Source: an optimization exercise on an open RTL-to-GDS flow (aim: small area and a short achievable clock period). Production flows keep margins and buffers that such runs may drop. RTL that was checked went through simulation tests only; none was proved equivalent to the original. Not every run is shown, and edits may drop behaviour that the tests do not exercise. The RTL of runs 2 to 4 and 7 to 10 was laid out without a check of its function. Power and IR drop assume default switching activity.

Run 1, floorplan with the power grid:
Drawn at 3 px/micron. Pins as bars on the die edge. Tap cells in grey.
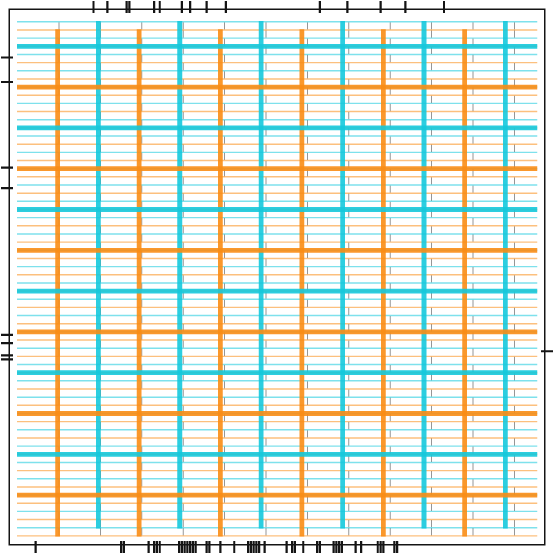
Run 1, cell classes on the final placement:
Drawn at 2 px/micron.
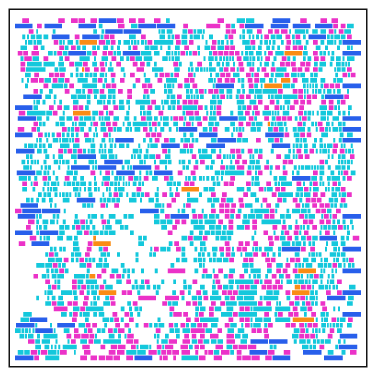
Run 1, gate families picked out:
Drawn at 3 px/micron.
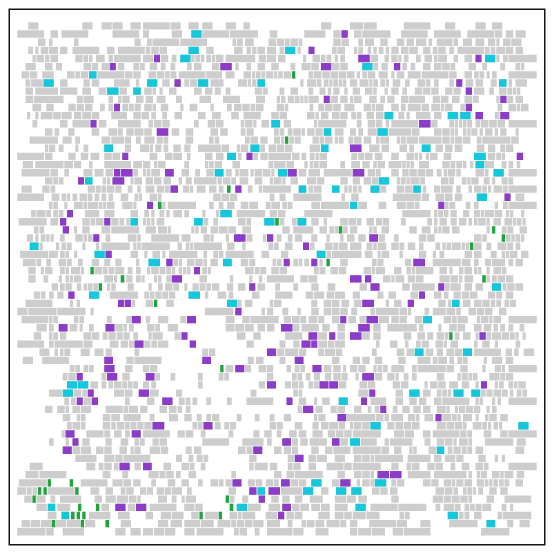
Run 1, wiring by layer:
Drawn at 4 px/micron.
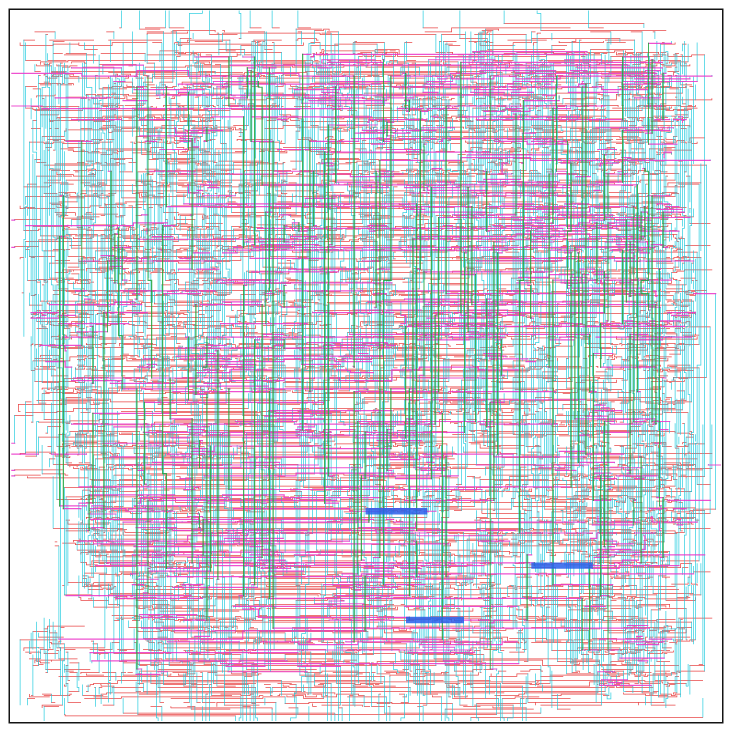
$ cat flow/run.sh
#!/bin/bash
# synth_recipe.tcl (not shown) runs the flow's synth.tcl, then flattens the netlist and writes it again
# the make line also repeats each setting of config.mk as NAME=value (left out here)
make -C /OpenROAD-flow-scripts/flow DESIGN_CONFIG=/design/flow/config.mk WORK_HOME=/design/flow/orfs CLKGATE_MAP_FILE= SYNTH_SCRIPT=/design/flow/synth_recipe.tcl finish
$ cat flow/config.mk
export PLATFORM = sky130hd
export DESIGN_NAME = free_list
export DESIGN_NICKNAME = free_list
export VERILOG_FILES = /design/flow/design.v
export SDC_FILE = /design/flow/constraint.sdc
export NUM_CORES = 4
export LEC_CHECK = 0
export CAP_MARGIN = 20
export CORE_MARGIN = 2
export CORE_UTILIZATION = 40
export SETUP_SLACK_MARGIN = 0.2
export SLEW_MARGIN = 20
$ cat flow/constraint.sdc
create_clock -name core_clock -period 7.0 [get_ports {i_clk}]
set_input_delay 1.4000 -clock core_clock [delete_from_list [all_inputs] [get_ports {i_clk}]]
set_output_delay 1.4000 -clock core_clock [all_outputs]
set_load 0.01 [all_outputs]
$ cat flow/design.v
`default_nettype none
module free_list #(
    parameter LEN = 32 + 16,
    parameter LBITS = $clog2(LEN)
) (
    input wire i_clk,
    input wire i_rst_n,
    input wire [LBITS - 1:0] i_ret_p0,
    input wire [LBITS - 1:0] i_ret_p1,
    input wire [LBITS - 1:0] i_ret_p2,
    input wire [LBITS - 1:0] i_ret_p3,
    input wire [2:0] i_ret_count,
    input wire [2:0] i_req_count,
    output reg [LBITS - 1:0] o_req0,
    output reg [LBITS - 1:0] o_req1,
    output reg [LBITS - 1:0] o_req2,
    output reg [LBITS - 1:0] o_req3,
    output reg [2:0] o_req_count,  
    output reg [LBITS - 1:0] o_avail_count
);
    reg [0:LEN - 1] free;
    wire [0:3] ret_mask = {i_ret_count != 0, i_ret_count > 1, i_ret_count > 2, i_ret_count == 4};
    wire [0:LEN - 1] released0 = ret_mask[0] << i_ret_p0;
    wire [0:LEN - 1] released1 = ret_mask[1] << i_ret_p1;
    wire [0:LEN - 1] released2 = ret_mask[2] << i_ret_p2;
    wire [0:LEN - 1] released3 = ret_mask[3] << i_ret_p3;
    wire [0:LEN - 1] released = free | released0 | released1 | released2 | released3;
    wire [0:LEN - 1] clb0 = released & (released - 1);
    wire [0:LEN - 1] clb1 = clb0 & (clb0 - 1);
    wire [0:LEN - 1] clb2 = clb1 & (clb1 - 1);
    wire [0:LEN - 1] clb3 = clb2 & (clb2 - 1);
    wire [0:LEN - 1] mask0 = released ^ clb0;
    wire [0:LEN - 1] mask1 = clb0 ^ clb1;
    wire [0:LEN - 1] mask2 = clb1 ^ clb2;
    wire [0:LEN - 1] mask3 = clb2 ^ clb3;
    wire [LBITS - 1:0] req0, req1, req2, req3;
    encoder_6bit enc0 (.i_vec(mask0), .o_code(req0));
    encoder_6bit enc1 (.i_vec(mask1), .o_code(req1));
    encoder_6bit enc2 (.i_vec(mask2), .o_code(req2));
    encoder_6bit enc3 (.i_vec(mask3), .o_code(req3));
    always @(posedge i_clk, negedge i_rst_n) begin
        if (!i_rst_n) begin
            free <= {LEN{1'b1}};
            o_avail_count <= LEN;
            o_req0 <= {LBITS{1'b0}};
            o_req1 <= {LBITS{1'b0}};
            o_req2 <= {LBITS{1'b0}};
            o_req3 <= {LBITS{1'b0}};
            o_req_count <= 3'd0;
        end else begin
            o_avail_count <= o_avail_count + i_ret_count - i_req_count;
            case (i_req_count)
                3'd0: free <= released;
                3'd1: free <= clb0;
                3'd2: free <= clb1;
                3'd3: free <= clb2;
                3'd4: free <= clb3;
            endcase
            o_req0 <= req0;
            o_req1 <= req1;
            o_req2 <= req2;
            o_req3 <= req3;
            o_req_count <= i_req_count;
        end
    end
endmodule
module encoder_6bit (
    input wire [63:0] i_vec,
    output reg [5:0] o_code
);
    always @(*) begin
        o_code = 6'h0;
        case (1'b1)
            i_vec[6'h0]: o_code = 6'h0;
            i_vec[6'h1]: o_code = 6'h1;
            i_vec[6'h2]: o_code = 6'h2;
            i_vec[6'h3]: o_code = 6'h3;
            i_vec[6'h4]: o_code = 6'h4;
            i_vec[6'h5]: o_code = 6'h5;
            i_vec[6'h6]: o_code = 6'h6;
            i_vec[6'h7]: o_code = 6'h7;
            i_vec[6'h8]: o_code = 6'h8;
            i_vec[6'h9]: o_code = 6'h9;
            i_vec[6'ha]: o_code = 6'ha;
            i_vec[6'hb]: o_code = 6'hb;
            i_vec[6'hc]: o_code = 6'hc;
            i_vec[6'hd]: o_code = 6'hd;
            i_vec[6'he]: o_code = 6'he;
            i_vec[6'hf]: o_code = 6'hf;
            i_vec[6'h10]: o_code = 6'h10;
            i_vec[6'h11]: o_code = 6'h11;
            i_vec[6'h12]: o_code = 6'h12;
            i_vec[6'h13]: o_code = 6'h13;
            i_vec[6'h14]: o_code = 6'h14;
            i_vec[6'h15]: o_code = 6'h15;
            i_vec[6'h16]: o_code = 6'h16;
            i_vec[6'h17]: o_code = 6'h17;
            i_vec[6'h18]: o_code = 6'h18;
            i_vec[6'h19]: o_code = 6'h19;
            i_vec[6'h1a]: o_code = 6'h1a;
            i_vec[6'h1b]: o_code = 6'h1b;
            i_vec[6'h1c]: o_code = 6'h1c;
            i_vec[6'h1d]: o_code = 6'h1d;
            i_vec[6'h1e]: o_code = 6'h1e;
            i_vec[6'h1f]: o_code = 6'h1f;
            i_vec[6'h20]: o_code = 6'h20;
            i_vec[6'h21]: o_code = 6'h21;
            i_vec[6'h22]: o_code = 6'h22;
            i_vec[6'h23]: o_code = 6'h23;
            i_vec[6'h24]: o_code = 6'h24;
            i_vec[6'h25]: o_code = 6'h25;
            i_vec[6'h26]: o_code = 6'h26;
            i_vec[6'h27]: o_code = 6'h27;
            i_vec[6'h28]: o_code = 6'h28;
            i_vec[6'h29]: o_code = 6'h29;
            i_vec[6'h2a]: o_code = 6'h2a;
            i_vec[6'h2b]: o_code = 6'h2b;
            i_vec[6'h2c]: o_code = 6'h2c;
            i_vec[6'h2d]: o_code = 6'h2d;
            i_vec[6'h2e]: o_code = 6'h2e;
            i_vec[6'h2f]: o_code = 6'h2f;
            i_vec[6'h30]: o_code = 6'h30;
            i_vec[6'h31]: o_code = 6'h31;
            i_vec[6'h32]: o_code = 6'h32;
            i_vec[6'h33]: o_code = 6'h33;
            i_vec[6'h34]: o_code = 6'h34;
            i_vec[6'h35]: o_code = 6'h35;
            i_vec[6'h36]: o_code = 6'h36;
            i_vec[6'h37]: o_code = 6'h37;
            i_vec[6'h38]: o_code = 6'h38;
            i_vec[6'h39]: o_code = 6'h39;
            i_vec[6'h3a]: o_code = 6'h3a;
            i_vec[6'h3b]: o_code = 6'h3b;
            i_vec[6'h3c]: o_code = 6'h3c;
            i_vec[6'h3d]: o_code = 6'h3d;
            i_vec[6'h3e]: o_code = 6'h3e;
            i_vec[6'h3f]: o_code = 6'h3f;
        endcase
    end
endmodule
==> results by group, run 1 <==
Run status
  – Run status: no timing/DRC/antenna violations

Final layout
  – Post-Layout Cell Count: 2,718
  – Layout area overhead: 52.32%
  – Max reg flops: 48
  – Fillers: 2,751
  – Fin area: 0.01845 sq mm
  – Layout cells sized above 1: 0.3670
  – Final Util: 0.6209
  – Fin nets: 2,363
  – Most flops, register: free

Power and ir drop
  – PD cells: 223.6 mW/mm^2
  – Logic pwr share: 0.691
  – Psw: 1.955 mW
  – Clock network power share: 0.132
  – Leakage: 7.760 nW
  – Net Sw Frac: 0.4740
  – Internal: 2.170 mW
  – Overall power: 4.125 mW
  – Share of power burned in registers: 0.177

Yosys
  – Net Count, Synth: 1,797
  – Top post-synthesis cells by count: nand2_1 (196), nor2_1 (154), nand3_1 (148), a21oi_1 (139), o21ai_0 (127)
  – Post-synth EDFFs: 0
  – Most frequent cell after synthesis: nand2_1
  – Synth cell types: 105
  – Synth Instances: 1,756
  – Synthesized area: 0.01211 sq mm
  – Ys async rst share: 1.000
  – Post-synthesis mux area share: 0.003409
  – Area leader, netlist: dfstp_2
  – Flop and latch count out of synthesis: 81
  – Ys Warns: 6
  – Synth Area in Compound Gates: 0.3679
  – Adder-Cell Fraction of Synth Area: 0.01859
  – Simple-gate area share of the yosys netlist: 0.3766
  – Post-synth top flop: dfstp_2
  – Xor and xnor fraction of the mapped netlist area: 0.007231
  – Register area share after synthesis: 0.1725
  – Largest family of logic cells by synthesized area: simple AND/OR/NAND/NOR gates
  – Synth area leaders: dfstp_2 (11%), dfrtp_1 (6.4%), nand3_1 (6.1%), nand2_1 (6.1%), a21oi_1 (5.7%)
  – Syn_area_per_cell: 6.898 sq um
  – Area share of the largest cell type after synthesis: 0.1085

Floorplanning
  – Starting Density: 0.4076
  – Total die area: 0.03169 sq mm
  – Row cnt: 63
  – Top-Level Pins: 65

Routing
  – Vias per cell: 6.811
  – Wire length on met2: 31.30 mm
  – Met3 WL: 9.367 mm
  – # DRC: 0
  – Final ANT Viol Nets: 0
  – Iteration-0 DRC Markers: 2,803
  – Top layer reached by signal wires: met5
  – Met1 WL: 29.03 mm
  – Drt first pass iters: 8

Critical path
  – Reg2reg path depth: 19
  – Worst path required time: 7320 ps
  – Cell family with most CP delay: buffers and inverters
  – Worst setup SP type: primary input
  – FF-to-FF End: o_req3[0]
  – Critical path class: primary input to register
  – Crit path capture: o_req3[0]
  – Bufs and invs on worst path: 12
  – Worst R2R Start: free[43]
  – CP max FO: 13
  – CP endpoint kind: register
  – R2R Setup Slk: 1680 ps
  – Source of the critical timing path: i_ret_p0[2]
  – CP max stage delay: 450 ps
  – Crit-path slowest cell: clkdlybuf4s50_1
  – Crit-path most repeated cell: buf_4
  – WP depth: 27
  – Arrival @ worst endpoint: 7080 ps

Placed design
  – Detailed Place HPWL: 58.34 mm
  – Area after DPL: 0.01711 sq mm
  – Port Buf Inserts: 64
  – Gpl congestion: 1.108
  – Placed cell count: 2,660
  – Pre-CTS setup slack: -715.7 ps

STA
  – Hold_ws: 502.9 ps
  – Setup TNS: 0 ps
  – Fmax: 148.1 MHz
  – Clock skew: 14.48 ps
  – Slew Limit Fails: 0
  – Final WS setup: 248.5 ps
  – Slew HR: 0.3316
  – Final hold violations: 0
  – Worst-Margin Slew: 1000 ps
  – Min cycle time layout: 6752 ps
  – Period utilization: 0.9645
  – RSZ-0062 raised after global routing: true
  – Finish-stage setup viols: 0

CTS
  – H-tree depth: 3
  – Post-CTS setup repair buffer count: 10
  – # hold bufs at CTS: 0
  – Clock Root Buffer: clkbuf_16
  – Inserted Clock Buffers: 9
  – CTS sink count: 81
  – Clk buf depth: 2
  – Worst-path clk slew: 70 ps
  – Clk Latency, worst-skew pair: 390 ps
  – CTS tree: yes
  – CTS resizes: 42

Global route
  – First-pass GRT wire length: 108.7 mm
  – Remaining Overflow, GRT: 0
  – Grt peak-use layer: met2
  – Met3 GRT Util: 0.1571
  – Met1 GRT Util: 0.5795
  – GRT met2 Usage: 0.6844
  – Vias in the first global route: 17,300
  – Initial antenna violation count: 5
  – Largest net degree at the start of global routing: 63

Min path
  – Worst Hold Launch: free[2]
  – Hold path depth: 2
  – Worst min-delay path class: register to register
  – Worst Hold Path EP: free[2]

Job
  – Max cap viols: 0
About 'floorplan with the power grid':
legend:
  orange:
    net: VSS
  cyan:
    net: VDD
signal pins: 65
met5 straps: 12
rows: 63
met1 rails: 64
total core area: 0.02972 sq mm
Die Ht: 178.0 microns
die width: 178.0 microns
Max VDD drop: 0.0002927 V

About 'cell classes on the final placement':
legend:
  magenta:
    class: remaining buffers and delay cells
    cells: 683
    share_of_their_area: 30%
  blue:
    class: registers
    cells: 81
    share_of_their_area: 12%
  cyan:
    class: remaining logic cells
    cells: 1,547
    share_of_their_area: 56%
  orange:
    class: clock drivers and dummy loads
    cells: 16
    share_of_their_area: 1.7%

About 'gate families picked out':
legend:
  green:
    family: inv cells
    cells: 35
  purple:
    family: and/or cells
    cells: 133
    where: widely spread
  cyan:
    family: non-inverting ao/oa cells
    cells: 79
    where: widely spread

About 'wiring by layer':
legend:
  red:
    layer: M1
    wire_length: 29.0 mm
  green:
    layer: M4
    wire_length: 5,180 microns
  magenta:
    layer: M3
    wire_length: 9,370 microns
  cyan:
    layer: M2
    wire_length: 31.3 mm
  blue:
    layer: M5
    wire_length: 40.5 microns
total detailed-routing wirelength: 74.91 mm
via count: 18,510
overall global routing resource usage: 0.4646
drt wl/cell: 27.56 microns

run 1: power by group through the flow:
stage	sequential [mW]	clock [mW]	combinational, mW
final	0.729	0.544	2.85
after floorplan	0.704	0	1.21
after global placement	0.725	0	2.56
after CTS	0.721	0.542	2.64
after global routing	0.732	0.558	2.99
after detailed placement	0.726	0	2.58
run 1: cell usage in the layout, fill, tap and decap left out, types with 15 or more instances in the layout:
cell,count
a211oi_1,17
a21o_1,15
a21oi_1,132
a221o_1,18
a221oi_1,28
a31oi_1,65
and2_1,18
and3_1,22
and4_1,27
buf_4,599
buf_6,15
clkdlybuf4s50_1,46
dfrtp_1,31
dfstp_2,50
inv_1,35
nand2_1,193
nand3_1,140
nand4_1,49
nor2_1,149
nor3_1,34
nor4_1,19
o211ai_1,18
o21ai_0,119
o22ai_1,17
o31ai_1,16
run 1: area by class of cell:
type                    instances  area, sq um  area share
diodes                          1        2.502   0.0001356
clock buffers                  12        246.5     0.01336
clock inverters                 4        52.55    0.002848
inverters                      35        131.4    0.007121
multi-input cells            1512        10000      0.5420
flip-flops and latches         81         2090      0.1133
well taps                     390        488.0     0.02645
repair buffers                683         5439      0.2948
Run 1, full-chip view from the flow's report step:
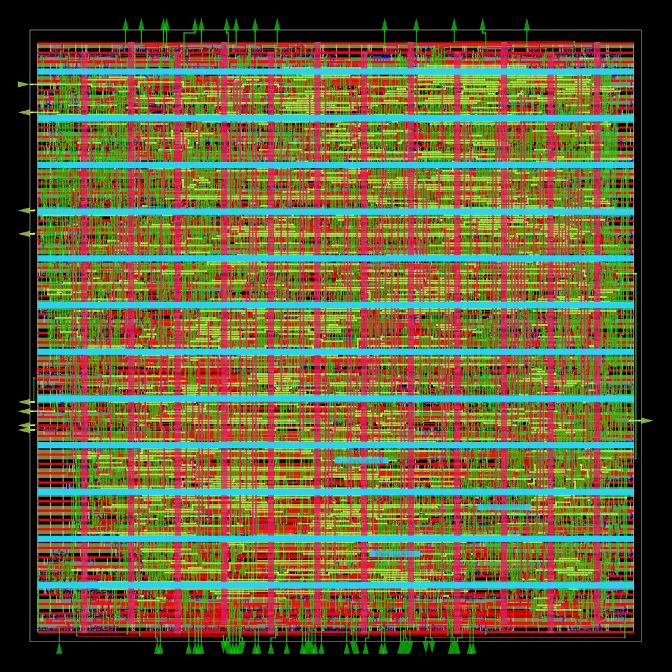

## Run 2: what changed since run 1
==> flow/design.v (replaced) <==
`default_nettype none
module free_list #(
    parameter LEN = 32 + 16,
    parameter LBITS = $clog2(LEN)
) (
    input wire i_clk,
    input wire i_rst_n,
    input wire [LBITS - 1:0] i_ret_p0,
    input wire [LBITS - 1:0] i_ret_p1,
    input wire [LBITS - 1:0] i_ret_p2,
    input wire [LBITS - 1:0] i_ret_p3,
    input wire [2:0] i_ret_count,
    input wire [2:0] i_req_count,
    output reg [LBITS - 1:0] o_req0,
    output reg [LBITS - 1:0] o_req1,
    output reg [LBITS - 1:0] o_req2,
    output reg [LBITS - 1:0] o_req3,
    output reg [2:0] o_req_count,
    output reg [LBITS - 1:0] o_avail_count
);
    reg [LEN - 1:0] free;
    reg [4:0] rank [0:LEN];
    reg [LEN - 1:0] m0, m1, m2, m3;
    integer i;
    always @(*) begin
        rank[0] = 5'b00001;
        for (i = 0; i < LEN; i = i + 1) begin
            rank[i + 1] = free[i] ? {rank[i][4] | rank[i][3], rank[i][2:0], 1'b0} : rank[i];
            m0[i] = free[i] & rank[i][0];
            m1[i] = free[i] & rank[i][1];
            m2[i] = free[i] & rank[i][2];
            m3[i] = free[i] & rank[i][3];
        end
    end
    reg [LBITS - 1:0] e0, e1, e2, e3;
    always @(*) begin
        e0 = 0; e1 = 0; e2 = 0; e3 = 0;
        for (i = 0; i < LEN; i = i + 1) begin
            e0 = e0 | ({LBITS{m0[i]}} & i[LBITS - 1:0]);
            e1 = e1 | ({LBITS{m1[i]}} & i[LBITS - 1:0]);
            e2 = e2 | ({LBITS{m2[i]}} & i[LBITS - 1:0]);
            e3 = e3 | ({LBITS{m3[i]}} & i[LBITS - 1:0]);
        end
    end
    wire q1 = i_req_count != 3'd0;
    wire q2 = i_req_count[2] | i_req_count[1];
    wire q3 = i_req_count[2] | (i_req_count[1] & i_req_count[0]);
    wire q4 = i_req_count[2];
    wire [LEN - 1:0] taken = (m0 & {LEN{q1}}) | (m1 & {LEN{q2}}) | (m2 & {LEN{q3}}) | (m3 & {LEN{q4}});
    wire r1 = i_ret_count != 3'd0;
    wire r2 = i_ret_count[2] | i_ret_count[1];
    wire r3 = i_ret_count[2] | (i_ret_count[1] & i_ret_count[0]);
    wire r4 = i_ret_count[2];
    reg [LEN - 1:0] ret;
    always @(*) begin
        for (i = 0; i < LEN; i = i + 1)
            ret[i] = (r1 & (i_ret_p0 == i)) | (r2 & (i_ret_p1 == i)) |
                     (r3 & (i_ret_p2 == i)) | (r4 & (i_ret_p3 == i));
    end
    always @(posedge i_clk, negedge i_rst_n) begin
        if (!i_rst_n) begin
            free <= {LEN{1'b1}};
            o_avail_count <= LEN;
            o_req_count <= 3'd0;
        end else begin
            free <= (free & ~taken) | ret;
            o_avail_count <= o_avail_count + i_ret_count - i_req_count;
            o_req_count <= i_req_count;
        end
    end
    always @(posedge i_clk) begin
        o_req0 <= e0;
        o_req1 <= e1;
        o_req2 <= e2;
        o_req3 <= e3;
    end
endmodule
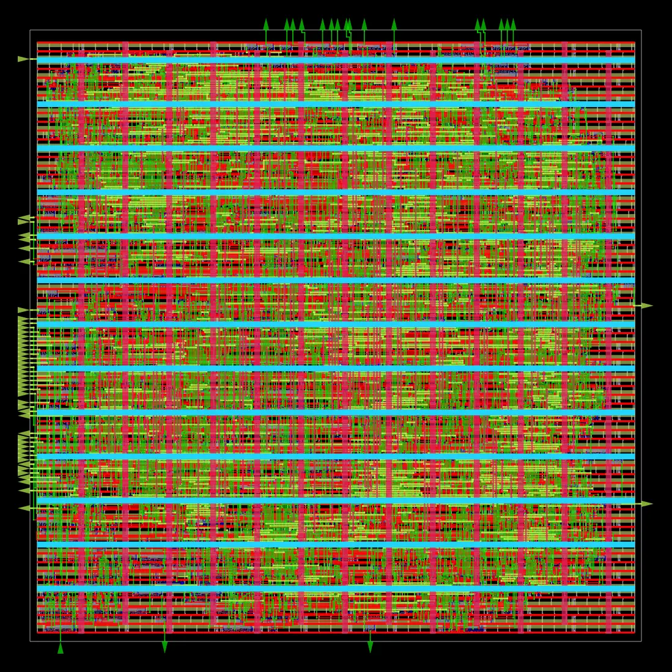
Run 2: full-chip view from the flow's report step
die width: 188.8 microns
row cnt: 67

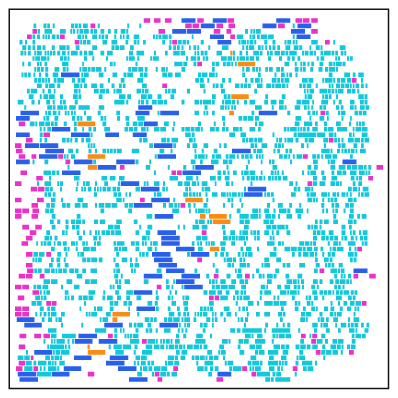
Run 2: cell classes on the final placement
Drawn at 2 px/micron.
legend:
  magenta:
    class: remaining buffers and delay cells
    cells: 118
    share_of_their_area: 7.2%
  cyan:
    class: remaining logic cells
    cells: 1,875
    share_of_their_area: 77%
  blue:
    class: registers
    cells: 81
    share_of_their_area: 14%
  orange:
    class: clock drivers and dummy loads
    cells: 16
    share_of_their_area: 2.0%

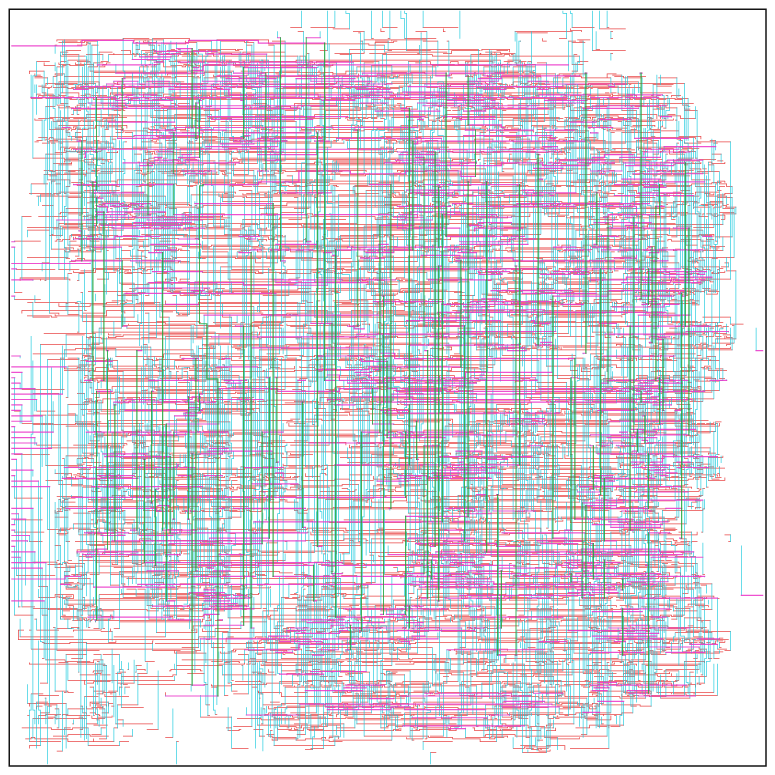
Run 2: wiring by layer
Drawn at 4 px/micron.
legend:
  cyan:
    layer: M2
    wire_length: 30.2 mm
  red:
    layer: M1
    wire_length: 30.7 mm
  green:
    layer: M4
    wire_length: 4,270 microns
  magenta:
    layer: M3
    wire_length: 9,030 microns

==> results by group, run 2 <==
Run status
  – Run status: no timing/DRC/antenna violations

Yosys
  – Net Count, Synth: 2,169 (+21%)
  – Area share of the largest cell type after synthesis: 0.09614 (-0.01232)
  – Post-synth top flop: dfstp_2
  – Top post-synthesis cells by count: nand2_1 (297), nor2_1 (227), o21ai_0 (165), a21oi_1 (163), clkbuf_1 (136)
  – Synth area leaders: dfstp_2 (9.6%), nand2_1 (8.2%), nor2_1 (6.2%), o21ai_0 (6.0%), a21oi_1 (6.0%)
  – Post-synth EDFFs: 0 (unchanged)
  – Area leader, netlist: dfstp_2
  – Flop and latch count out of synthesis: 81 (unchanged)
  – Ys async rst share: 0.7037 (-0.2963)
  – Synthesized area: 0.01367 sq mm (+13%)
  – Synth cell types: 104 (-0.95%)
  – Synth Instances: 2,125 (+21%)
  – Post-synthesis mux area share: 0.01676 (+0.01335)
  – Synth Area in Compound Gates: 0.4044 (+0.03648)
  – Largest family of logic cells by synthesized area: compound AO/OA/AOI/OAI gates
  – Ys Warns: 2 (-4)
  – Xor and xnor fraction of the mapped netlist area: 0.01730 (+0.01007)
  – Syn_area_per_cell: 6.431 sq um (-6.8%)
  – Simple-gate area share of the yosys netlist: 0.3351 (-0.04151)
  – Most frequent cell after synthesis: nand2_1
  – Adder-Cell Fraction of Synth Area: 0.01483 (-0.003761)
  – Register area share after synthesis: 0.1441 (-0.02839)

Final layout
  – Fin nets: 2,129 (-9.9%)
  – Post-Layout Cell Count: 2,538 (-6.6%)
  – Fillers: 3,586 (+30%)
  – ANT cells: 0 (-1)
  – Layout cells sized above 1: 0.09856 (-0.2684)
  – Multi-input gate area: 0.01085 sq mm (+8.5%)
  – Fin area: 0.01495 sq mm (-19%)
  – Final Util: 0.4446 (-0.1763)
  – Most flops, register: free
  – Most common cell after layout, fill and taps aside: nand2_1
  – Most frequent cells in the layout: nand2_1 (297), nor2_1 (224), a21oi_1 (162), o21ai_0 (162), nand3_1 (79)
  – Seq. cell area: 0.001969 sq mm (-5.7%)
  – Layout area overhead: 9.367%
  – Max reg flops: 48 (unchanged)

Global route
  – First-pass GRT wire length: 110.0 mm (+1.2%)
  – Initial antenna violation count: 0 (-5)
  – Largest net degree at the start of global routing: 58 (-7.9%)
  – Vias in the first global route: 16,660 (-3.7%)
  – Remaining Overflow, GRT: 0 (unchanged)
  – Met3 GRT Util: 0.09331 (-0.06376)
  – Grt peak-use layer: met1
  – Met1 GRT Util: 0.5735 (-0.005978)
  – GRT met2 Usage: 0.5683 (-0.1161)
  – Overall global routing resource usage: 0.4052 (-0.05937)

STA
  – Slew HR: 0.2734 (-0.05822)
  – Slew Limit Fails: 0 (unchanged)
  – Hold_ws: 627.5 ps (+124.7 ps)
  – Fmax: 153.0 MHz (+3.3%)
  – Period utilization: 0.9337 (-0.03079)
  – Min cycle time layout: 6536 ps (-215.5 ps)
  – Worst-Margin Slew: 1078 ps (+77.99 ps)
  – Finish-stage setup viols: 0 (unchanged)
  – RSZ-0062 raised after global routing: true
  – Final WS setup: 464.0 ps (+215.5 ps)
  – Clock skew: 23.49 ps (+9.010 ps)
  – Final hold violations: 0 (unchanged)
  – Setup TNS: 0 ps (unchanged)

Critical path
  – CP max FO: 13 (unchanged)
  – Worst R2R Start: free[0]
  – Critical path class: register to register
  – Crit-path cells: inv_1, ha_1, mux2_4, nand4_1, a211oi_1, or2_1, nor2_2, o2111a_1, nand4_1, a211oi_1, or4b_4, nand3_1, a31oi_1, a211oi_2, o31ai_1, a21o_1, a221oi_1, nand2_1, or4_1
  – CP endpoint kind: register
  – Worst setup SP type: register
  – Source of the critical timing path: free[0]
  – Crit-path slowest cell: a211oi_1
  – CP max stage delay: 570 ps (+120 ps)
  – Arrival @ worst endpoint: 6790 ps (-290 ps)
  – Worst path required time: 7250 ps (-70 ps)
  – Bufs and invs on worst path: 1 (-11)
  – Cell family with most CP delay: simple AND/OR/NAND/NOR gates

CTS
  – H-tree depth: 3 (unchanged)
  – CTS sink count: 81 (unchanged)
  – Post-CTS setup repair buffer count: 0 (-10)
  – Clk buf depth: 2 (unchanged)
  – Clock Root Buffer: clkbuf_16
  – Worst-path clk slew: 70 ps (about the same)
  – CTS resizes: 0 (-100%)
  – # hold bufs at CTS: 0 (unchanged)
  – Inserted Clock Buffers: 9 (unchanged)
  – CTS tree: yes
  – Clk Latency, worst-skew pair: 390 ps (about the same)

Placed design
  – Detailed Place HPWL: 57.67 mm (-1.2%)
  – Area after DPL: 0.01460 sq mm (-15%)
  – Placed cell count: 2,522 (-5.2%)
  – Pre-CTS setup slack: 304.8 ps (+1020 ps)
  – Gpl congestion: 1.029 (-7.1%)
  – Port Buf Inserts: 64 (unchanged)

Power and ir drop
  – Clock network power share: 0.055 (-0.077)
  – Seq group: 1.29 mW (+77%)
  – Max VDD drop: 0.0003257 V (+11%)
  – Clk pwr: 501 uW (-7.9%)
  – Logic pwr share: 0.805 (+0.114)
  – Leakage: 5.487 nW (-29%)
  – Share of power burned in registers: 0.140 (-0.037)
  – Logic power comb: 7.40 mW (+160%)
  – Max power group: combinational cells
  – Psw: 5.721 mW (+190%)
  – PD cells: 615.1 mW/mm^2 (+180%)
  – Overall power: 9.192 mW (+120%)
  – Internal: 3.472 mW (+60%)
  – Net Sw Frac: 0.6223 (+0.1484)

Min path
  – Worst Hold Launch: o_avail_count[4]
  – Worst min-delay path class: register to register

Floorplanning
  – Total die area: 0.03566 sq mm (+13%)
  – Total core area: 0.03362 sq mm (+13%)
  – Starting Density: 0.4065 (-0.001083)
  – Top-Level Pins: 65 (unchanged)

Job
  – Max cap viols: 0 (unchanged)

Routing
  – Final ANT Viol Nets: 0 (unchanged)
  – Via count: 18,470 (-0.23%)
  – Vias per cell: 7.277 (+6.8%)
  – Drt wl/cell: 29.25 microns (+6.1%)
  – Total detailed-routing wirelength: 74.24 mm (-0.90%)
  – # DRC: 0 (unchanged)
  – Iteration-0 DRC Markers: 3,115 (+11%)
  – Drt first pass iters: 8 (unchanged)
## run 2: final timing paths
check                      slack [ps]          endpoint  cells after the start
max in group asynchronous        5320  o_avail_count[1]                      2
hold reg to reg                   630  o_avail_count[5]                      2
min in group asynchronous        1180    o_req_count[1]                      2
setup / recovery                  460         o_req3[1]                     19
setup reg to reg                  460         o_req3[1]                     19
hold / removal                    630  o_avail_count[5]                      2
## run 2: cells by family (layout without fill, tap and decap cells)
logic type / Yosys count / after routing
buffers and inverters: 232 / 197
flip-flops: 81 / 81
multiplexers: 21 / 21
AO/OA/AOI/OAI: 805 / 805
adder cells (fa/ha/maj): 15 / 15
AND/OR/NAND/NOR: 944 / 944
XOR/XNOR: 27 / 27
## run 2: layout make-up
cell class              instances  area share
flip-flops and latches         81      0.1318
repair buffers                118     0.06965
clock buffers                  13     0.01741
multi-input cells            1812      0.7262
well taps                     448     0.03751
inverters                      63     0.01582
clock inverters                 3    0.001591
## run 2: routing by layer
layer	share of wire	routed length, microns	vias up
met2	0.41	30210	1469
met5	0	0	-
met3	0.12	9027	242
met4	0.058	4270	0
met1	0.41	30730	8763
li1	-	-	7995
Run 2, gate families picked out:
Drawn at 2 px/micron.
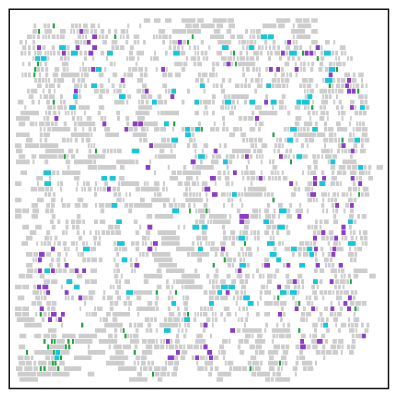

==> run 3: a larger rewrite; changed files in full <==
==> flow/design.v <==
`default_nettype none
module free_list #(
    parameter LEN = 32 + 16,
    parameter LBITS = $clog2(LEN)
) (
    input wire i_clk,
    input wire i_rst_n,
    input wire [LBITS - 1:0] i_ret_p0,
    input wire [LBITS - 1:0] i_ret_p1,
    input wire [LBITS - 1:0] i_ret_p2,
    input wire [LBITS - 1:0] i_ret_p3,
    input wire [2:0] i_ret_count,
    input wire [2:0] i_req_count,
    output reg [LBITS - 1:0] o_req0,
    output reg [LBITS - 1:0] o_req1,
    output reg [LBITS - 1:0] o_req2,
    output reg [LBITS - 1:0] o_req3,
    output reg [2:0] o_req_count,
    output reg [LBITS - 1:0] o_avail_count
);
    localparam NN = LEN / 4;
    reg [LEN - 1:0] free;
    function automatic [3:0] tadd(input [3:0] x, input [3:0] y);
        begin
            tadd[0] = x[0] | y[0];
            tadd[1] = x[1] | y[1] | (x[0] & y[0]);
            tadd[2] = x[2] | y[2] | (x[0] & y[1]) | (x[1] & y[0]);
            tadd[3] = x[3] | y[3] | (x[0] & y[2]) | (x[1] & y[1]) | (x[2] & y[0]);
        end
    endfunction
    reg [3:0] ncnt [0:NN - 1];
    reg [3:0] pre [0:NN];
    reg [1:0] lpos [0:NN - 1][0:3];
    integer j, r, u, k;
    reg a, b, c, d;
    always @(*) begin
        for (j = 0; j < NN; j = j + 1) begin
            a = free[4 * j]; b = free[4 * j + 1]; c = free[4 * j + 2]; d = free[4 * j + 3];
            ncnt[j] = tadd(tadd({3'b0, a}, {3'b0, b}), tadd({3'b0, c}, {3'b0, d}));
            lpos[j][0] = a ? 2'd0 : b ? 2'd1 : c ? 2'd2 : 2'd3;
            lpos[j][1] = (a & b) ? 2'd1 : ((a | b) & c) ? 2'd2 : 2'd3;
            lpos[j][2] = (a & b & c) ? 2'd2 : 2'd3;
            lpos[j][3] = 2'd3;
        end
        pre[0] = 4'b0;
        for (j = 0; j < NN; j = j + 1) begin
            if (j % 3 == 0)
                pre[j + 1] = ncnt[j];
            else
                pre[j + 1] = tadd(pre[j], ncnt[j]);
        end
    end
    reg [3:0] gs [0:3];     
    reg [3:0] tb [0:NN];    
    always @(*) begin
        gs[0] = 4'b0;
        gs[1] = pre[3];
        gs[2] = tadd(pre[3], pre[6]);
        gs[3] = tadd(gs[2], pre[9]);
        for (j = 0; j < NN; j = j + 1)
            tb[j] = (j % 3 == 0) ? gs[j / 3] : tadd(gs[j / 3], pre[j]);
        tb[NN] = tadd(gs[3], pre[NN]);
    end
    reg [NN - 1:0] sel [0:3];
    reg [LBITS - 1:0] cand [0:3];
    reg [1:0] lp;
    reg [3:0] eq;   
    always @(*) begin
        for (k = 0; k < 4; k = k + 1) begin
            cand[k] = 0;
            for (j = 0; j < NN; j = j + 1) begin
                sel[k][j] = tb[j + 1][k] & ~tb[j][k];
                eq = {tb[j][2] & ~tb[j][3], tb[j][1] & ~tb[j][2], tb[j][0] & ~tb[j][1], ~tb[j][0]};
                lp = 2'd0;
                for (u = 0; u <= k; u = u + 1)
                    lp = lp | ({2{eq[u]}} & lpos[j][k - u]);
                cand[k] = cand[k] | ({LBITS{sel[k][j]}} & {j[3:0], lp});
            end
        end
    end
    wire [4:0] q = {i_req_count[2], i_req_count[2] | (i_req_count[1] & i_req_count[0]),
                    i_req_count[2] | i_req_count[1], i_req_count != 3'd0, 1'b1};
    reg [3:0] want;
    reg [LEN - 1:0] taken;
    always @(*) begin
        for (j = 0; j < NN; j = j + 1) begin
            eq = {tb[j][2] & ~tb[j][3], tb[j][1] & ~tb[j][2], tb[j][0] & ~tb[j][1], ~tb[j][0]};
            for (r = 0; r < 4; r = r + 1) begin
                want[r] = 1'b0;
                for (u = 0; u < 4; u = u + 1)
                    if (u + r + 1 <= 4)
                        want[r] = want[r] | (eq[u] & q[u + r + 1]);
            end
            a = free[4 * j]; b = free[4 * j + 1]; c = free[4 * j + 2]; d = free[4 * j + 3];
            taken[4 * j]     = a & want[0];
            taken[4 * j + 1] = b & (a ? want[1] : want[0]);
            taken[4 * j + 2] = c & ((a & b) ? want[2] : (a | b) ? want[1] : want[0]);
            taken[4 * j + 3] = d & ((a & b & c) ? want[3] : ((a & b) | (a & c) | (b & c)) ? want[2] :
                                    (a | b | c) ? want[1] : want[0]);
        end
    end
    wire r1 = i_ret_count != 3'd0;
    wire r2 = i_ret_count[2] | i_ret_count[1];
    wire r3 = i_ret_count[2] | (i_ret_count[1] & i_ret_count[0]);
    wire r4 = i_ret_count[2];
    reg [LEN - 1:0] ret;
    integer i;
    always @(*) begin
        for (i = 0; i < LEN; i = i + 1)
            ret[i] = (r1 & (i_ret_p0 == i)) | (r2 & (i_ret_p1 == i)) |
                     (r3 & (i_ret_p2 == i)) | (r4 & (i_ret_p3 == i));
    end
    always @(posedge i_clk, negedge i_rst_n) begin
        if (!i_rst_n) begin
            free <= {LEN{1'b1}};
            o_avail_count <= LEN;
            o_req_count <= 3'd0;
        end else begin
            free <= (free & ~taken) | ret;
            o_avail_count <= o_avail_count + i_ret_count - i_req_count;
            o_req_count <= i_req_count;
        end
    end
    always @(posedge i_clk) begin
        o_req0 <= cand[0];
        o_req1 <= cand[1];
        o_req2 <= cand[2];
        o_req3 <= cand[3];
    end
endmodule
==> flow/config.mk <==
export PLATFORM = sky130hd
export DESIGN_NAME = free_list
export DESIGN_NICKNAME = free_list
export VERILOG_FILES = /design/flow/design.v
export SDC_FILE = /design/flow/constraint.sdc
export NUM_CORES = 4
export LEC_CHECK = 0
export ABC_AREA = 1
export CAP_MARGIN = 20
export CORE_MARGIN = 2
export CORE_UTILIZATION = 40
export SETUP_SLACK_MARGIN = 0.2
export SLEW_MARGIN = 20
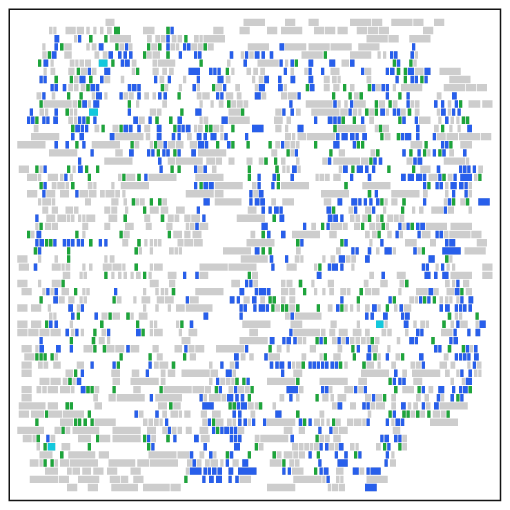
Run 3: gate families picked out
Drawn at 3 px/micron.
legend:
  blue:
    family: nand cells
    cells: 583
    where: widely spread
  green:
    family: inv cells
    cells: 299
    where: widely spread
  cyan:
    family: non-inverting ao/oa cells
    cells: 4

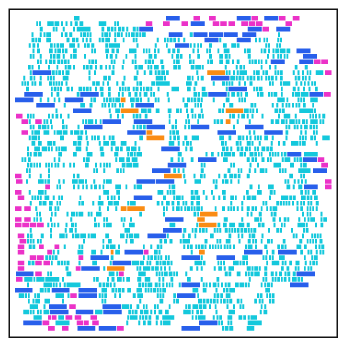
Run 3: cell classes on the final placement
Drawn at 2 px/micron.
legend:
  blue:
    class: registers
    cells: 81
    share_of_their_area: 18%
  magenta:
    class: remaining buffers and delay cells
    cells: 74
    share_of_their_area: 6.5%
  orange:
    class: clock drivers and dummy loads
    cells: 16
    share_of_their_area: 2.6%
  cyan:
    class: remaining logic cells
    cells: 1,649
    share_of_their_area: 73%
row cnt: 58
Final Util: 0.4560
Seq/total area: 0.1725

==> results by group, run 3 <==
Power and ir drop
  – Leakage: 5.383 nW (-1.9%)
  – Overall power: 6.134 mW (-33%)
  – Max VDD drop: 0.0003404 V (+4.5%)
  – Net Sw Frac: 0.6128 (-0.009493)
  – Logic pwr share: 0.791 (-0.014)
  – Logic power comb: 4.85 mW (-34%)
  – Internal: 2.375 mW (-32%)
  – Max power group: combinational cells
  – PD cells: 537.3 mW/mm^2 (-13%)
  – Clock network power share: 0.080 (+0.025)
  – Seq group: 793 uW (-39%)
  – Clk pwr: 491 uW (-2%)
  – Psw: 3.759 mW (-34%)
  – Share of power burned in registers: 0.129 (-0.011)

Placed design
  – Gpl congestion: 1.001 (-2.7%)
  – Port Buf Inserts: 64 (unchanged)
  – Pre-CTS setup slack: 1847 ps (+1542 ps)
  – Detailed Place HPWL: 35.91 mm (-38%)
  – Placed cell count: 2,133 (-15%)
  – Area after DPL: 0.01113 sq mm (-24%)

Routing
  – Wire length on met2: 18.53 mm (-39%)
  – Drt wl/cell: 20.72 microns (-29%)
  – Met3 WL: 5.039 mm (-44%)
  – Final ANT Viol Nets: 0 (unchanged)
  – Via count: 12,680 (-31%)
  – Top layer reached by signal wires: met5
  – Drt first pass iters: 7 (-1)
  – # DRC: 0 (unchanged)
  – Iteration-0 DRC Markers: 1,693 (-46%)
  – Vias per cell: 5.896 (-19%)
  – Met1 WL: 19.37 mm (-37%)

Critical path
  – R2R Setup Slk: 2970 ps (+2510 ps)
  – Critical path class: primary input to register
  – Bufs and invs on worst path: 5 (+4)
  – Worst R2R Start: free[2]
  – WP depth: 14 (-5)
  – Cell family with most CP delay: buffers and inverters
  – Arrival @ worst endpoint: 5150 ps (-1640 ps)
  – Source of the critical timing path: i_req_count[2]
  – Crit-path most repeated cell: nand2_1
  – CP endpoint kind: register
  – Crit-path cells: clkdlybuf4s50_1, buf_4, clkinv_1, buf_4, nand2_1, nand2_1, inv_1, a21oi_1, nand2_1, nand2_1, o21ai_0, o21bai_1, nand3_1, nand2_1
  – Reg2reg path depth: 19 (unchanged)
  – CP max FO: 31 (+18)
  – FF-to-FF End: o_req3[1]
  – Crit path capture: free[15]
  – Crit-path slowest cell: inv_1
  – Worst path required time: 7290 ps (+40 ps)
  – CP max stage delay: 780 ps (+210 ps)
  – Worst setup SP type: primary input

STA
  – Finish-stage setup viols: 0 (unchanged)
  – Worst-Margin Slew: 1161 ps (+82.10 ps)
  – RSZ-0062 raised after global routing: false
  – Fmax: 205.8 MHz (+34%)
  – Slew HR: 0.2263 (-0.04713)
  – Slew Limit Fails: 0 (unchanged)
  – Min cycle time layout: 4860 ps (-1676 ps)
  – Period utilization: 0.6942 (-0.2395)
  – Setup TNS: 0 ps (unchanged)
  – Clock skew: 16.08 ps (-7.411 ps)
  – Hold_ws: 505.1 ps (-122.5 ps)
  – Final WS setup: 2140 ps (+1676 ps)
  – Final hold violations: 0 (unchanged)

Final layout
  – Most common cell after layout, fill and taps aside: nand2_1
  – Fin nets: 1,856 (-13%)
  – Layout area overhead: 12.54%
  – ANT cells: 0 (unchanged)
  – Most frequent cells in the layout: nand2_1 (420), inv_1 (277), nor2_1 (262)
  – Max reg flops: 48 (unchanged)
  – Most flops, register: free
  – Layout cells sized above 1: 0.09890 (+0.0003365)

CTS
  – CTS tree: yes
  – Clk Latency, worst-skew pair: 370 ps (-20 ps)
  – H-tree depth: 3 (unchanged)
  – Post-CTS setup repair buffer count: 0 (unchanged)
  – Clock Root Buffer: clkbuf_16
  – Inserted Clock Buffers: 9 (unchanged)
  – Clk buf depth: 2 (unchanged)
  – Worst-path clk slew: 70 ps (about the same)
  – CTS sink count: 81 (unchanged)
  – # hold bufs at CTS: 0 (unchanged)
  – CTS resizes: 0 (unchanged)

Global route
  – Met3 GRT Util: 0.08177 (-0.01155)
  – GRT met2 Usage: 0.4958 (-0.07252)
  – First-pass GRT wire length: 68.04 mm (-38%)
  – Initial antenna violation count: 2 (+2)
  – Met1 GRT Util: 0.4734 (-0.1001)
  – Vias in the first global route: 11,530 (-31%)
  – Remaining Overflow, GRT: 0 (unchanged)
  – Overall global routing resource usage: 0.3349 (-0.07028)
  – Largest net degree at the start of global routing: 58 (unchanged)
  – Grt peak-use layer: met2

Yosys
  – Net Count, Synth: 1,791 (-17%)
  – Synth area leaders: nand2_1 (16%), dfstp_2 (13%), inv_1 (10%), nor2_1 (9.7%), nand3_1 (5.2%)
  – Synthesized area: 0.01014 sq mm (-26%)
  – Synth Instances: 1,750 (-18%)
  – Synth cell types: 57 (-45%)
  – Area leader, netlist: nand2_1
  – Flop and latch count out of synthesis: 81 (unchanged)
  – Post-synth EDFFs: 0 (unchanged)
  – Ys Warns: 12 (+10)
  – Syn_area_per_cell: 5.796 sq um (-9.9%)
  – Post-synth top flop: dfstp_2
  – Top post-synthesis cells by count: nand2_1 (420), inv_1 (277), nor2_1 (262), nand3_1 (106), a21oi_1 (93)
  – Most frequent cell after synthesis: nand2_1
  – Area share of the largest cell type after synthesis: 0.1554 (+0.05929)
  – Register area share after synthesis: 0.1942 (+0.05004)
  – Ys async rst share: 0.7037 (unchanged)

Min path
  – Worst min-delay path class: register to register

Job
  – Max cap viols: 0 (unchanged)

Floorplanning
  – Total die area: 0.02665 sq mm (-25%)
  – Total core area: 0.02504 sq mm (-26%)
  – Starting Density: 0.4051 (-0.001374)

Run status
  – Run status: no timing/DRC/antenna violations
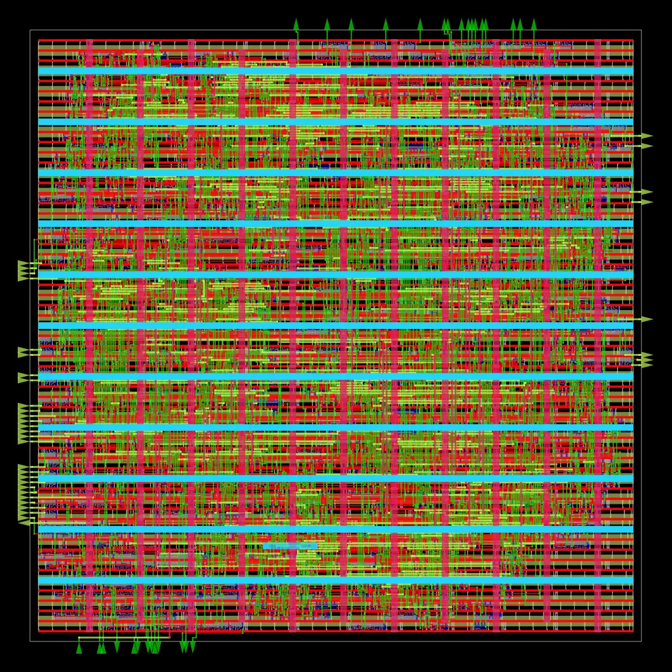
Run 3: full-chip view from the flow's report step
Top-Level Pins: 65
die width: 163.2 microns
Post-Layout Cell Count: 2,150
fin area: 0.01142 sq mm
total detailed-routing wirelength: 44.55 mm

[run 3: cell types whose count changed after synthesis, moves of 33 or more]
cell and change:
clkbuf_1 -129, nor2_1 +35, o211ai_1 -33, nand2_1 +123, inv_1 +221, a21oi_1 -70, o21ai_0 -76
[run 3: worst min-delay path by stage]
stage | start | endpoint | depth (start not counted)
floorplan | free[15] | free[15] | 2
global placement | free[15] | free[15] | 2
detailed placement | free[15] | free[15] | 2
CTS | free[15] | free[15] | 2
global route | free[15] | free[15] | 2
finish | free[15] | free[15] | 2
[run 3: worst reg2reg max path, delay by kind of cell (launching register included)]
kind          cells  cell delay [ps]
flops             1              400
buf+inv           2              220
simple gates     17             3350
[run 3: cells by family (layout without fill, tap and decap cells)]
family          count (synthesis)  after routing  share of synthesized area
xor+xnor                        5              5                   0.004317
simple gates                  936            936                     0.4170
flops                          81             81                     0.1942
buf+inv                       319            389                     0.1242
compound gates                400            400                     0.2469
fa+ha+maj                       9              9                    0.01332
[run 3: cell type report]
type                            instances  area [sq um]
Fill cell                            2788         13620
Sequential cell                        81          1969
Multi-Input combinational cell       1350          6915
Clock inverter                          7         57.56
Timing Repair Buffer                   74         710.7
Clock buffer                            9         225.2
Tap cell                              330         412.9
Inverter                              299          1125
Run 3, floorplan with the power grid:
Drawn at 3 px/micron. Pins as bars on the die edge. Tap cells in grey.
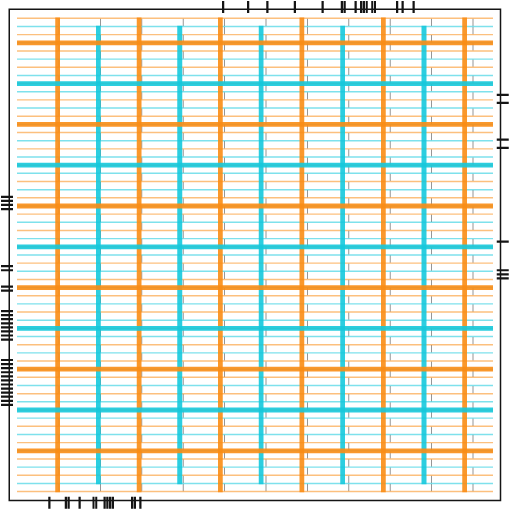

## Run 4: what changed since run 3
--- a/flow/config.mk
+++ b/flow/config.mk
@@ -10,4 +10,4 @@
 export CORE_MARGIN = 2
 export CORE_UTILIZATION = 40
-export SETUP_SLACK_MARGIN = 0.2
+export SETUP_SLACK_MARGIN = 4.2
 export SLEW_MARGIN = 20
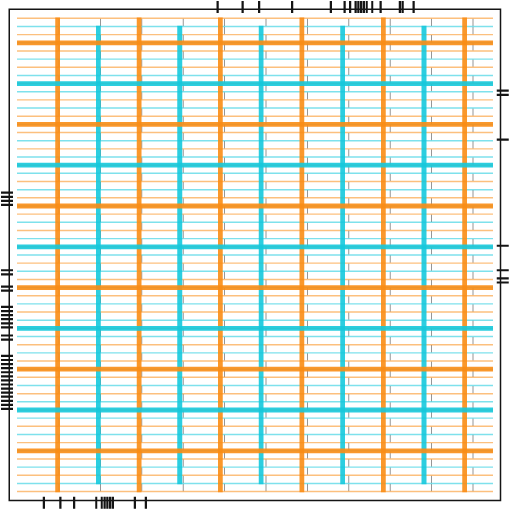
Run 4: floorplan with the power grid
Drawn at 3 px/micron. Pins as bars on the die edge. Tap cells in grey.
legend:
  orange:
    net: VSS
  cyan:
    net: VDD
tap cells: 330
met4 straps: 11
rows: 58

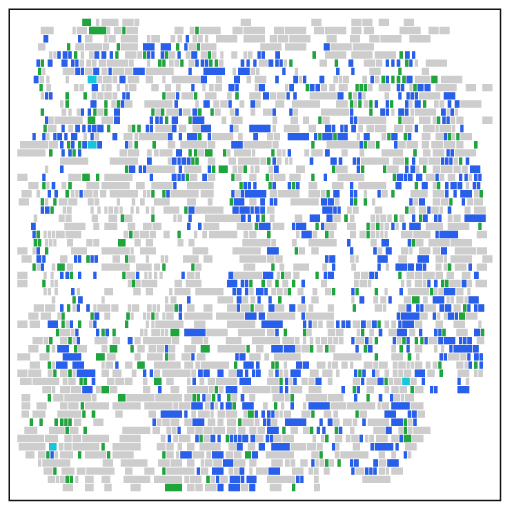
Run 4: gate families picked out
Drawn at 3 px/micron.
legend:
  blue:
    family: nand cells
    cells: 584
    where: widely spread
  green:
    family: inv cells
    cells: 299
    where: widely spread
  cyan:
    family: non-inverting ao/oa cells
    cells: 4
multi-input gate share of total cell area: 0.5798
Post-Layout Cell Count: 2,319

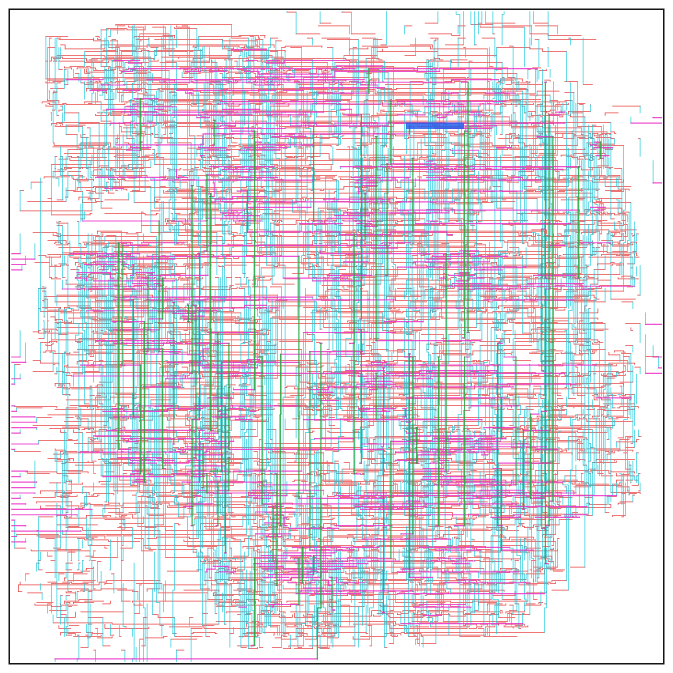
Run 4: wiring by layer
Drawn at 4 px/micron.
legend:
  red:
    layer: M1
    wire_length: 20.7 mm
  green:
    layer: M4
    wire_length: 2,490 microns
  cyan:
    layer: M2
    wire_length: 20.7 mm
  blue:
    layer: M5
    wire_length: 12.9 microns
  magenta:
    layer: M3
    wire_length: 5,430 microns
overall global routing resource usage: 0.3561
total detailed-routing wirelength: 49.34 mm
drt wl/cell: 21.28 microns
via count: 13,890

==> results by group, run 4 <==
Final layout
  – CLK BUF: 9 (unchanged)
  – Most common cell after layout, fill and taps aside: nand2_1
  – Fin nets: 2,024 (+9.1%)
  – Multi-input gate area: 0.008486 sq mm (+23%)
  – Nonclk buf count: 241 (+230%)
  – Fillers: 2,455 (-12%)
  – Final Util: 0.5846 (+0.1286)
  – Most flops, register: free
  – Layout cells sized above 1: 0.3169 (+0.2180)
  – Inverters: 299 (unchanged)
  – Layout area overhead: 44.29%
  – Seq. cell area: 0.001969 sq mm (unchanged)
  – Fin area: 0.01464 sq mm (+28%)
  – Most frequent cells in the layout: nand2_1 (353), inv_1 (233), nor2_1 (217)
  – Dominant kind of cell: multi-input gates
  – Sequential cells: 81 (unchanged)
  – Data buffer area share: 0.1525 (+0.09025)
  – Clock-cell share: 0.02094 (-0.003826)
  – Seq/total area: 0.1346 (-0.03796)
  – ANT cells: 1 (+1)
  – Multi-In Gates: 1,351 (+0.074%)
  – Max reg flops: 48 (unchanged)

Global route
  – First-pass GRT wire length: 72.26 mm (+6.2%)
  – Met3 GRT Util: 0.07390 (-0.007872)
  – Remaining Overflow, GRT: 0 (unchanged)
  – Largest net degree at the start of global routing: 58 (unchanged)
  – Initial antenna violation count: 1 (-1)
  – Vias in the first global route: 12,370 (+7.3%)
  – GRT met2 Usage: 0.5188 (+0.02301)
  – Grt peak-use layer: met2
  – Met1 GRT Util: 0.5056 (+0.03219)

CTS
  – Clk buf depth: 2 (unchanged)
  – CTS sink count: 81 (unchanged)
  – CTS tree: yes
  – Clk Latency, worst-skew pair: 360 ps (about the same)
  – Worst-path clk slew: 80 ps (about the same)
  – # hold bufs at CTS: 0 (unchanged)
  – Inserted Clock Buffers: 9 (unchanged)
  – Clock Root Buffer: clkbuf_16
  – H-tree depth: 3 (unchanged)

Yosys
  – Area share of the largest cell type after synthesis: 0.1554 (unchanged)
  – Ys Warns: 12 (unchanged)
  – Most frequent cell after synthesis: nand2_1
  – Synth cell types: 57 (unchanged)
  – Net Count, Synth: 1,791 (unchanged)
  – Synth Area in Compound Gates: 0.2469 (unchanged)
  – Synthesized area: 0.01014 sq mm (unchanged)
  – Post-synth top flop: dfstp_2
  – Register area share after synthesis: 0.1942 (unchanged)
  – Adder-Cell Fraction of Synth Area: 0.01332 (unchanged)
  – Largest family of logic cells by synthesized area: simple AND/OR/NAND/NOR gates
  – Top post-synthesis cells by count: nand2_1 (420), inv_1 (277), nor2_1 (262), nand3_1 (106), a21oi_1 (93)
  – Flop and latch count out of synthesis: 81 (unchanged)
  – Area leader, netlist: nand2_1
  – Ys async rst share: 0.7037 (unchanged)
  – Synth area leaders: nand2_1 (16%), dfstp_2 (13%), inv_1 (10%), nor2_1 (9.7%), nand3_1 (5.2%)
  – Synth Instances: 1,750 (unchanged)
  – Post-synthesis mux area share: 0 (unchanged)
  – Simple-gate area share of the yosys netlist: 0.4170 (unchanged)
  – Post-synth EDFFs: 0 (unchanged)
  – Xor and xnor fraction of the mapped netlist area: 0.004317 (unchanged)
  – Syn_area_per_cell: 5.796 sq um (unchanged)

Routing
  – # DRC: 0 (unchanged)
  – Final ANT Viol Nets: 0 (unchanged)
  – Top layer reached by signal wires: met5
  – Iteration-0 DRC Markers: 1,768 (+4.4%)
  – Met1 WL: 20.69 mm (+6.8%)
  – Vias per cell: 5.988 (+1.6%)
  – Drt first pass iters: 6 (-1)
  – Met3 WL: 5.433 mm (+7.8%)
  – Wire length on met2: 20.72 mm (+12%)

Floorplanning
  – N_taps: 330 (unchanged)
  – Die Ht: 163.2 microns
  – Row cnt: 58 (unchanged)
  – Total die area: 0.02665 sq mm (unchanged)
  – Top-Level Pins: 65 (unchanged)
  – Die width: 163.2 microns (unchanged)
  – Total core area: 0.02504 sq mm (unchanged)
  – Starting Density: 0.4051 (unchanged)

STA
  – Slew Limit Fails: 0 (unchanged)
  – RSZ-0062 raised after global routing: true
  – Hold_ws: 515.3 ps (+10.21 ps)
  – Fmax: 340.3 MHz (+65%)
  – Final hold violations: 0 (unchanged)
  – Finish-stage setup viols: 0 (unchanged)
  – Clock skew: 17.72 ps (+1.645 ps)
  – Min cycle time layout: 2939 ps (-1921 ps)
  – Slew HR: 0.4363 (+0.2100)
  – Setup TNS: 0 ps (unchanged)
  – Final WS setup: 4061 ps (+1921 ps)
  – Worst-Margin Slew: 845.5 ps (-315.0 ps)
  – Period utilization: 0.4198 (-0.2744)

Power and ir drop
  – Internal: 3.408 mW (+44%)
  – PD cells: 545.9 mW/mm^2 (+1.6%)
  – Share of power burned in registers: 0.101 (-0.028)
  – Max VDD drop: 0.0004658 V (+37%)
  – Logic pwr share: 0.833 (+0.042)
  – Psw: 4.582 mW (+22%)
  – Max power group: combinational cells
  – Clock network power share: 0.066 (-0.014)
  – Overall power: 7.990 mW (+30%)
  – Leakage: 6.768 nW (+26%)
  – Net Sw Frac: 0.5735 (-0.03935)
  – Clk pwr: 531 uW (+8.1%)
  – Logic power comb: 6.66 mW (+37%)
  – Seq group: 803 uW (+1%)

Placed design
  – Placed cell count: 2,131 (-0.094%)
  – Detailed Place HPWL: 35.83 mm (-0.24%)
  – Area after DPL: 0.01115 sq mm (+0.19%)
  – Port Buf Inserts: 64 (unchanged)
  – Pre-CTS setup slack: 1380 ps (-466.2 ps)
  – Gpl congestion: 1.002 (about the same)

Run status
  – Run status: no timing/DRC/antenna violations

Critical path
  – Worst path required time: 7310 ps (+20 ps)
  – Arrival @ worst endpoint: 3250 ps (-1900 ps)
  – CP endpoint kind: register
  – Critical path class: register to register
  – Worst setup SP type: register
  – CP max FO: 10 (-68%)

Job
  – Max cap viols: 0 (unchanged)

Min path
  – Worst min-delay path class: register to register
-- run 4: worst max-delay path, stage by stage (launching register included) --
cell and delay, ps:
dfstp_2 400, nor2_4 240, nand2_8 150, nor2_8 150, inv_2 110, nor2_4 170
buf_4 140, nor2_4 40, nor2_4 190, nand2_8 140, buf_6 160, clkinv_8 40
o21ai_4 50, nor2_4 210, buf_4 160, nand2_4 40, nor2_4 200, nand2_2 90
nand2_4 90, inv_2 30, nand2_1 50
-- run 4: path summary, 6_finish.rpt --
kind | start | to | slack [ps] | cells past startpoint
setup reg to reg | free[24] | o_req3[1] | 4060 | 20
hold reg to reg | free[11] | free[11] | 520 | 2
max in group asynchronous | i_rst_n | o_req_count[1] | 5250 | 2
setup / recovery | free[24] | o_req3[1] | 4060 | 20
min in group asynchronous | i_rst_n | o_avail_count[0] | 1210 | 2
hold / removal | free[11] | free[11] | 520 | 2
-- run 4: what timing repair did --
item,in CTS,in global routing
pin swaps,54,139
gates resized for setup,206,285
buffers inserted,79,90
cloned,2,0
setup endpoints to repair,75,59
Run 4, cell classes on the final placement:
Drawn at 2 px/micron.
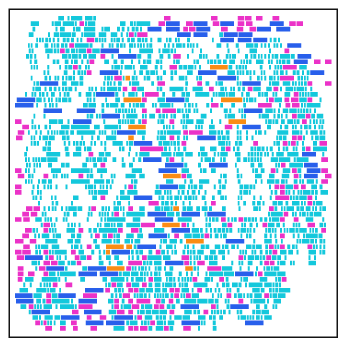

--- run 5 (changed files replaced; the others as in run 4) ---
==> flow/design.v <==
`default_nettype none
module free_list #(
    parameter LEN = 32 + 16,
    parameter LBITS = $clog2(LEN)
) (
    input wire i_clk,
    input wire i_rst_n,
    input wire [LBITS - 1:0] i_ret_p0,
    input wire [LBITS - 1:0] i_ret_p1,
    input wire [LBITS - 1:0] i_ret_p2,
    input wire [LBITS - 1:0] i_ret_p3,
    input wire [2:0] i_ret_count,
    input wire [2:0] i_req_count,
    output reg [LBITS - 1:0] o_req0,
    output reg [LBITS - 1:0] o_req1,
    output reg [LBITS - 1:0] o_req2,
    output reg [LBITS - 1:0] o_req3,
    output reg [2:0] o_req_count,
    output reg [LBITS - 1:0] o_avail_count
);
    localparam NN = 12;    
    reg [47:0] free;
    function automatic [1:0] sadd(input [1:0] x, input [1:0] y);
        sadd = {x[1] | y[1] | (x[0] & y[0]), x[0] | y[0]};
    endfunction
    wire [1:0] ncnt [0:NN - 1];
    wire [1:0] lo0 [0:NN - 1];
    wire [1:0] lo1 [0:NN - 1];
    wire [1:0] hi0 [0:NN - 1];
    wire [1:0] hi1 [0:NN - 1];
    genvar j;
    generate
        for (j = 0; j < NN; j = j + 1) begin : g_nib
            wire a = free[4 * j], b = free[4 * j + 1], c = free[4 * j + 2], d = free[4 * j + 3];
            assign ncnt[j] = {(a & b) | (a & c) | (a & d) | (b & c) | (b & d) | (c & d), a | b | c | d};
            assign lo0[j] = a ? 2'd0 : b ? 2'd1 : c ? 2'd2 : 2'd3;
            assign lo1[j] = (a & b) ? 2'd1 : ((a | b) & c) ? 2'd2 : 2'd3;
            assign hi0[j] = d ? 2'd3 : c ? 2'd2 : b ? 2'd1 : 2'd0;
            assign hi1[j] = (d & c) ? 2'd2 : ((d | c) & b) ? 2'd1 : 2'd0;
        end
    endgenerate
    wire [1:0] sl [0:4][0:NN - 1];    
    wire [1:0] sh [0:4][0:NN - 1];    
    genvar lv;
    generate
        for (j = 0; j < NN; j = j + 1) begin : g_p0
            assign sl[0][j] = ncnt[j];
            assign sh[0][j] = ncnt[j];
        end
        for (lv = 0; lv < 4; lv = lv + 1) begin : g_lv
            for (j = 0; j < NN; j = j + 1) begin : g_j
                if (j >= (1 << lv)) begin : g_l
                    assign sl[lv + 1][j] = sadd(sl[lv][j - (1 << lv)], sl[lv][j]);
                end else begin : g_lc
                    assign sl[lv + 1][j] = sl[lv][j];
                end
                if (j + (1 << lv) < NN) begin : g_h
                    assign sh[lv + 1][j] = sadd(sh[lv][j], sh[lv][j + (1 << lv)]);
                end else begin : g_hc
                    assign sh[lv + 1][j] = sh[lv][j];
                end
            end
        end
    endgenerate
    wire [4:0] q = {i_req_count[2], i_req_count[2] | (i_req_count[1] & i_req_count[0]),
                    i_req_count[2] | i_req_count[1], i_req_count != 3'd0, 1'b1};
    wire nl1 = q[1], nl2 = q[3], nh1 = q[2], nh2 = q[4];
    wire [LBITS - 1:0] tl0 [0:NN - 1];
    wire [LBITS - 1:0] tl1 [0:NN - 1];
    wire [LBITS - 1:0] th0 [0:NN - 1];
    wire [LBITS - 1:0] th1 [0:NN - 1];
    wire [47:0] taken;
    generate
        for (j = 0; j < NN; j = j + 1) begin : g_sel
            wire [1:0] pl = (j == 0) ? 2'b00 : sl[4][j - 1];
            wire [1:0] ph = (j == NN - 1) ? 2'b00 : sh[4][j + 1];
            wire l0 = ~pl[0], l1 = pl[0] & ~pl[1];    
            wire h0 = ~ph[0], h1 = ph[0] & ~ph[1];
            wire [3:0] nib = j;
            wire sl0 = l0 & ncnt[j][0];
            wire sl1 = (l0 & ncnt[j][1]) | (l1 & ncnt[j][0]);
            wire sh0 = h0 & ncnt[j][0];
            wire sh1 = (h0 & ncnt[j][1]) | (h1 & ncnt[j][0]);
            assign tl0[j] = {LBITS{sl0}} & {nib, lo0[j]};
            assign tl1[j] = {LBITS{sl1}} & {nib, l0 ? lo1[j] : lo0[j]};
            assign th0[j] = {LBITS{sh0}} & {nib, hi0[j]};
            assign th1[j] = {LBITS{sh1}} & {nib, h0 ? hi1[j] : hi0[j]};
            wire wl1 = (l0 & nl1) | (l1 & nl2), wl2 = l0 & nl2;
            wire wh1 = (h0 & nh1) | (h1 & nh2), wh2 = h0 & nh2;
            wire a = free[4 * j], b = free[4 * j + 1], c = free[4 * j + 2], d = free[4 * j + 3];
            wire [1:0] bl1 = {1'b0, a}, bl2 = {a & b, a | b}, bl3 = {(a & b) | (a & c) | (b & c), a | b | c};
            wire [1:0] bh2 = {1'b0, d}, bh1 = {d & c, d | c}, bh0 = {(d & c) | (d & b) | (c & b), d | c | b};
            assign taken[4 * j]     = a & (wl1 | (bh0[0] ? (~bh0[1] & wh2) : wh1));
            assign taken[4 * j + 1] = b & ((bl1[0] ? wl2 : wl1) | (bh1[0] ? (~bh1[1] & wh2) : wh1));
            assign taken[4 * j + 2] = c & ((bl2[0] ? (~bl2[1] & wl2) : wl1) | (bh2[0] ? wh2 : wh1));
            assign taken[4 * j + 3] = d & ((bl3[0] ? (~bl3[1] & wl2) : wl1) | wh1);
        end
    endgenerate
    reg [LBITS - 1:0] cl0, cl1, ch0, ch1;
    integer jj;
    always @(*) begin
        cl0 = 0; cl1 = 0; ch0 = 0; ch1 = 0;
        for (jj = 0; jj < NN; jj = jj + 1) begin
            cl0 = cl0 | tl0[jj];
            cl1 = cl1 | tl1[jj];
            ch0 = ch0 | th0[jj];
            ch1 = ch1 | th1[jj];
        end
    end
    wire [3:0] rv = {i_ret_count[2], i_ret_count[2] | (i_ret_count[1] & i_ret_count[0]),
                     i_ret_count[2] | i_ret_count[1], i_ret_count != 3'd0};
    wire [LBITS - 1:0] rp [0:3];
    assign rp[0] = i_ret_p0;
    assign rp[1] = i_ret_p1;
    assign rp[2] = i_ret_p2;
    assign rp[3] = i_ret_p3;
    wire [5:0] rh [0:3];
    wire [7:0] rl [0:3];
    genvar k, i;
    generate
        for (k = 0; k < 4; k = k + 1) begin : g_pre
            for (i = 0; i < 6; i = i + 1) begin : g_h
                assign rh[k][i] = rv[k] & (rp[k][5:3] == i);
            end
            for (i = 0; i < 8; i = i + 1) begin : g_l
                assign rl[k][i] = rp[k][2:0] == i;
            end
        end
    endgenerate
    wire [47:0] ret;
    generate
        for (i = 0; i < 48; i = i + 1) begin : g_ret
            assign ret[i] = (rh[0][i / 8] & rl[0][i % 8]) | (rh[1][i / 8] & rl[1][i % 8]) |
                            (rh[2][i / 8] & rl[2][i % 8]) | (rh[3][i / 8] & rl[3][i % 8]);
        end
    endgenerate
    wire [4:0] rc1h = {i_ret_count == 3'd4, i_ret_count == 3'd3, i_ret_count == 3'd2,
                       i_ret_count == 3'd1, i_ret_count == 3'd0};
    wire [4:0] qc1h = {i_req_count == 3'd4, i_req_count == 3'd3, i_req_count == 3'd2,
                       i_req_count == 3'd1, i_req_count == 3'd0};
    reg [8:0] dsel;    
    reg [LBITS - 1:0] avail_n;
    integer ri, qi, m;
    always @(*) begin
        dsel = 9'b0;
        for (ri = 0; ri < 5; ri = ri + 1)
            for (qi = 0; qi < 5; qi = qi + 1)
                dsel[ri - qi + 4] = dsel[ri - qi + 4] | (rc1h[ri] & qc1h[qi]);
        avail_n = {LBITS{1'b0}};
        for (m = 0; m < 9; m = m + 1)
            avail_n = avail_n | ({LBITS{dsel[m]}} & (o_avail_count + m - 4));
    end
    always @(posedge i_clk, negedge i_rst_n) begin
        if (!i_rst_n) begin
            free <= {48{1'b1}};
            o_avail_count <= LEN;
            o_req_count <= 3'd0;
        end else begin
            free <= (free & ~taken) | ret;
            o_avail_count <= avail_n;
            o_req_count <= i_req_count;
        end
    end
    always @(posedge i_clk) begin
        o_req0 <= cl0;
        o_req1 <= ch0;
        o_req2 <= cl1;
        o_req3 <= ch1;
    end
endmodule
==> flow/config.mk <==
export PLATFORM = sky130hd
export DESIGN_NAME = free_list
export DESIGN_NICKNAME = free_list
export VERILOG_FILES = /design/flow/design.v
export SDC_FILE = /design/flow/constraint.sdc
export NUM_CORES = 4
export LEC_CHECK = 0
export ABC_AREA = 1
export CAP_MARGIN = 20
export CORE_MARGIN = 2
export CORE_UTILIZATION = 40
export SETUP_SLACK_MARGIN = 0.2
export SLEW_MARGIN = 20
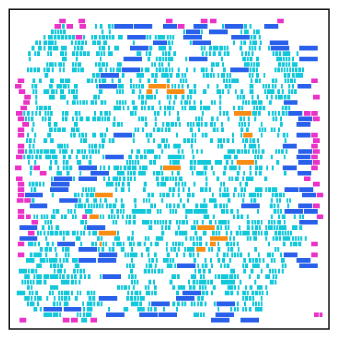
Run 5: cell classes on the final placement
Drawn at 2 px/micron.
legend:
  blue:
    class: registers
    cells: 81
    share_of_their_area: 19%
  cyan:
    class: remaining logic cells
    cells: 1,563
    share_of_their_area: 72%
  orange:
    class: clock drivers and dummy loads
    cells: 16
    share_of_their_area: 2.8%
  magenta:
    class: remaining buffers and delay cells
    cells: 67
    share_of_their_area: 6.2%

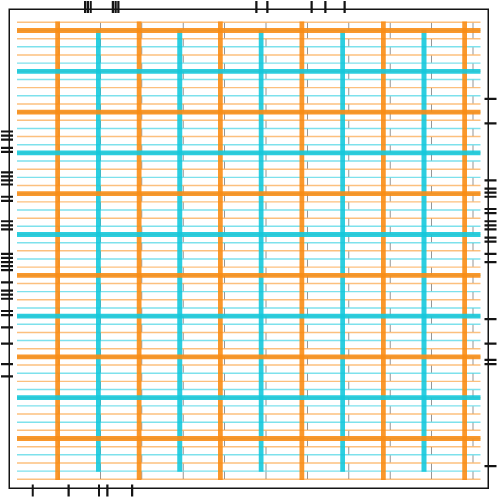
Run 5: floorplan with the power grid
Drawn at 3 px/micron. Pins as bars on the die edge. Tap cells in grey.
legend:
  orange:
    net: VSS
  cyan:
    net: VDD
tap cells: 319
met1 rails: 57
die width: 159.2 microns
total core area: 0.02354 sq mm
Die Ht: 159.2 microns
Max VDD drop: 0.0001684 V

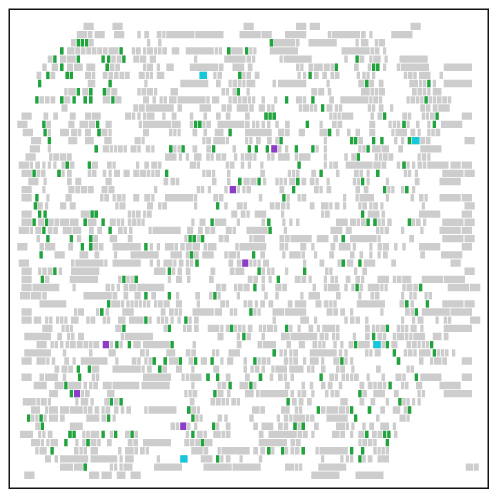
Run 5: gate families picked out
Drawn at 3 px/micron.
legend:
  cyan:
    family: non-inverting ao/oa cells
    cells: 4
  purple:
    family: and/or cells
    cells: 6
  green:
    family: inv cells
    cells: 231
    where: widely spread

==> results by group, run 5 <==
Min path
  – Worst Hold Path EP: o_avail_count[5]
  – Hold path depth: 2 (unchanged)
  – Worst Hold Launch: o_avail_count[5]
  – Worst min-delay path class: register to register

Final layout
  – Layout cells sized above 1: 0.09959 (-0.2173)
  – Most common cell after layout, fill and taps aside: nand2_1
  – Fin nets: 1,763 (-13%)
  – Sequential cells: 81 (unchanged)
  – Data buffer area share: 0.06016 (-0.09234)
  – Seq/total area: 0.1800 (+0.04548)
  – Multi-In Gates: 1,332 (-1.4%)
  – Max reg flops: 48 (unchanged)
  – Multi-input gate share of total cell area: 0.6171 (+0.03731)
  – Fillers: 2,583 (+5.2%)
  – Inverters: 231 (-23%)
  – Most flops, register: free
  – Clock-cell share: 0.02676 (+0.005821)
  – Layout area overhead: 13.60%
  – Multi-input gate area: 0.006750 sq mm (-20%)
  – CLK BUF: 13 (+4)
  – ANT cells: 1 (unchanged)
  – Dominant kind of cell: multi-input gates
  – Nonclk buf count: 67 (-72%)
  – Most frequent cells in the layout: nand2_1 (424), nor2_1 (250), inv_1 (213)
  – Seq. cell area: 0.001969 sq mm (unchanged)
  – Post-Layout Cell Count: 2,047 (-12%)
  – Final Util: 0.4647 (-0.1200)

Yosys
  – Ys async rst share: 0.7037 (unchanged)
  – Ys Warns: 1 (-11)
  – Register area share after synthesis: 0.2045 (+0.01037)
  – Flop and latch count out of synthesis: 81 (unchanged)
  – Synth cell types: 52 (-8.8%)
  – Post-synth top flop: dfstp_2
  – Area leader, netlist: nand2_1
  – Most frequent cell after synthesis: nand2_1
  – Syn_area_per_cell: 5.825 sq um (+0.50%)
  – Synth Instances: 1,653 (-5.5%)
  – Synthesized area: 0.009629 sq mm (-5.1%)
  – Area share of the largest cell type after synthesis: 0.1653 (+0.009859)
  – Net Count, Synth: 1,694 (-5.4%)
  – Post-synth EDFFs: 0 (unchanged)
  – Synth area leaders: nand2_1 (17%), dfstp_2 (14%), nor2_1 (9.7%), inv_1 (8.3%), nand3_1 (7.4%)
  – Top post-synthesis cells by count: nand2_1 (424), nor2_1 (250), inv_1 (213), nand3_1 (142), o21ai_0 (76)

Routing
  – Iteration-0 DRC Markers: 1,362 (-23%)
  – Drt wl/cell: 20.95 microns (-1.5%)
  – Total detailed-routing wirelength: 42.88 mm (-13%)
  – Final ANT Viol Nets: 0 (unchanged)
  – Drt first pass iters: 6 (unchanged)
  – # DRC: 0 (unchanged)
  – Vias per cell: 5.843 (-2.4%)
  – Via count: 11,960 (-14%)

CTS
  – Clk Latency, worst-skew pair: 360 ps (about the same)
  – Worst-path clk slew: 70 ps (about the same)
  – Post-CTS setup repair buffer count: 0 (-100%)
  – Inserted Clock Buffers: 9 (unchanged)
  – H-tree depth: 3 (unchanged)
  – CTS resizes: 0 (-100%)
  – Clock Root Buffer: clkbuf_16
  – CTS sink count: 81 (unchanged)
  – # hold bufs at CTS: 0 (unchanged)
  – Clk buf depth: 2 (unchanged)
  – CTS tree: yes

Power and ir drop
  – PD cells: 391.9 mW/mm^2 (-28%)
  – Net Sw Frac: 0.5857 (+0.01220)
  – Share of power burned in registers: 0.172 (+0.071)
  – Logic pwr share: 0.712 (-0.121)
  – Internal: 1.776 mW (-48%)
  – Psw: 2.511 mW (-45%)
  – Clock network power share: 0.116 (+0.050)
  – Overall power: 4.287 mW (-46%)
  – Leakage: 5.008 nW (-26%)

Critical path
  – Worst setup SP type: primary input
  – Crit path capture: free[5]
  – Worst R2R Start: free[0]
  – Reg2reg path depth: 10 (-50%)
  – WP depth: 14 (-30%)
  – Crit-path slowest cell: nor2_2
  – CP endpoint kind: register
  – CP max stage delay: 610 ps (+210 ps)
  – Crit-path cells: clkdlybuf4s50_1, buf_4, nor2_2, nand2_1, inv_1, nor2_1, inv_1, o21ai_0, inv_1, nand3_1, o21ai_0, o21ai_0, a21o_1, nand2_1
  – Arrival @ worst endpoint: 4550 ps (+1300 ps)
  – R2R Setup Slk: 4140 ps (+80 ps)
  – Cell family with most CP delay: simple AND/OR/NAND/NOR gates
  – FF-to-FF End: free[21]
  – Source of the critical timing path: i_req_count[2]
  – Bufs and invs on worst path: 5 (-1)
  – Critical path class: primary input to register
  – Worst path required time: 7300 ps (about the same)

STA
  – RSZ-0062 raised after global routing: false
  – Fmax: 235.6 MHz (-31%)
  – Final WS setup: 2755 ps (-1306 ps)
  – Slew HR: 0.3054 (-0.1309)
  – Min cycle time layout: 4245 ps (+1306 ps)
  – Final hold violations: 0 (unchanged)
  – Clock skew: 8.987 ps (-8.734 ps)
  – Finish-stage setup viols: 0 (unchanged)
  – Setup TNS: 0 ps (unchanged)
  – Slew Limit Fails: 0 (unchanged)
  – Period utilization: 0.6064 (+0.1866)

Placed design
  – Pre-CTS setup slack: 2530 ps (+1150 ps)
  – Gpl congestion: 1.018 (+1.6%)
  – Placed cell count: 2,030 (-4.7%)
  – Detailed Place HPWL: 34.98 mm (-2.4%)
  – Port Buf Inserts: 64 (unchanged)

Global route
  – First-pass GRT wire length: 65.04 mm (-10%)
  – Met1 GRT Util: 0.4352 (-0.07047)
  – Vias in the first global route: 10,930 (-12%)
  – Initial antenna violation count: 2 (+1)
  – Largest net degree at the start of global routing: 58 (unchanged)
  – Grt peak-use layer: met2
  – Met3 GRT Util: 0.05079 (-0.02310)

Run status
  – Run status: no timing/DRC/antenna violations

Floorplanning
  – Top-Level Pins: 65 (unchanged)
  – Starting Density: 0.4090 (+0.003866)
  – Total die area: 0.02533 sq mm (-4.9%)
  – Row cnt: 56 (-3.4%)
  – N_taps: 319 (-3.3%)
[run 5: layer usage]
layer	up-vias	part of all wire
li1	5686	-
met5	-	0.00026
met1	5475	0.42
met2	665	0.45
met3	133	0.086
met4	2	0.051
[run 5: cell families (layout without fill, tap and decap cells)]
group,count (synthesis),count (layout),synth area share
flops,81,81,0.2045
other cells,0,1,0
simple gates,998,998,0.4777
fa+ha+maj,9,9,0.01169
xor+xnor,12,12,0.01091
compound gates,313,313,0.2008
buf+inv,240,314,0.09447
[run 5: power groups by stage]
| stage | registers, mW | clock network [mW] | logic (mW) |
|---|---|---|---|
| 2_1_floorplan | 0.752 | 0 | 1.95 |
| 3_3_place_gp | 0.744 | 0 | 2.98 |
| 3_5_place_dp | 0.745 | 0 | 2.95 |
| 4_1_cts | 0.737 | 0.498 | 2.96 |
| 5_1_grt | 0.755 | 0.512 | 3.30 |
| 6_report | 0.739 | 0.496 | 3.05 |
[run 5: per-stage QoR]
stage	area (sq um)	hold WS (ps)
after floorplan	9629	485.7
after global placement	10640	521.8
after detailed placement	10640	532.5
after CTS	10940	536.5
after global routing	10940	560.9
final	10940	534.4
Run 5, wiring by layer:
Drawn at 4 px/micron.
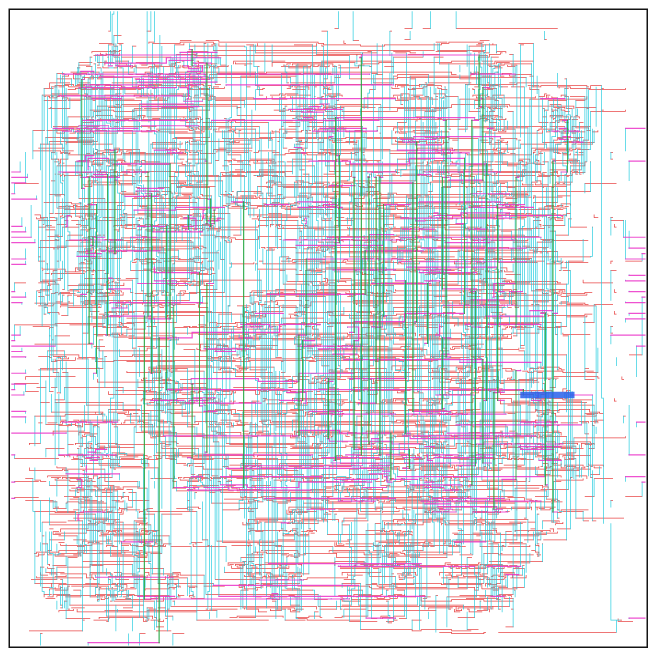

## Run 6: what changed since run 5
--- a/flow/config.mk
+++ b/flow/config.mk
@@ -10,4 +10,4 @@
 export CORE_MARGIN = 2
 export CORE_UTILIZATION = 40
-export SETUP_SLACK_MARGIN = 0.2
+export SETUP_SLACK_MARGIN = 4.5
 export SLEW_MARGIN = 20
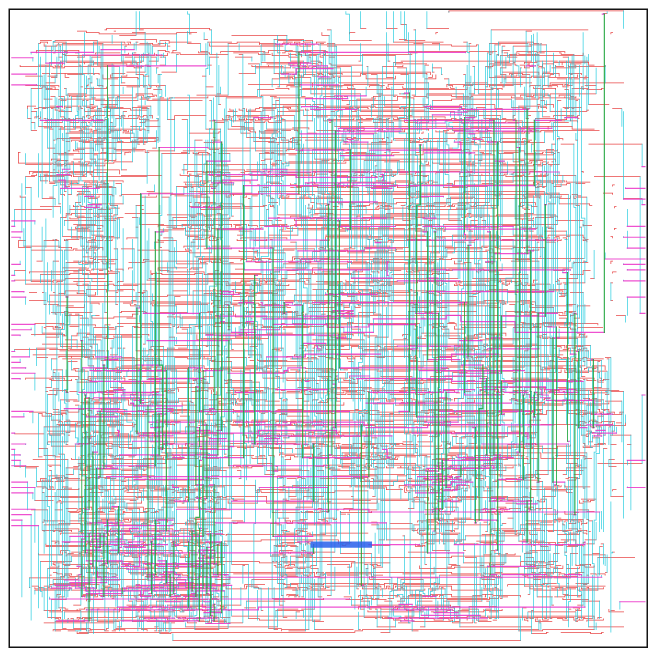
Run 6: wiring by layer
Drawn at 4 px/micron.
legend:
  cyan:
    layer: M2
    wire_length: 22.1 mm
  blue:
    layer: M5
    wire_length: 13.8 microns
  green:
    layer: M4
    wire_length: 3,440 microns
  magenta:
    layer: M3
    wire_length: 4,440 microns
  red:
    layer: M1
    wire_length: 19,000 microns
via count: 13,040
drt wl/cell: 22.71 microns
overall global routing resource usage: 0.3715
total detailed-routing wirelength: 49.06 mm

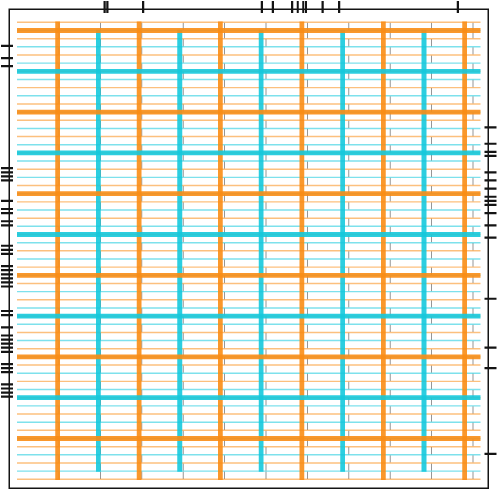
Run 6: floorplan with the power grid
Drawn at 3 px/micron. Pins as bars on the die edge. Tap cells in grey.
legend:
  orange:
    net: VSS
  cyan:
    net: VDD
tap cells: 319
met5 straps: 11
signal pins: 65

==> results by group, run 6 <==
STA
  – Final hold violations: 0 (unchanged)
  – Final WS setup: 4391 ps (+1636 ps)
  – Fmax: 383.3 MHz (+63%)
  – Period utilization: 0.3727 (-0.2337)
  – Finish-stage setup viols: 0 (unchanged)
  – RSZ-0062 raised after global routing: true
  – Setup TNS: 0 ps (unchanged)
  – Slew Limit Fails: 0 (unchanged)
  – Clock skew: 10.01 ps (+1.022 ps)
  – Min cycle time layout: 2609 ps (-1636 ps)
  – Slew HR: 0.4222 (+0.1169)

Routing
  – Final ANT Viol Nets: 0 (unchanged)
  – Vias per cell: 6.035 (+3.3%)
  – Drt first pass iters: 6 (unchanged)
  – Iteration-0 DRC Markers: 1,452 (+6.6%)

Final layout
  – Data buffer area share: 0.1180 (+0.05783)
  – Fin nets: 1,877 (+6.5%)
  – ANT cells: 0 (-1)
  – Nonclk buf count: 180 (+170%)
  – Sequential cells: 81 (unchanged)
  – Max reg flops: 48 (unchanged)
  – Seq. cell area: 0.001974 sq mm (+0.25%)
  – Multi-input gate area: 0.008394 sq mm (+24%)
  – Multi-In Gates: 1,333 (+0.075%)
  – Layout cells sized above 1: 0.3064 (+0.2068)
  – Layout area overhead: 40.85%
  – Most common cell after layout, fill and taps aside: nand2_1
  – Fillers: 2,361 (-8.6%)
  – Dominant kind of cell: multi-input gates
  – Most flops, register: free

Global route
  – Initial antenna violation count: 2 (unchanged)
  – Vias in the first global route: 11,980 (+9.5%)
  – Largest net degree at the start of global routing: 58 (unchanged)

Yosys
  – Syn_area_per_cell: 5.825 sq um (unchanged)
  – Register area share after synthesis: 0.2045 (unchanged)
  – Flop and latch count out of synthesis: 81 (unchanged)
  – Synth area leaders: nand2_1 (17%), dfstp_2 (14%), nor2_1 (9.7%), inv_1 (8.3%), nand3_1 (7.4%)
  – Synth Instances: 1,653 (unchanged)
  – Synthesized area: 0.009629 sq mm (unchanged)
  – Synth cell types: 52 (unchanged)
  – Most frequent cell after synthesis: nand2_1
  – Post-synth EDFFs: 0 (unchanged)
  – Ys async rst share: 0.7037 (unchanged)
  – Top post-synthesis cells by count: nand2_1 (424), nor2_1 (250), inv_1 (213), nand3_1 (142), o21ai_0 (76)
  – Area share of the largest cell type after synthesis: 0.1653 (unchanged)
  – Ys Warns: 1 (unchanged)
  – Net Count, Synth: 1,694 (unchanged)

Floorplanning
  – Top-Level Pins: 65 (unchanged)
  – Row cnt: 56 (unchanged)
  – N_taps: 319 (unchanged)
  – Die Ht: 159.2 microns (unchanged)

Critical path
  – Crit path capture: free[18]
  – CP max stage delay: 250 ps (-360 ps)
  – R2R Setup Slk: 4410 ps (+270 ps)
  – Worst path required time: 7280 ps (-20 ps)
  – Source of the critical timing path: i_req_count[2]
  – Worst R2R Start: free[29]
  – Crit-path slowest cell: nor2_4
  – WP depth: 14 (unchanged)
  – Worst setup SP type: primary input
  – Cell family with most CP delay: simple AND/OR/NAND/NOR gates
  – Reg2reg path depth: 15 (+5)

CTS
  – Clk buf depth: 2 (unchanged)
  – Clk Latency, worst-skew pair: 370 ps (about the same)
  – # hold bufs at CTS: 0 (unchanged)
  – Clock Root Buffer: clkbuf_16
  – Worst-path clk slew: 70 ps (about the same)
  – CTS sink count: 81 (unchanged)
  – Inserted Clock Buffers: 9 (unchanged)
  – H-tree depth: 3 (unchanged)
  – CTS tree: yes

Min path
  – Worst min-delay path class: register to register
  – Worst Hold Path EP: free[15]
  – Hold path depth: 2 (unchanged)

Power and ir drop
  – Leakage: 6.076 nW (+21%)
  – Max power group: combinational cells
  – Logic power comb: 3.52 mW (+15%)
  – Clk pwr: 474 uW (-4.4%)
  – Net Sw Frac: 0.5894 (+0.003771)
  – Psw: 2.776 mW (+11%)
  – Share of power burned in registers: 0.153 (-0.019)
  – Seq group: 720 uW (-3%)
  – Clock network power share: 0.101 (-0.015)
  – PD cells: 347.3 mW/mm^2 (-11%)
  – Internal: 1.934 mW (+8.9%)
  – Logic pwr share: 0.746 (+0.034)
  – Max VDD drop: 0.0001584 V (-5.9%)
  – Overall power: 4.710 mW (+9.9%)

Placed design
  – Placed cell count: 2,030 (unchanged)
  – Port Buf Inserts: 64 (unchanged)
  – Gpl congestion: 1.026 (+0.83%)
  – Detailed Place HPWL: 37.15 mm (+6.2%)

Run status
  – Run status: no timing/DRC/antenna violations
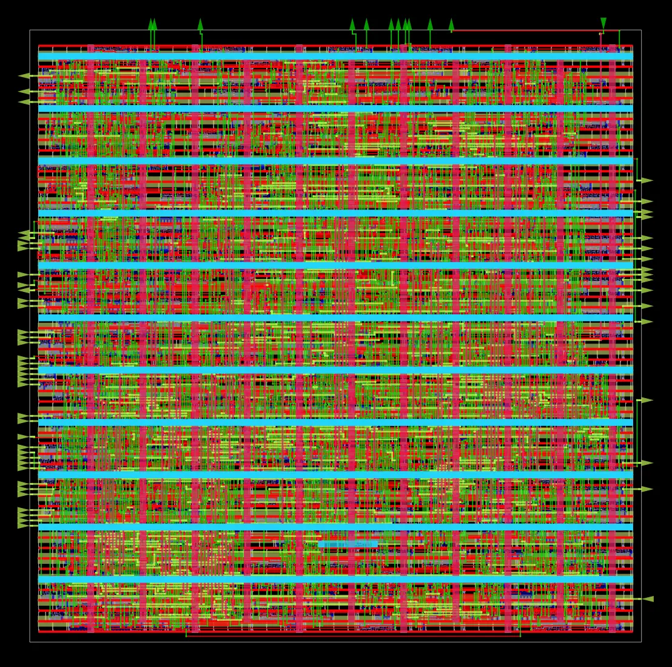
Run 6: full-chip view from the flow's report step
Post-Layout Cell Count: 2,160
Final Util: 0.5761
total die area: 0.02533 sq mm
fin area: 0.01356 sq mm

run 6: cell counts after synthesis:
No cell type changed its count.
run 6: worst min-delay path: stages, from the launching register on:
cell      delay [ps]
dfstp_2          410
o311ai_2          90
o21ai_1           60
run 6: per-layer routing:
layer | global-route usage | vias to the layer above | part of all wire
met2 | 0.6000 | 790 | 0.45
met1 | 0.4556 | 6058 | 0.39
met4 | 0.2384 | 2 | 0.070
met5 | 0 | - | 0.00027
met3 | 0.06929 | 226 | 0.091
li1 | - | 5960 | -
run 6: stage by stage:
stage	cell area (sq um)	hold slack, ps
floorplan	9737	485.7
global placement	10740	532.2
detailed placement	10740	542.1
CTS	12570	562.5
global route	13560	577.5
finish	13560	562.8
run 6: logic make-up after synthesis:
kind of cell | after synthesis | synth area share
AND/OR/NAND/NOR | 998 | 0.4777
AO/OA/AOI/OAI | 313 | 0.2008
buffers and inverters | 240 | 0.09447
flip-flops | 81 | 0.2045
XOR/XNOR | 12 | 0.01091
adder cells (fa/ha/maj) | 9 | 0.01169
run 6: repair_timing:
action | in CTS | in global routing
buffers inserted | 67 | 44
gates resized for setup | 350 | 170
pin swaps | 54 | 75
gates cloned | 2 | 1
endpoints found under the setup margin | 96 | 67
Run 6, gate families picked out:
Drawn at 3 px/micron.
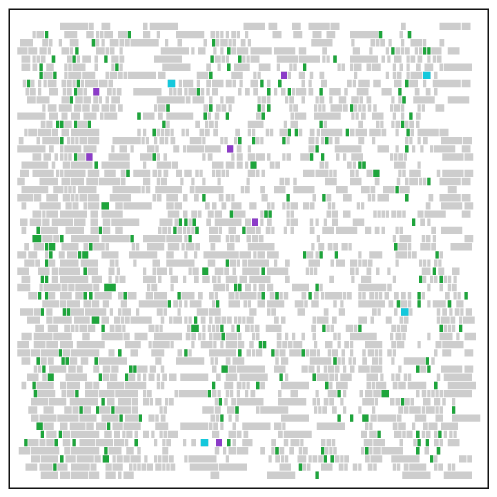

## Run 7: what changed since run 6
--- a/flow/design.v
+++ b/flow/design.v
@@ -70,5 +70,5 @@
     wire [LBITS - 1:0] th0 [0:NN - 1];
     wire [LBITS - 1:0] th1 [0:NN - 1];
-    wire [47:0] taken;
+    wire [47:0] keep;
     generate
         for (j = 0; j < NN; j = j + 1) begin : g_sel
@@ -86,13 +86,21 @@
             assign th0[j] = {LBITS{sh0}} & {nib, hi0[j]};
             assign th1[j] = {LBITS{sh1}} & {nib, h0 ? hi1[j] : hi0[j]};
-            wire wl1 = (l0 & nl1) | (l1 & nl2), wl2 = l0 & nl2;
-            wire wh1 = (h0 & nh1) | (h1 & nh2), wh2 = h0 & nh2;
             wire a = free[4 * j], b = free[4 * j + 1], c = free[4 * j + 2], d = free[4 * j + 3];
-            wire [1:0] bl1 = {1'b0, a}, bl2 = {a & b, a | b}, bl3 = {(a & b) | (a & c) | (b & c), a | b | c};
-            wire [1:0] bh2 = {1'b0, d}, bh1 = {d & c, d | c}, bh0 = {(d & c) | (d & b) | (c & b), d | c | b};
-            assign taken[4 * j]     = a & (wl1 | (bh0[0] ? (~bh0[1] & wh2) : wh1));
-            assign taken[4 * j + 1] = b & ((bl1[0] ? wl2 : wl1) | (bh1[0] ? (~bh1[1] & wh2) : wh1));
-            assign taken[4 * j + 2] = c & ((bl2[0] ? (~bl2[1] & wl2) : wl1) | (bh2[0] ? wh2 : wh1));
-            assign taken[4 * j + 3] = d & ((bl3[0] ? (~bl3[1] & wl2) : wl1) | wh1);
+            wire [1:0] rl [0:3];
+            wire [1:0] rh [0:3];
+            assign rl[0] = pl;
+            assign rl[1] = sadd(pl, {1'b0, a});
+            assign rl[2] = sadd(pl, {a & b, a | b});
+            assign rl[3] = sadd(pl, {(a & b) | (a & c) | (b & c), a | b | c});
+            assign rh[3] = ph;
+            assign rh[2] = sadd(ph, {1'b0, d});
+            assign rh[1] = sadd(ph, {d & c, d | c});
+            assign rh[0] = sadd(ph, {(d & c) | (d & b) | (c & b), d | c | b});
+            genvar l;
+            for (l = 0; l < 4; l = l + 1) begin : g_b
+                assign keep[4 * j + l] = free[4 * j + l] &
+                                         (~nl1 | rl[l][1] | (rl[l][0] & ~nl2)) &
+                                         (~nh1 | rh[l][1] | (rh[l][0] & ~nh2));
+            end
         end
     endgenerate
@@ -157,5 +165,5 @@
             o_req_count <= 3'd0;
         end else begin
-            free <= (free & ~taken) | ret;
+            free <= keep | ret;
             o_avail_count <= avail_n;
             o_req_count <= i_req_count;
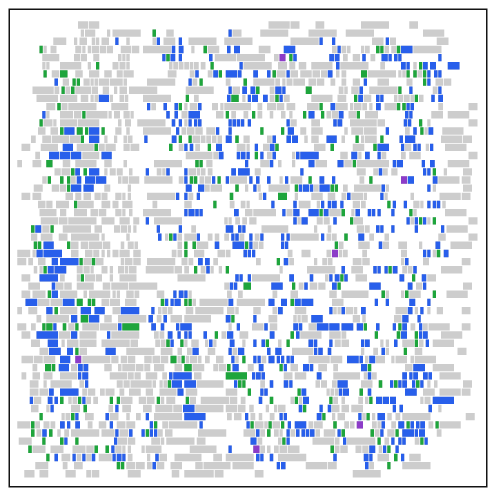
Run 7: gate families picked out
Drawn at 3 px/micron.
legend:
  purple:
    family: and/or cells
    cells: 6
  blue:
    family: nand cells
    cells: 546
    where: widely spread
  green:
    family: inv cells
    cells: 223
    where: widely spread

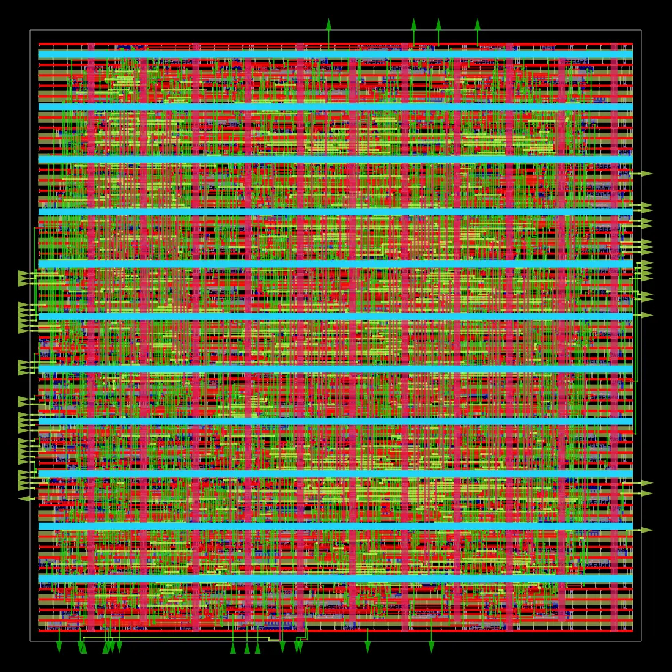
Run 7: full-chip view from the flow's report step
Die Ht: 158.7 microns
total die area: 0.02518 sq mm
total detailed-routing wirelength: 49.49 mm

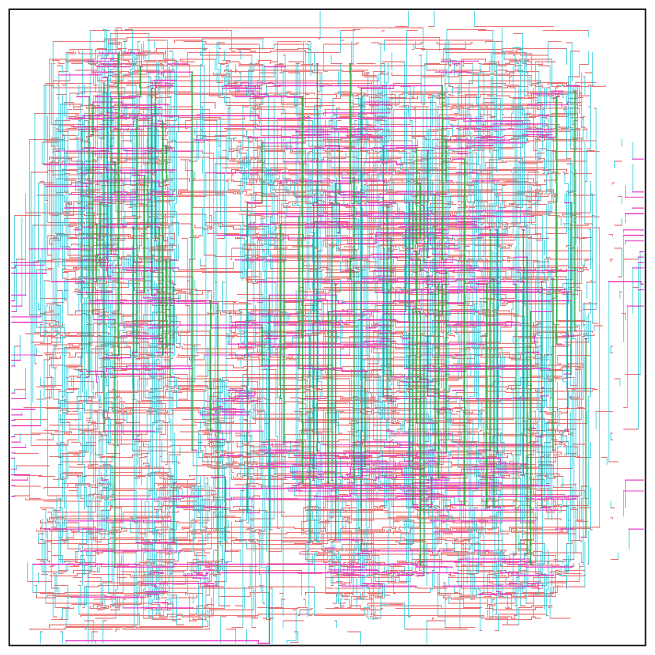
Run 7: wiring by layer
Drawn at 4 px/micron.
legend:
  magenta:
    layer: M3
    wire_length: 4,790 microns
  green:
    layer: M4
    wire_length: 3,980 microns
  red:
    layer: M1
    wire_length: 19,200 microns
  cyan:
    layer: M2
    wire_length: 21.5 mm

==> results by group, run 7 <==
Routing
  – Final ANT Viol Nets: 0 (unchanged)
  – # DRC: 0
  – Vias per cell: 6.094 (+0.97%)
  – Drt first pass iters: 5 (-1)
  – Drt wl/cell: 23.82 microns (+4.9%)
  – Via count: 12,660 (-2.9%)
  – Iteration-0 DRC Markers: 1,387 (-4.5%)

Critical path
  – CP endpoint kind: register
  – Crit-path most repeated cell: nor2_4
  – Crit-path cells: buf_16, inv_16, nor2_4, inv_4, nor2_4, nand2_2, nor2_4, nand2_2, o21ai_0, nand3_1, o211ai_1, o211ai_1
  – Source of the critical timing path: i_req_count[2]
  – Reg2reg path depth: 14 (-1)
  – Arrival @ worst endpoint: 2890 ps
  – CP max stage delay: 270 ps (+20 ps)
  – Worst setup SP type: primary input
  – WP depth: 12 (-2)
  – Critical path class: primary input to register
  – Worst R2R Start: free[2]
  – Bufs and invs on worst path: 3
  – FF-to-FF End: o_req2[0]
  – R2R Setup Slk: 4550 ps (+140 ps)
  – Cell family with most CP delay: simple AND/OR/NAND/NOR gates
  – Worst path required time: 7270 ps (about the same)
  – Crit-path slowest cell: nor2_4
  – Crit path capture: free[25]
  – CP max FO: 14

CTS
  – Clock Root Buffer: clkbuf_16
  – CTS sink count: 81 (unchanged)
  – Worst-path clk slew: 70 ps (about the same)
  – # hold bufs at CTS: 0 (unchanged)
  – Inserted Clock Buffers: 9 (unchanged)
  – Clk buf depth: 2 (unchanged)
  – Clk Latency, worst-skew pair: 370 ps (about the same)
  – CTS tree: yes
  – H-tree depth: 3 (unchanged)

Placed design
  – Pre-CTS setup slack: 2334 ps
  – Area after DPL: 0.01058 sq mm (-1.5%)
  – Port Buf Inserts: 64 (unchanged)
  – Placed cell count: 1,966 (-3.2%)
  – Detailed Place HPWL: 37.99 mm (+2.3%)
  – Gpl congestion: 1.054 (+2.7%)

STA
  – Min cycle time layout: 2618 ps (+9.120 ps)
  – Setup TNS: 0 ps (unchanged)
  – Slew HR: 0.4275 (+0.005308)
  – Final WS setup: 4382 ps (-9.120 ps)
  – Clock skew: 10.29 ps (+0.2846 ps)
  – Worst-Margin Slew: 849.7 ps
  – Finish-stage setup viols: 0 (unchanged)
  – Period utilization: 0.3740 (+0.001303)
  – Fmax: 382.0 MHz (-0.35%)
  – Slew Limit Fails: 0 (unchanged)
  – RSZ-0062 raised after global routing: true
  – Hold_ws: 507.3 ps (-55.54 ps)
  – Final hold violations: 0 (unchanged)

Yosys
  – Net Count, Synth: 1,635 (-3.5%)
  – Area share of the largest cell type after synthesis: 0.1404 (-0.02485)
  – Synthesized area: 0.009569 sq mm (-0.62%)
  – Most frequent cell after synthesis: nand2_1
  – Synth Instances: 1,594 (-3.6%)
  – Ys async rst share: 0.7037 (unchanged)
  – Register area share after synthesis: 0.2058 (+0.001284)
  – Ys Warns: 1 (unchanged)
  – Synth area leaders: nand2_1 (14%), dfstp_2 (14%), nor2_1 (9.0%), inv_1 (7.7%), nand3_1 (6.2%)
  – Flop and latch count out of synthesis: 81 (unchanged)
  – Area leader, netlist: nand2_1
  – Top post-synthesis cells by count: nand2_1 (358), nor2_1 (229), inv_1 (197), nand3_1 (119), o21ai_0 (95)
  – Post-synth EDFFs: 0 (unchanged)
  – Synth cell types: 51 (-1.9%)
  – Syn_area_per_cell: 6.003 sq um (+3.1%)
  – Post-synth top flop: dfstp_2

Final layout
  – Most frequent cells in the layout: nand2_1 (333), nor2_1 (201), inv_1 (156)
  – Fin nets: 1,794 (-4.4%)
  – Max reg flops: 48 (unchanged)
  – Most flops, register: free
  – Layout area overhead: 33.97%
  – Most common cell after layout, fill and taps aside: nand2_1
  – Post-Layout Cell Count: 2,078 (-3.8%)
  – Fin area: 0.01282 sq mm (-5.5%)
  – Layout cells sized above 1: 0.2924 (-0.01398)
  – Final Util: 0.5462 (-0.02994)

Power and ir drop
  – Max VDD drop: 0.0002107 V (+33%)
  – Overall power: 4.626 mW (-1.8%)
  – Leakage: 5.815 nW (-4.3%)
  – PD cells: 360.9 mW/mm^2 (+3.9%)

Min path
  – Worst min-delay path class: register to register
  – Hold path depth: 2 (unchanged)
  – Worst Hold Path EP: free[1]
  – Worst Hold Launch: free[1]

Global route
  – Largest net degree at the start of global routing: 58 (unchanged)
  – Remaining Overflow, GRT: 0
  – Overall global routing resource usage: 0.3970 (+0.02555)
  – Initial antenna violation count: 2 (unchanged)
  – Vias in the first global route: 11,610 (-3.1%)
  – First-pass GRT wire length: 72.80 mm

Floorplanning
  – Total core area: 0.02347 sq mm
  – Starting Density: 0.4077
  – Top-Level Pins: 65 (unchanged)
  – Row cnt: 56 (unchanged)
  – Die width: 158.7 microns

Job
  – Max cap viols: 0

Run status
  – Run status: no timing/DRC/antenna violations
-- run 7: timing repair --
| action | CTS | global route |
|---|---|---|
| endpoints found under the setup margin | 97 | 63 |
| gates cloned | 0 | 0 |
| setup buffers | 56 | 39 |
| gates resized for setup | 304 | 122 |
| pin swaps | 44 | 52 |
-- run 7: logic make-up after synthesis --
group / synth area share
compound gates: 0.2239
simple gates: 0.4512
fa+ha+maj: 0.01281
buf+inv: 0.09532
xor+xnor: 0.01098
flops: 0.2058
-- run 7: power by group --
part           internal (mW)  switching [mW]
combinational           1.03            2.35
clock                  0.276           0.219
sequential             0.640           0.113
-- run 7: cell type report --
class,instances,area (sq um)
Antenna cell,1,2.502
Tap cell,319,399.1
Inverter,223,909.6
Multi-Input combinational cell,1277,7870
Fill cell,2379,10650
Timing Repair Buffer,161,1380
Sequential cell,81,1974
Clock buffer,12,236.5
Clock inverter,4,47.55
-- run 7: metal layers --
layer / wire (microns) / global-route usage / up-vias
met2: 21490 / 0.6133 / 865
met4: 3983 / 0.2664 / 0
met1: 19220 / 0.5017 / 5860
met5: 0 / 0 / -
li1: - / - / 5730
met3: 4792 / 0.07730 / 208
Run 7, floorplan with the power grid:
Drawn at 3 px/micron. Pins as bars on the die edge. Tap cells in grey.
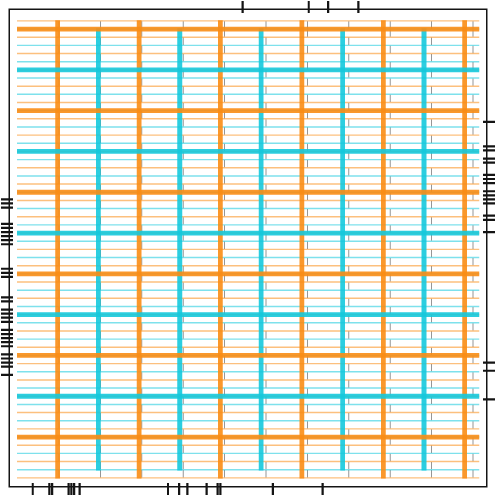

## Run 8: what changed since run 7
--- a/flow/config.mk
+++ b/flow/config.mk
@@ -10,4 +10,4 @@
 export CORE_MARGIN = 2
 export CORE_UTILIZATION = 40
-export SETUP_SLACK_MARGIN = 4.5
+export SETUP_SLACK_MARGIN = 4.8
 export SLEW_MARGIN = 20
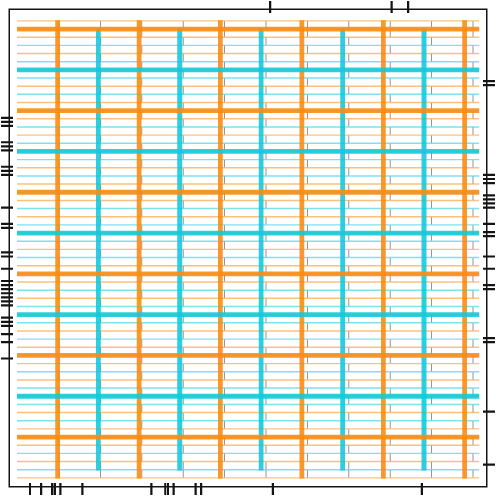
Run 8: floorplan with the power grid
Drawn at 3 px/micron. Pins as bars on the die edge. Tap cells in grey.
legend:
  orange:
    net: VSS
  cyan:
    net: VDD
rows: 56
met4 straps: 11
signal pins: 65
tap cells: 319
met1 rails: 57
Max VDD drop: 0.0003278 V
die width: 158.7 microns

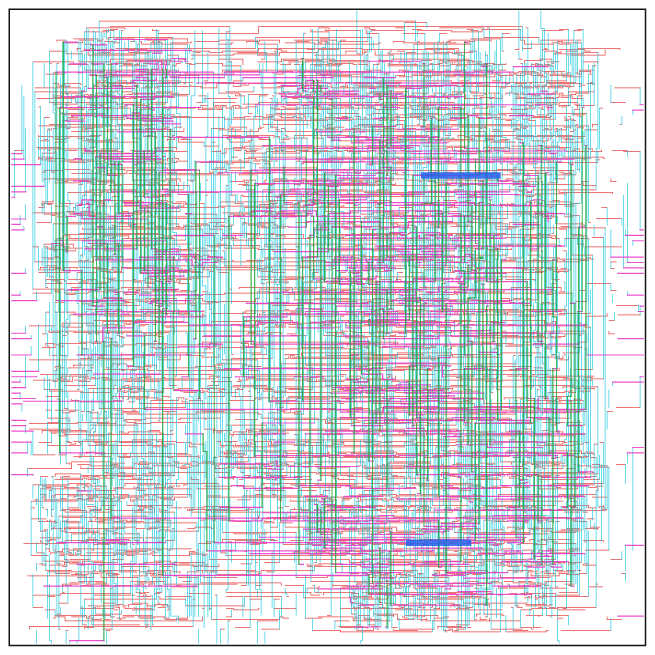
Run 8: wiring by layer
Drawn at 4 px/micron.
legend:
  cyan:
    layer: M2
    wire_length: 24.0 mm
  red:
    layer: M1
    wire_length: 20.0 mm
  magenta:
    layer: M3
    wire_length: 5,990 microns
  blue:
    layer: M5
    wire_length: 33.1 microns
  green:
    layer: M4
    wire_length: 5,650 microns

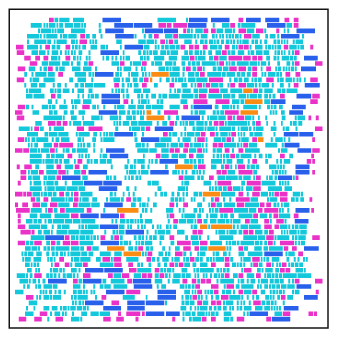
Run 8: cell classes on the final placement
Drawn at 2 px/micron.
legend:
  magenta:
    class: remaining buffers and delay cells
    cells: 337
    share_of_their_area: 19%
  orange:
    class: clock drivers and dummy loads
    cells: 16
    share_of_their_area: 2.1%
  blue:
    class: registers
    cells: 81
    share_of_their_area: 13%
  cyan:
    class: remaining logic cells
    cells: 1,500
    share_of_their_area: 66%

==> results by group, run 8 <==
CTS
  – Inserted Clock Buffers: 9 (unchanged)
  – # hold bufs at CTS: 0 (unchanged)
  – H-tree depth: 3 (unchanged)
  – Clk Latency, worst-skew pair: 370 ps (about the same)
  – CTS resizes: 651 (+110%)
  – Clk buf depth: 2 (unchanged)
  – Worst-path clk slew: 70 ps (about the same)

Global route
  – GRT met2 Usage: 0.6438 (+0.03051)
  – Overall global routing resource usage: 0.4109 (+0.01386)
  – Grt peak-use layer: met2
  – First-pass GRT wire length: 75.67 mm (+3.9%)
  – Remaining Overflow, GRT: 0 (unchanged)
  – Initial antenna violation count: 2 (unchanged)

Routing
  – Met1 WL: 20.03 mm (+4.2%)
  – Met3 WL: 5.991 mm (+25%)
  – # DRC: 0 (unchanged)
  – Drt wl/cell: 24.71 microns (+3.8%)
  – Drt first pass iters: 6 (+1)
  – Via count: 14,000 (+11%)
  – Iteration-0 DRC Markers: 1,643 (+18%)
  – Vias per cell: 6.211 (+1.9%)
  – Final ANT Viol Nets: 0 (unchanged)
  – Wire length on met2: 24.00 mm (+12%)

Yosys
  – Synth cell types: 51 (unchanged)
  – Synth Instances: 1,594 (unchanged)
  – Post-synth EDFFs: 0 (unchanged)
  – Post-synth top flop: dfstp_2
  – Ys async rst share: 0.7037 (unchanged)
  – Area share of the largest cell type after synthesis: 0.1404 (unchanged)
  – Net Count, Synth: 1,635 (unchanged)
  – Synth area leaders: nand2_1 (14%), dfstp_2 (14%), nor2_1 (9.0%), inv_1 (7.7%), nand3_1 (6.2%)
  – Ys Warns: 1 (unchanged)
  – Register area share after synthesis: 0.2058 (unchanged)
  – Area leader, netlist: nand2_1

STA
  – Final hold violations: 0 (unchanged)
  – Period utilization: 0.3669 (-0.007034)
  – Fmax: 389.3 MHz (+1.9%)
  – RSZ-0062 raised after global routing: true
  – Finish-stage setup viols: 0 (unchanged)
  – Hold_ws: 510.4 ps (+3.115 ps)
  – Slew Limit Fails: 0 (unchanged)
  – Setup TNS: 0 ps (unchanged)

Final layout
  – Most flops, register: free
  – Final Util: 0.6873 (+0.1411)
  – Layout cells sized above 1: 0.5098 (+0.2174)

Placed design
  – Port Buf Inserts: 64 (unchanged)

Job
  – Max cap viols: 0 (unchanged)

Critical path
  – WP depth: 11 (-1)
  – R2R Setup Slk: 4590 ps (+40 ps)
  – FF-to-FF End: free[14]
  – Worst setup SP type: primary input
  – CP max FO: 6 (-8)
  – Worst R2R Start: free[20]
  – Crit-path slowest cell: nor2_4
  – Worst path required time: 7300 ps (+30 ps)
  – Cell family with most CP delay: buffers and inverters
  – Bufs and invs on worst path: 5 (+2)
  – Source of the critical timing path: i_req_count[2]
  – Crit path capture: free[36]
  – CP endpoint kind: register
  – Reg2reg path depth: 13 (-1)

Floorplanning
  – Starting Density: 0.4077 (unchanged)
  – Total die area: 0.02518 sq mm (unchanged)
  – Total core area: 0.02347 sq mm (unchanged)

Min path
  – Hold path depth: 2 (unchanged)
  – Worst min-delay path class: register to register
  – Worst Hold Path EP: free[43]

Run status
  – Run status: no timing/DRC/antenna violations

Power and ir drop
  – PD cells: 380.6 mW/mm^2 (+5.5%)
  – Leakage: 7.208 nW (+24%)
==> run 8: cell counts after synthesis <==
No cell type changed its count.
==> run 8: power by group <==
part | switching (mW) | total (mW) | internal [mW]
clock | 0.234 | 0.561 | 0.327
combinational | 2.97 | 4.81 | 1.83
sequential | 0.126 | 0.772 | 0.646
==> run 8: cell families after synthesis <==
| group | synth area share |
|---|---|
| flip-flops | 0.2058 |
| AND/OR/NAND/NOR | 0.4512 |
| AO/OA/AOI/OAI | 0.2239 |
| adder cells (fa/ha/maj) | 0.01281 |
| buffers and inverters | 0.09532 |
| XOR/XNOR | 0.01098 |
==> run 8: cell type report <==
cell class	instances	area (sq um)
antenna	1	2.502
clock inverter	5	87.58
fill	1947	7341
sequential	81	1987
timing repair buffer	337	3043
tap	319	399.1
inverter	223	988.4
multi-input combinational	1277	9382
clock buffer	11	242.7
==> run 8: through the flow <==
stage                     total power, mW  setup WS (ps)  cells  cell area [sq um]
final                               6.140           4431   2254              16130
after floorplan                     2.696           4478   1594               9752
after global routing                6.369           4368   2253              16130
after detailed placement            3.698           2937   1967              10720
after CTS                           4.939           4487   2127              13710
after global placement              3.730           2939   1967              10720
## Run 9: what changed since run 8
--- a/flow/config.mk
+++ b/flow/config.mk
@@ -9,5 +9,5 @@
 export CAP_MARGIN = 20
 export CORE_MARGIN = 2
-export CORE_UTILIZATION = 40
-export SETUP_SLACK_MARGIN = 4.8
+export CORE_UTILIZATION = 65
+export SETUP_SLACK_MARGIN = 4.5
 export SLEW_MARGIN = 20
==> results by group, run 9 <==
Run status
  – Run status: did not finish
  – Stop err: [ERROR GRT-0232] Routing congestion too high. Check the congestion heatmap in the GUI.
  – Last stage reached: 5_1_grt

Yosys
  – Most frequent cell after synthesis: nand2_1
  – Ys Warns: 1 (unchanged)
  – Post-synth EDFFs: 0 (unchanged)
  – Synth cell types: 51 (unchanged)
  – Area share of the largest cell type after synthesis: 0.1404 (unchanged)
  – Area leader, netlist: nand2_1
  – Net Count, Synth: 1,635 (unchanged)
  – Flop and latch count out of synthesis: 81
  – Top post-synthesis cells by count: nand2_1 (358), nor2_1 (229), inv_1 (197), nand3_1 (119), o21ai_0 (95)
  – Register area share after synthesis: 0.2058 (unchanged)
  – Synthesized area: 0.009569 sq mm
  – Synth Instances: 1,594 (unchanged)
  – Synth area leaders: nand2_1 (14%), dfstp_2 (14%), nor2_1 (9.0%), inv_1 (7.7%), nand3_1 (6.2%)
  – Post-synth top flop: dfstp_2
  – Ys async rst share: 0.7037 (unchanged)
  – Syn_area_per_cell: 6.003 sq um

CTS
  – H-tree depth: 3 (unchanged)
  – Clock Root Buffer: clkbuf_16
  – Clk buf depth: 2 (unchanged)
  – Inserted Clock Buffers: 9 (unchanged)
  – CTS sink count: 81

Floorplanning
  – Starting Density: 0.6609 (+0.2532)
  – Row cnt: 44
  – Die width: 125.3 microns (-21%)
  – Top-Level Pins: 65
  – Die Ht: 125.3 microns

Global route
  – Overall global routing resource usage: 0.7266
  – Remaining Overflow, GRT: 8
  – Largest net degree at the start of global routing: 58

Placed design
  – Placed cell count: 1,830 (-7.0%)
  – Port Buf Inserts: 64 (unchanged)
  – Area after DPL: 0.01041 sq mm (-2.9%)
  – Detailed Place HPWL: 31.05 mm
  – Pre-CTS setup slack: 2703 ps (-234.1 ps)
  – Gpl congestion: 1.267

STA
  – Worst-path end type: register input
  – Worst endpoint after global-route timing repair: free[24]$_DFF_PN1_/D
## run 9: per-layer routing
metal	track usage	GRT overflow
met1	0.7441	0
met5	0.1734	0
met3	0.5670	0
met4	0.7007	4
met2	0.8948	4
## run 9: worst max-delay path by stage
stage | end | cells past startpoint
3_3_place_gp | free[9] | 10
4_1_cts | free[12] | 6
2_1_floorplan | o_avail_count[3] | 11
3_5_place_dp | free[9] | 10
## run 9: power by group through the flow
stage / clock, mW / sequential (mW) / combinational (mW)
floorplan: 0 / 0.778 / 1.91
global placement: 0 / 0.772 / 2.71
detailed placement: 0 / 0.778 / 2.77
CTS: 0.460 / 0.747 / 2.83
## run 9: logic make-up after synthesis
kind of cell | share of synthesized area
simple gates | 0.4512
compound gates | 0.2239
buf+inv | 0.09532
flops | 0.2058
xor+xnor | 0.01098
fa+ha+maj | 0.01281
## run 9: repair_timing
action                                  in CTS
endpoints found under the hold margin        0
endpoints found under the setup margin      92
cloned                                       0
setup buffers                               31
hold buffers                                 0
pin swaps                                   20
resized for setup                          215
## Run 10: what changed since run 9
--- a/flow/config.mk
+++ b/flow/config.mk
@@ -9,5 +9,6 @@
 export CAP_MARGIN = 20
 export CORE_MARGIN = 2
-export CORE_UTILIZATION = 65
+export CORE_UTILIZATION = 40
 export SETUP_SLACK_MARGIN = 4.5
 export SLEW_MARGIN = 20
+export TNS_END_PERCENT = 5
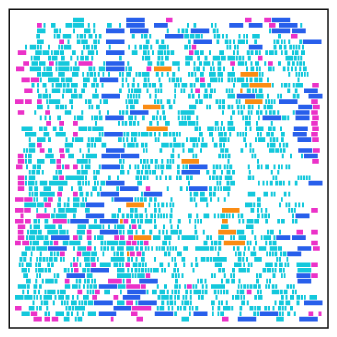
Run 10: cell classes on the final placement
Drawn at 2 px/micron.
legend:
  orange:
    class: clock drivers and dummy loads
    cells: 16
    share_of_their_area: 2.8%
  blue:
    class: registers
    cells: 81
    share_of_their_area: 17%
  cyan:
    class: remaining logic cells
    cells: 1,500
    share_of_their_area: 70%
  magenta:
    class: remaining buffers and delay cells
    cells: 130
    share_of_their_area: 10%
total core area: 0.02347 sq mm
Final Util: 0.5259
Seq/total area: 0.1600

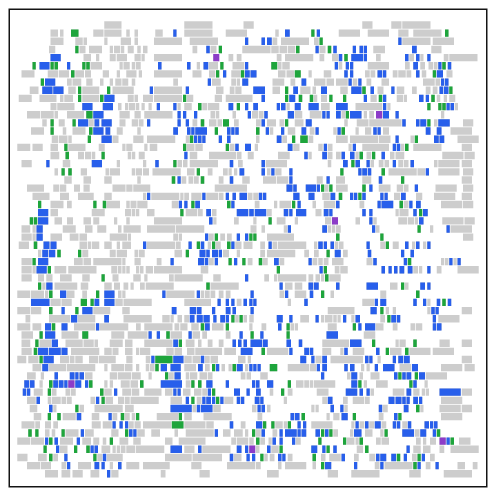
Run 10: gate families picked out
Drawn at 3 px/micron.
legend:
  purple:
    family: and/or cells
    cells: 6
  green:
    family: inv cells
    cells: 223
    where: widely spread
  blue:
    family: nand cells
    cells: 546
    where: widely spread
Post-Layout Cell Count: 2,047
multi-input gate share of total cell area: 0.6098

==> results by group, run 10 <==
Run status
  – Run status: no timing/DRC/antenna violations

Critical path
  – Crit path capture: o_req1[1]
  – CP max stage delay: 740 ps
  – Reg2reg path depth: 10
  – FF-to-FF End: o_req1[1]
  – Cell family with most CP delay: simple AND/OR/NAND/NOR gates
  – Crit-path cells: nor2_4, nand2_4, nor2_4, buf_4, nand2_8, nor2_8, nand2_4, nor2_2, a221oi_1, nand4_1
  – Worst path required time: 7170 ps
  – CP max FO: 9
  – Worst setup SP type: register
  – WP depth: 10
  – R2R Setup Slk: 4290 ps

CTS
  – Worst-path clk slew: 70 ps
  – Clock Root Buffer: clkbuf_16
  – H-tree depth: 3 (unchanged)
  – Clk buf depth: 2 (unchanged)
  – CTS sink count: 81 (unchanged)
  – Inserted Clock Buffers: 9 (unchanged)
  – # hold bufs at CTS: 0 (unchanged)

Power and ir drop
  – Max VDD drop: 0.0001983 V
  – Clock network power share: 0.127
  – Psw: 2.570 mW
  – PD cells: 365.2 mW/mm^2
  – Share of power burned in registers: 0.168
  – Net Sw Frac: 0.5702
  – Leakage: 5.619 nW

Min path
  – Worst min-delay path class: register to register
  – Worst Hold Launch: free[1]
  – Worst Hold Path EP: free[1]

Routing
  – Via count: 12,370
  – Met3 WL: 4.413 mm
  – Iteration-0 DRC Markers: 1,407
  – Drt first pass iters: 6

Final layout
  – Fillers: 2,436
  – Layout cells sized above 1: 0.2501
  – Multi-input gate area: 0.007527 sq mm
  – Fin nets: 1,763
  – Max reg flops: 48
  – Seq. cell area: 0.001974 sq mm
  – Most frequent cells in the layout: nand2_1 (337), nor2_1 (212), inv_1 (166)
  – Fin area: 0.01234 sq mm

Yosys
  – Most frequent cell after synthesis: nand2_1
  – Synth cell types: 51 (unchanged)
  – Ys Warns: 1 (unchanged)
  – Register area share after synthesis: 0.2058 (unchanged)
  – Post-synth top flop: dfstp_2
  – Synthesized area: 0.009569 sq mm (unchanged)
  – Net Count, Synth: 1,635 (unchanged)
  – Synth Instances: 1,594 (unchanged)
  – Syn_area_per_cell: 6.003 sq um (unchanged)
  – Area leader, netlist: nand2_1
  – Post-synth EDFFs: 0 (unchanged)
  – Ys async rst share: 0.7037 (unchanged)
  – Flop and latch count out of synthesis: 81 (unchanged)
  – Area share of the largest cell type after synthesis: 0.1404 (unchanged)
  – Top post-synthesis cells by count: nand2_1 (358), nor2_1 (229), inv_1 (197), nand3_1 (119), o21ai_0 (95)
  – Synth area leaders: nand2_1 (14%), dfstp_2 (14%), nor2_1 (9.0%), inv_1 (7.7%), nand3_1 (6.2%)

STA
  – Hold_ws: 511.3 ps
  – Period utilization: 0.3878
  – Setup TNS: 0 ps
  – Slew Limit Fails: 0
  – Final hold violations: 0
  – Min cycle time layout: 2715 ps
  – RSZ-0062 raised after global routing: true

Floorplanning
  – Row cnt: 56 (+27%)
  – Die Ht: 158.7 microns (+27%)
  – Total die area: 0.02518 sq mm
  – Starting Density: 0.4077 (-0.2532)
  – Die width: 158.7 microns (+27%)
  – Top-Level Pins: 65 (unchanged)

Global route
  – GRT met2 Usage: 0.6092
  – Met3 GRT Util: 0.07458
  – Initial antenna violation count: 3
  – Overall global routing resource usage: 0.3908
  – Remaining Overflow, GRT: 0
  – Met1 GRT Util: 0.4893
  – Largest net degree at the start of global routing: 58
  – Grt peak-use layer: met2

Placed design
  – Area after DPL: 0.01058 sq mm (+1.6%)
  – Placed cell count: 1,968 (+7.5%)
  – Detailed Place HPWL: 38.44 mm (+24%)
  – Gpl congestion: 1.085 (-14%)
  – Pre-CTS setup slack: 2113 ps (-590.1 ps)
  – Port Buf Inserts: 64 (unchanged)
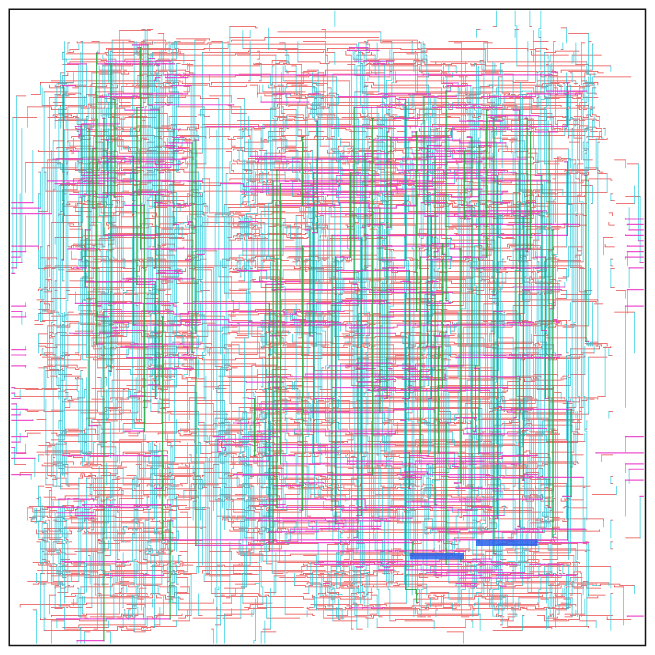
Run 10: wiring by layer
Drawn at 4 px/micron.
legend:
  blue:
    layer: M5
    wire_length: 25.8 microns
  red:
    layer: M1
    wire_length: 19,200 microns
  cyan:
    layer: M2
    wire_length: 21.4 mm
  magenta:
    layer: M3
    wire_length: 4,410 microns
  green:
    layer: M4
    wire_length: 3,960 microns
total detailed-routing wirelength: 49.02 mm
drt wl/cell: 23.95 microns

-- run 10: cell counts after synthesis --
Identical to the previous run, type by type.
-- run 10: cell families (layout without fill, tap and decap cells) --
logic type                 Yosys count  count (layout)  synth area share
adders and majority gates           10              10           0.01281
AOI/OAI and AO/OA                  355             355            0.2239
and+or+nand+nor                    900             900            0.4512
other                                0               1                 0
buffers and inverters              236             369           0.09532
xor gates and xnor gates            12              12           0.01098
DFF                                 81              81            0.2058
-- run 10: what timing repair did --
item	in CTS	in global routing
endpoints found under the setup margin	100	101
setup buffers	43	19
resized for setup	174	100
pin swaps	26	17
-- run 10: layout make-up --
type,instances,area share
tap,319,0.03234
clock inverter,5,0.008414
inverter,223,0.07157
timing repair buffer,130,0.09883
sequential,81,0.1600
antenna,1,0.0002027
clock buffer,11,0.01885
multi-input combinational,1277,0.6098
-- run 10: power by group through the flow --
stage                     Sequential (mW)  Combinational (mW)  Clock (mW)
after global placement              0.782                2.91           0
after global routing                0.773                3.37       0.591
after detailed placement            0.784                2.89           0
final                               0.759                3.17       0.575
after CTS                           0.756                3.03       0.572
after floorplan                     0.778                1.91           0

## Gallery

Full-chip view from the flow's report step.
Plate I
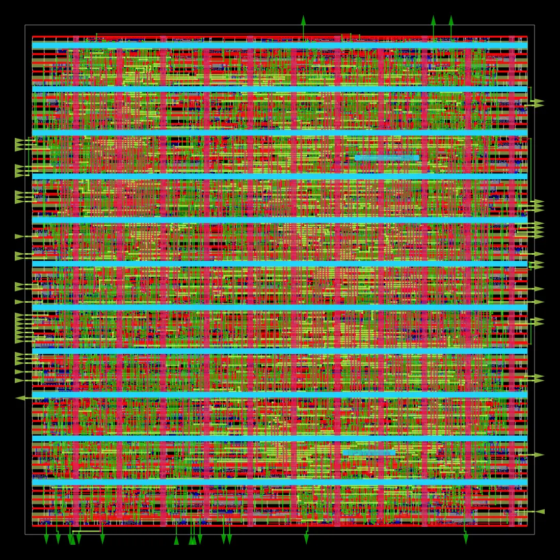
Plate II
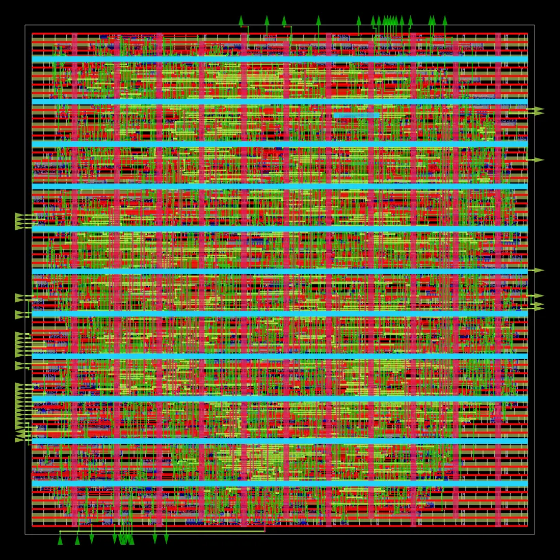
Plate III
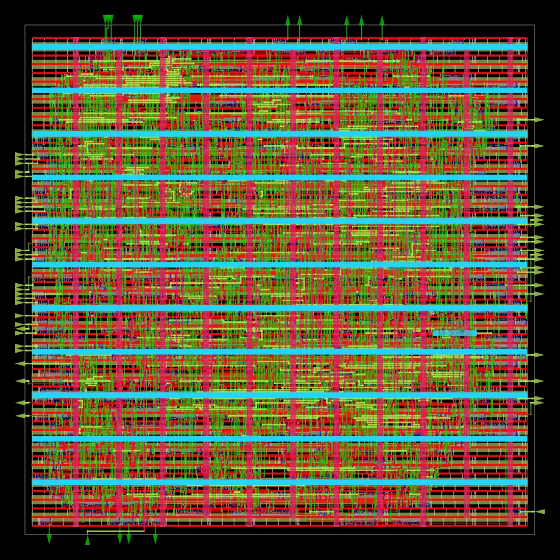
Plate IV
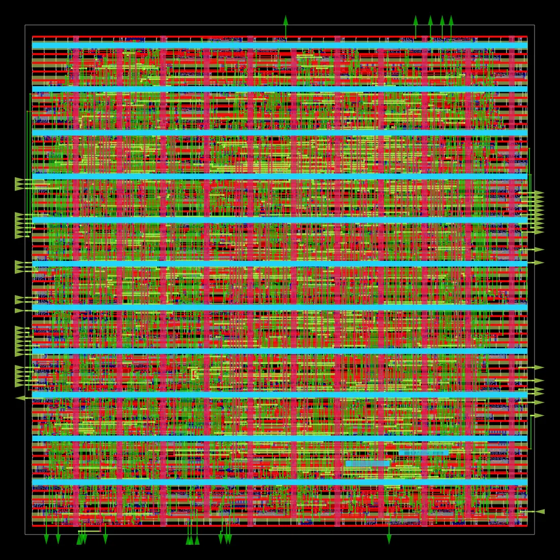
Plate II comes from run 4.
Plate IV comes from run 10.
Plate III comes from run 5.
Plate I comes from run 8.
Of these, highest utilization: Plate I

-- afterwards: timing with drivers on the ports --
In the flow no input, the clock included, has a driving cell. The finished layouts below were timed again as built, in two steps. Step 1 sets driving cells, clkbuf_16 on the clock port and buf_2 on the other inputs (assumed; they add their load-dependent delay and slew). Step 2 times the ports against the registers' clock, not the clock port: input delays grow and output delays shrink by t, the midpoint of the rising clock arrivals with the driver on. a / b / c = no drivers / after step 1 / after step 2; a / b = the first two.
run	t, ns	slack for setup (ns)	worst register clock-pin slew, ns	worst data-port slew with drivers (ns)
run 1	0.443	0.248 / 0.268 / -0.175	0.08 / 0.08	0.04
run 2	0.427	0.464 / 0.464 / 0.464	0.09 / 0.09	0.05
run 3	0.405	2.140 / 2.163 / 1.758	0.08 / 0.08	0.04
run 4	0.399	4.061 / 4.061 / 3.694	0.08 / 0.08	0.07
run 5	0.403	2.755 / 2.782 / 2.378	0.07 / 0.07	0.03
run 6	0.409	4.391 / 4.392 / 3.983	0.07 / 0.07	0.05
run 7	0.410	4.382 / 4.348 / 3.938	0.07 / 0.07	0.08
run 8	0.410	4.431 / 4.451 / 4.041	0.08 / 0.08	0.06
run 10	0.410	4.285 / 4.251 / 3.890	0.08 / 0.08	0.09
With both steps, setup timing fails in run 1, where it was met with ideal ports. The setup slack of run 7, which loses most, moves by -0.034 ns with the drivers and by -0.444 ns with both steps.
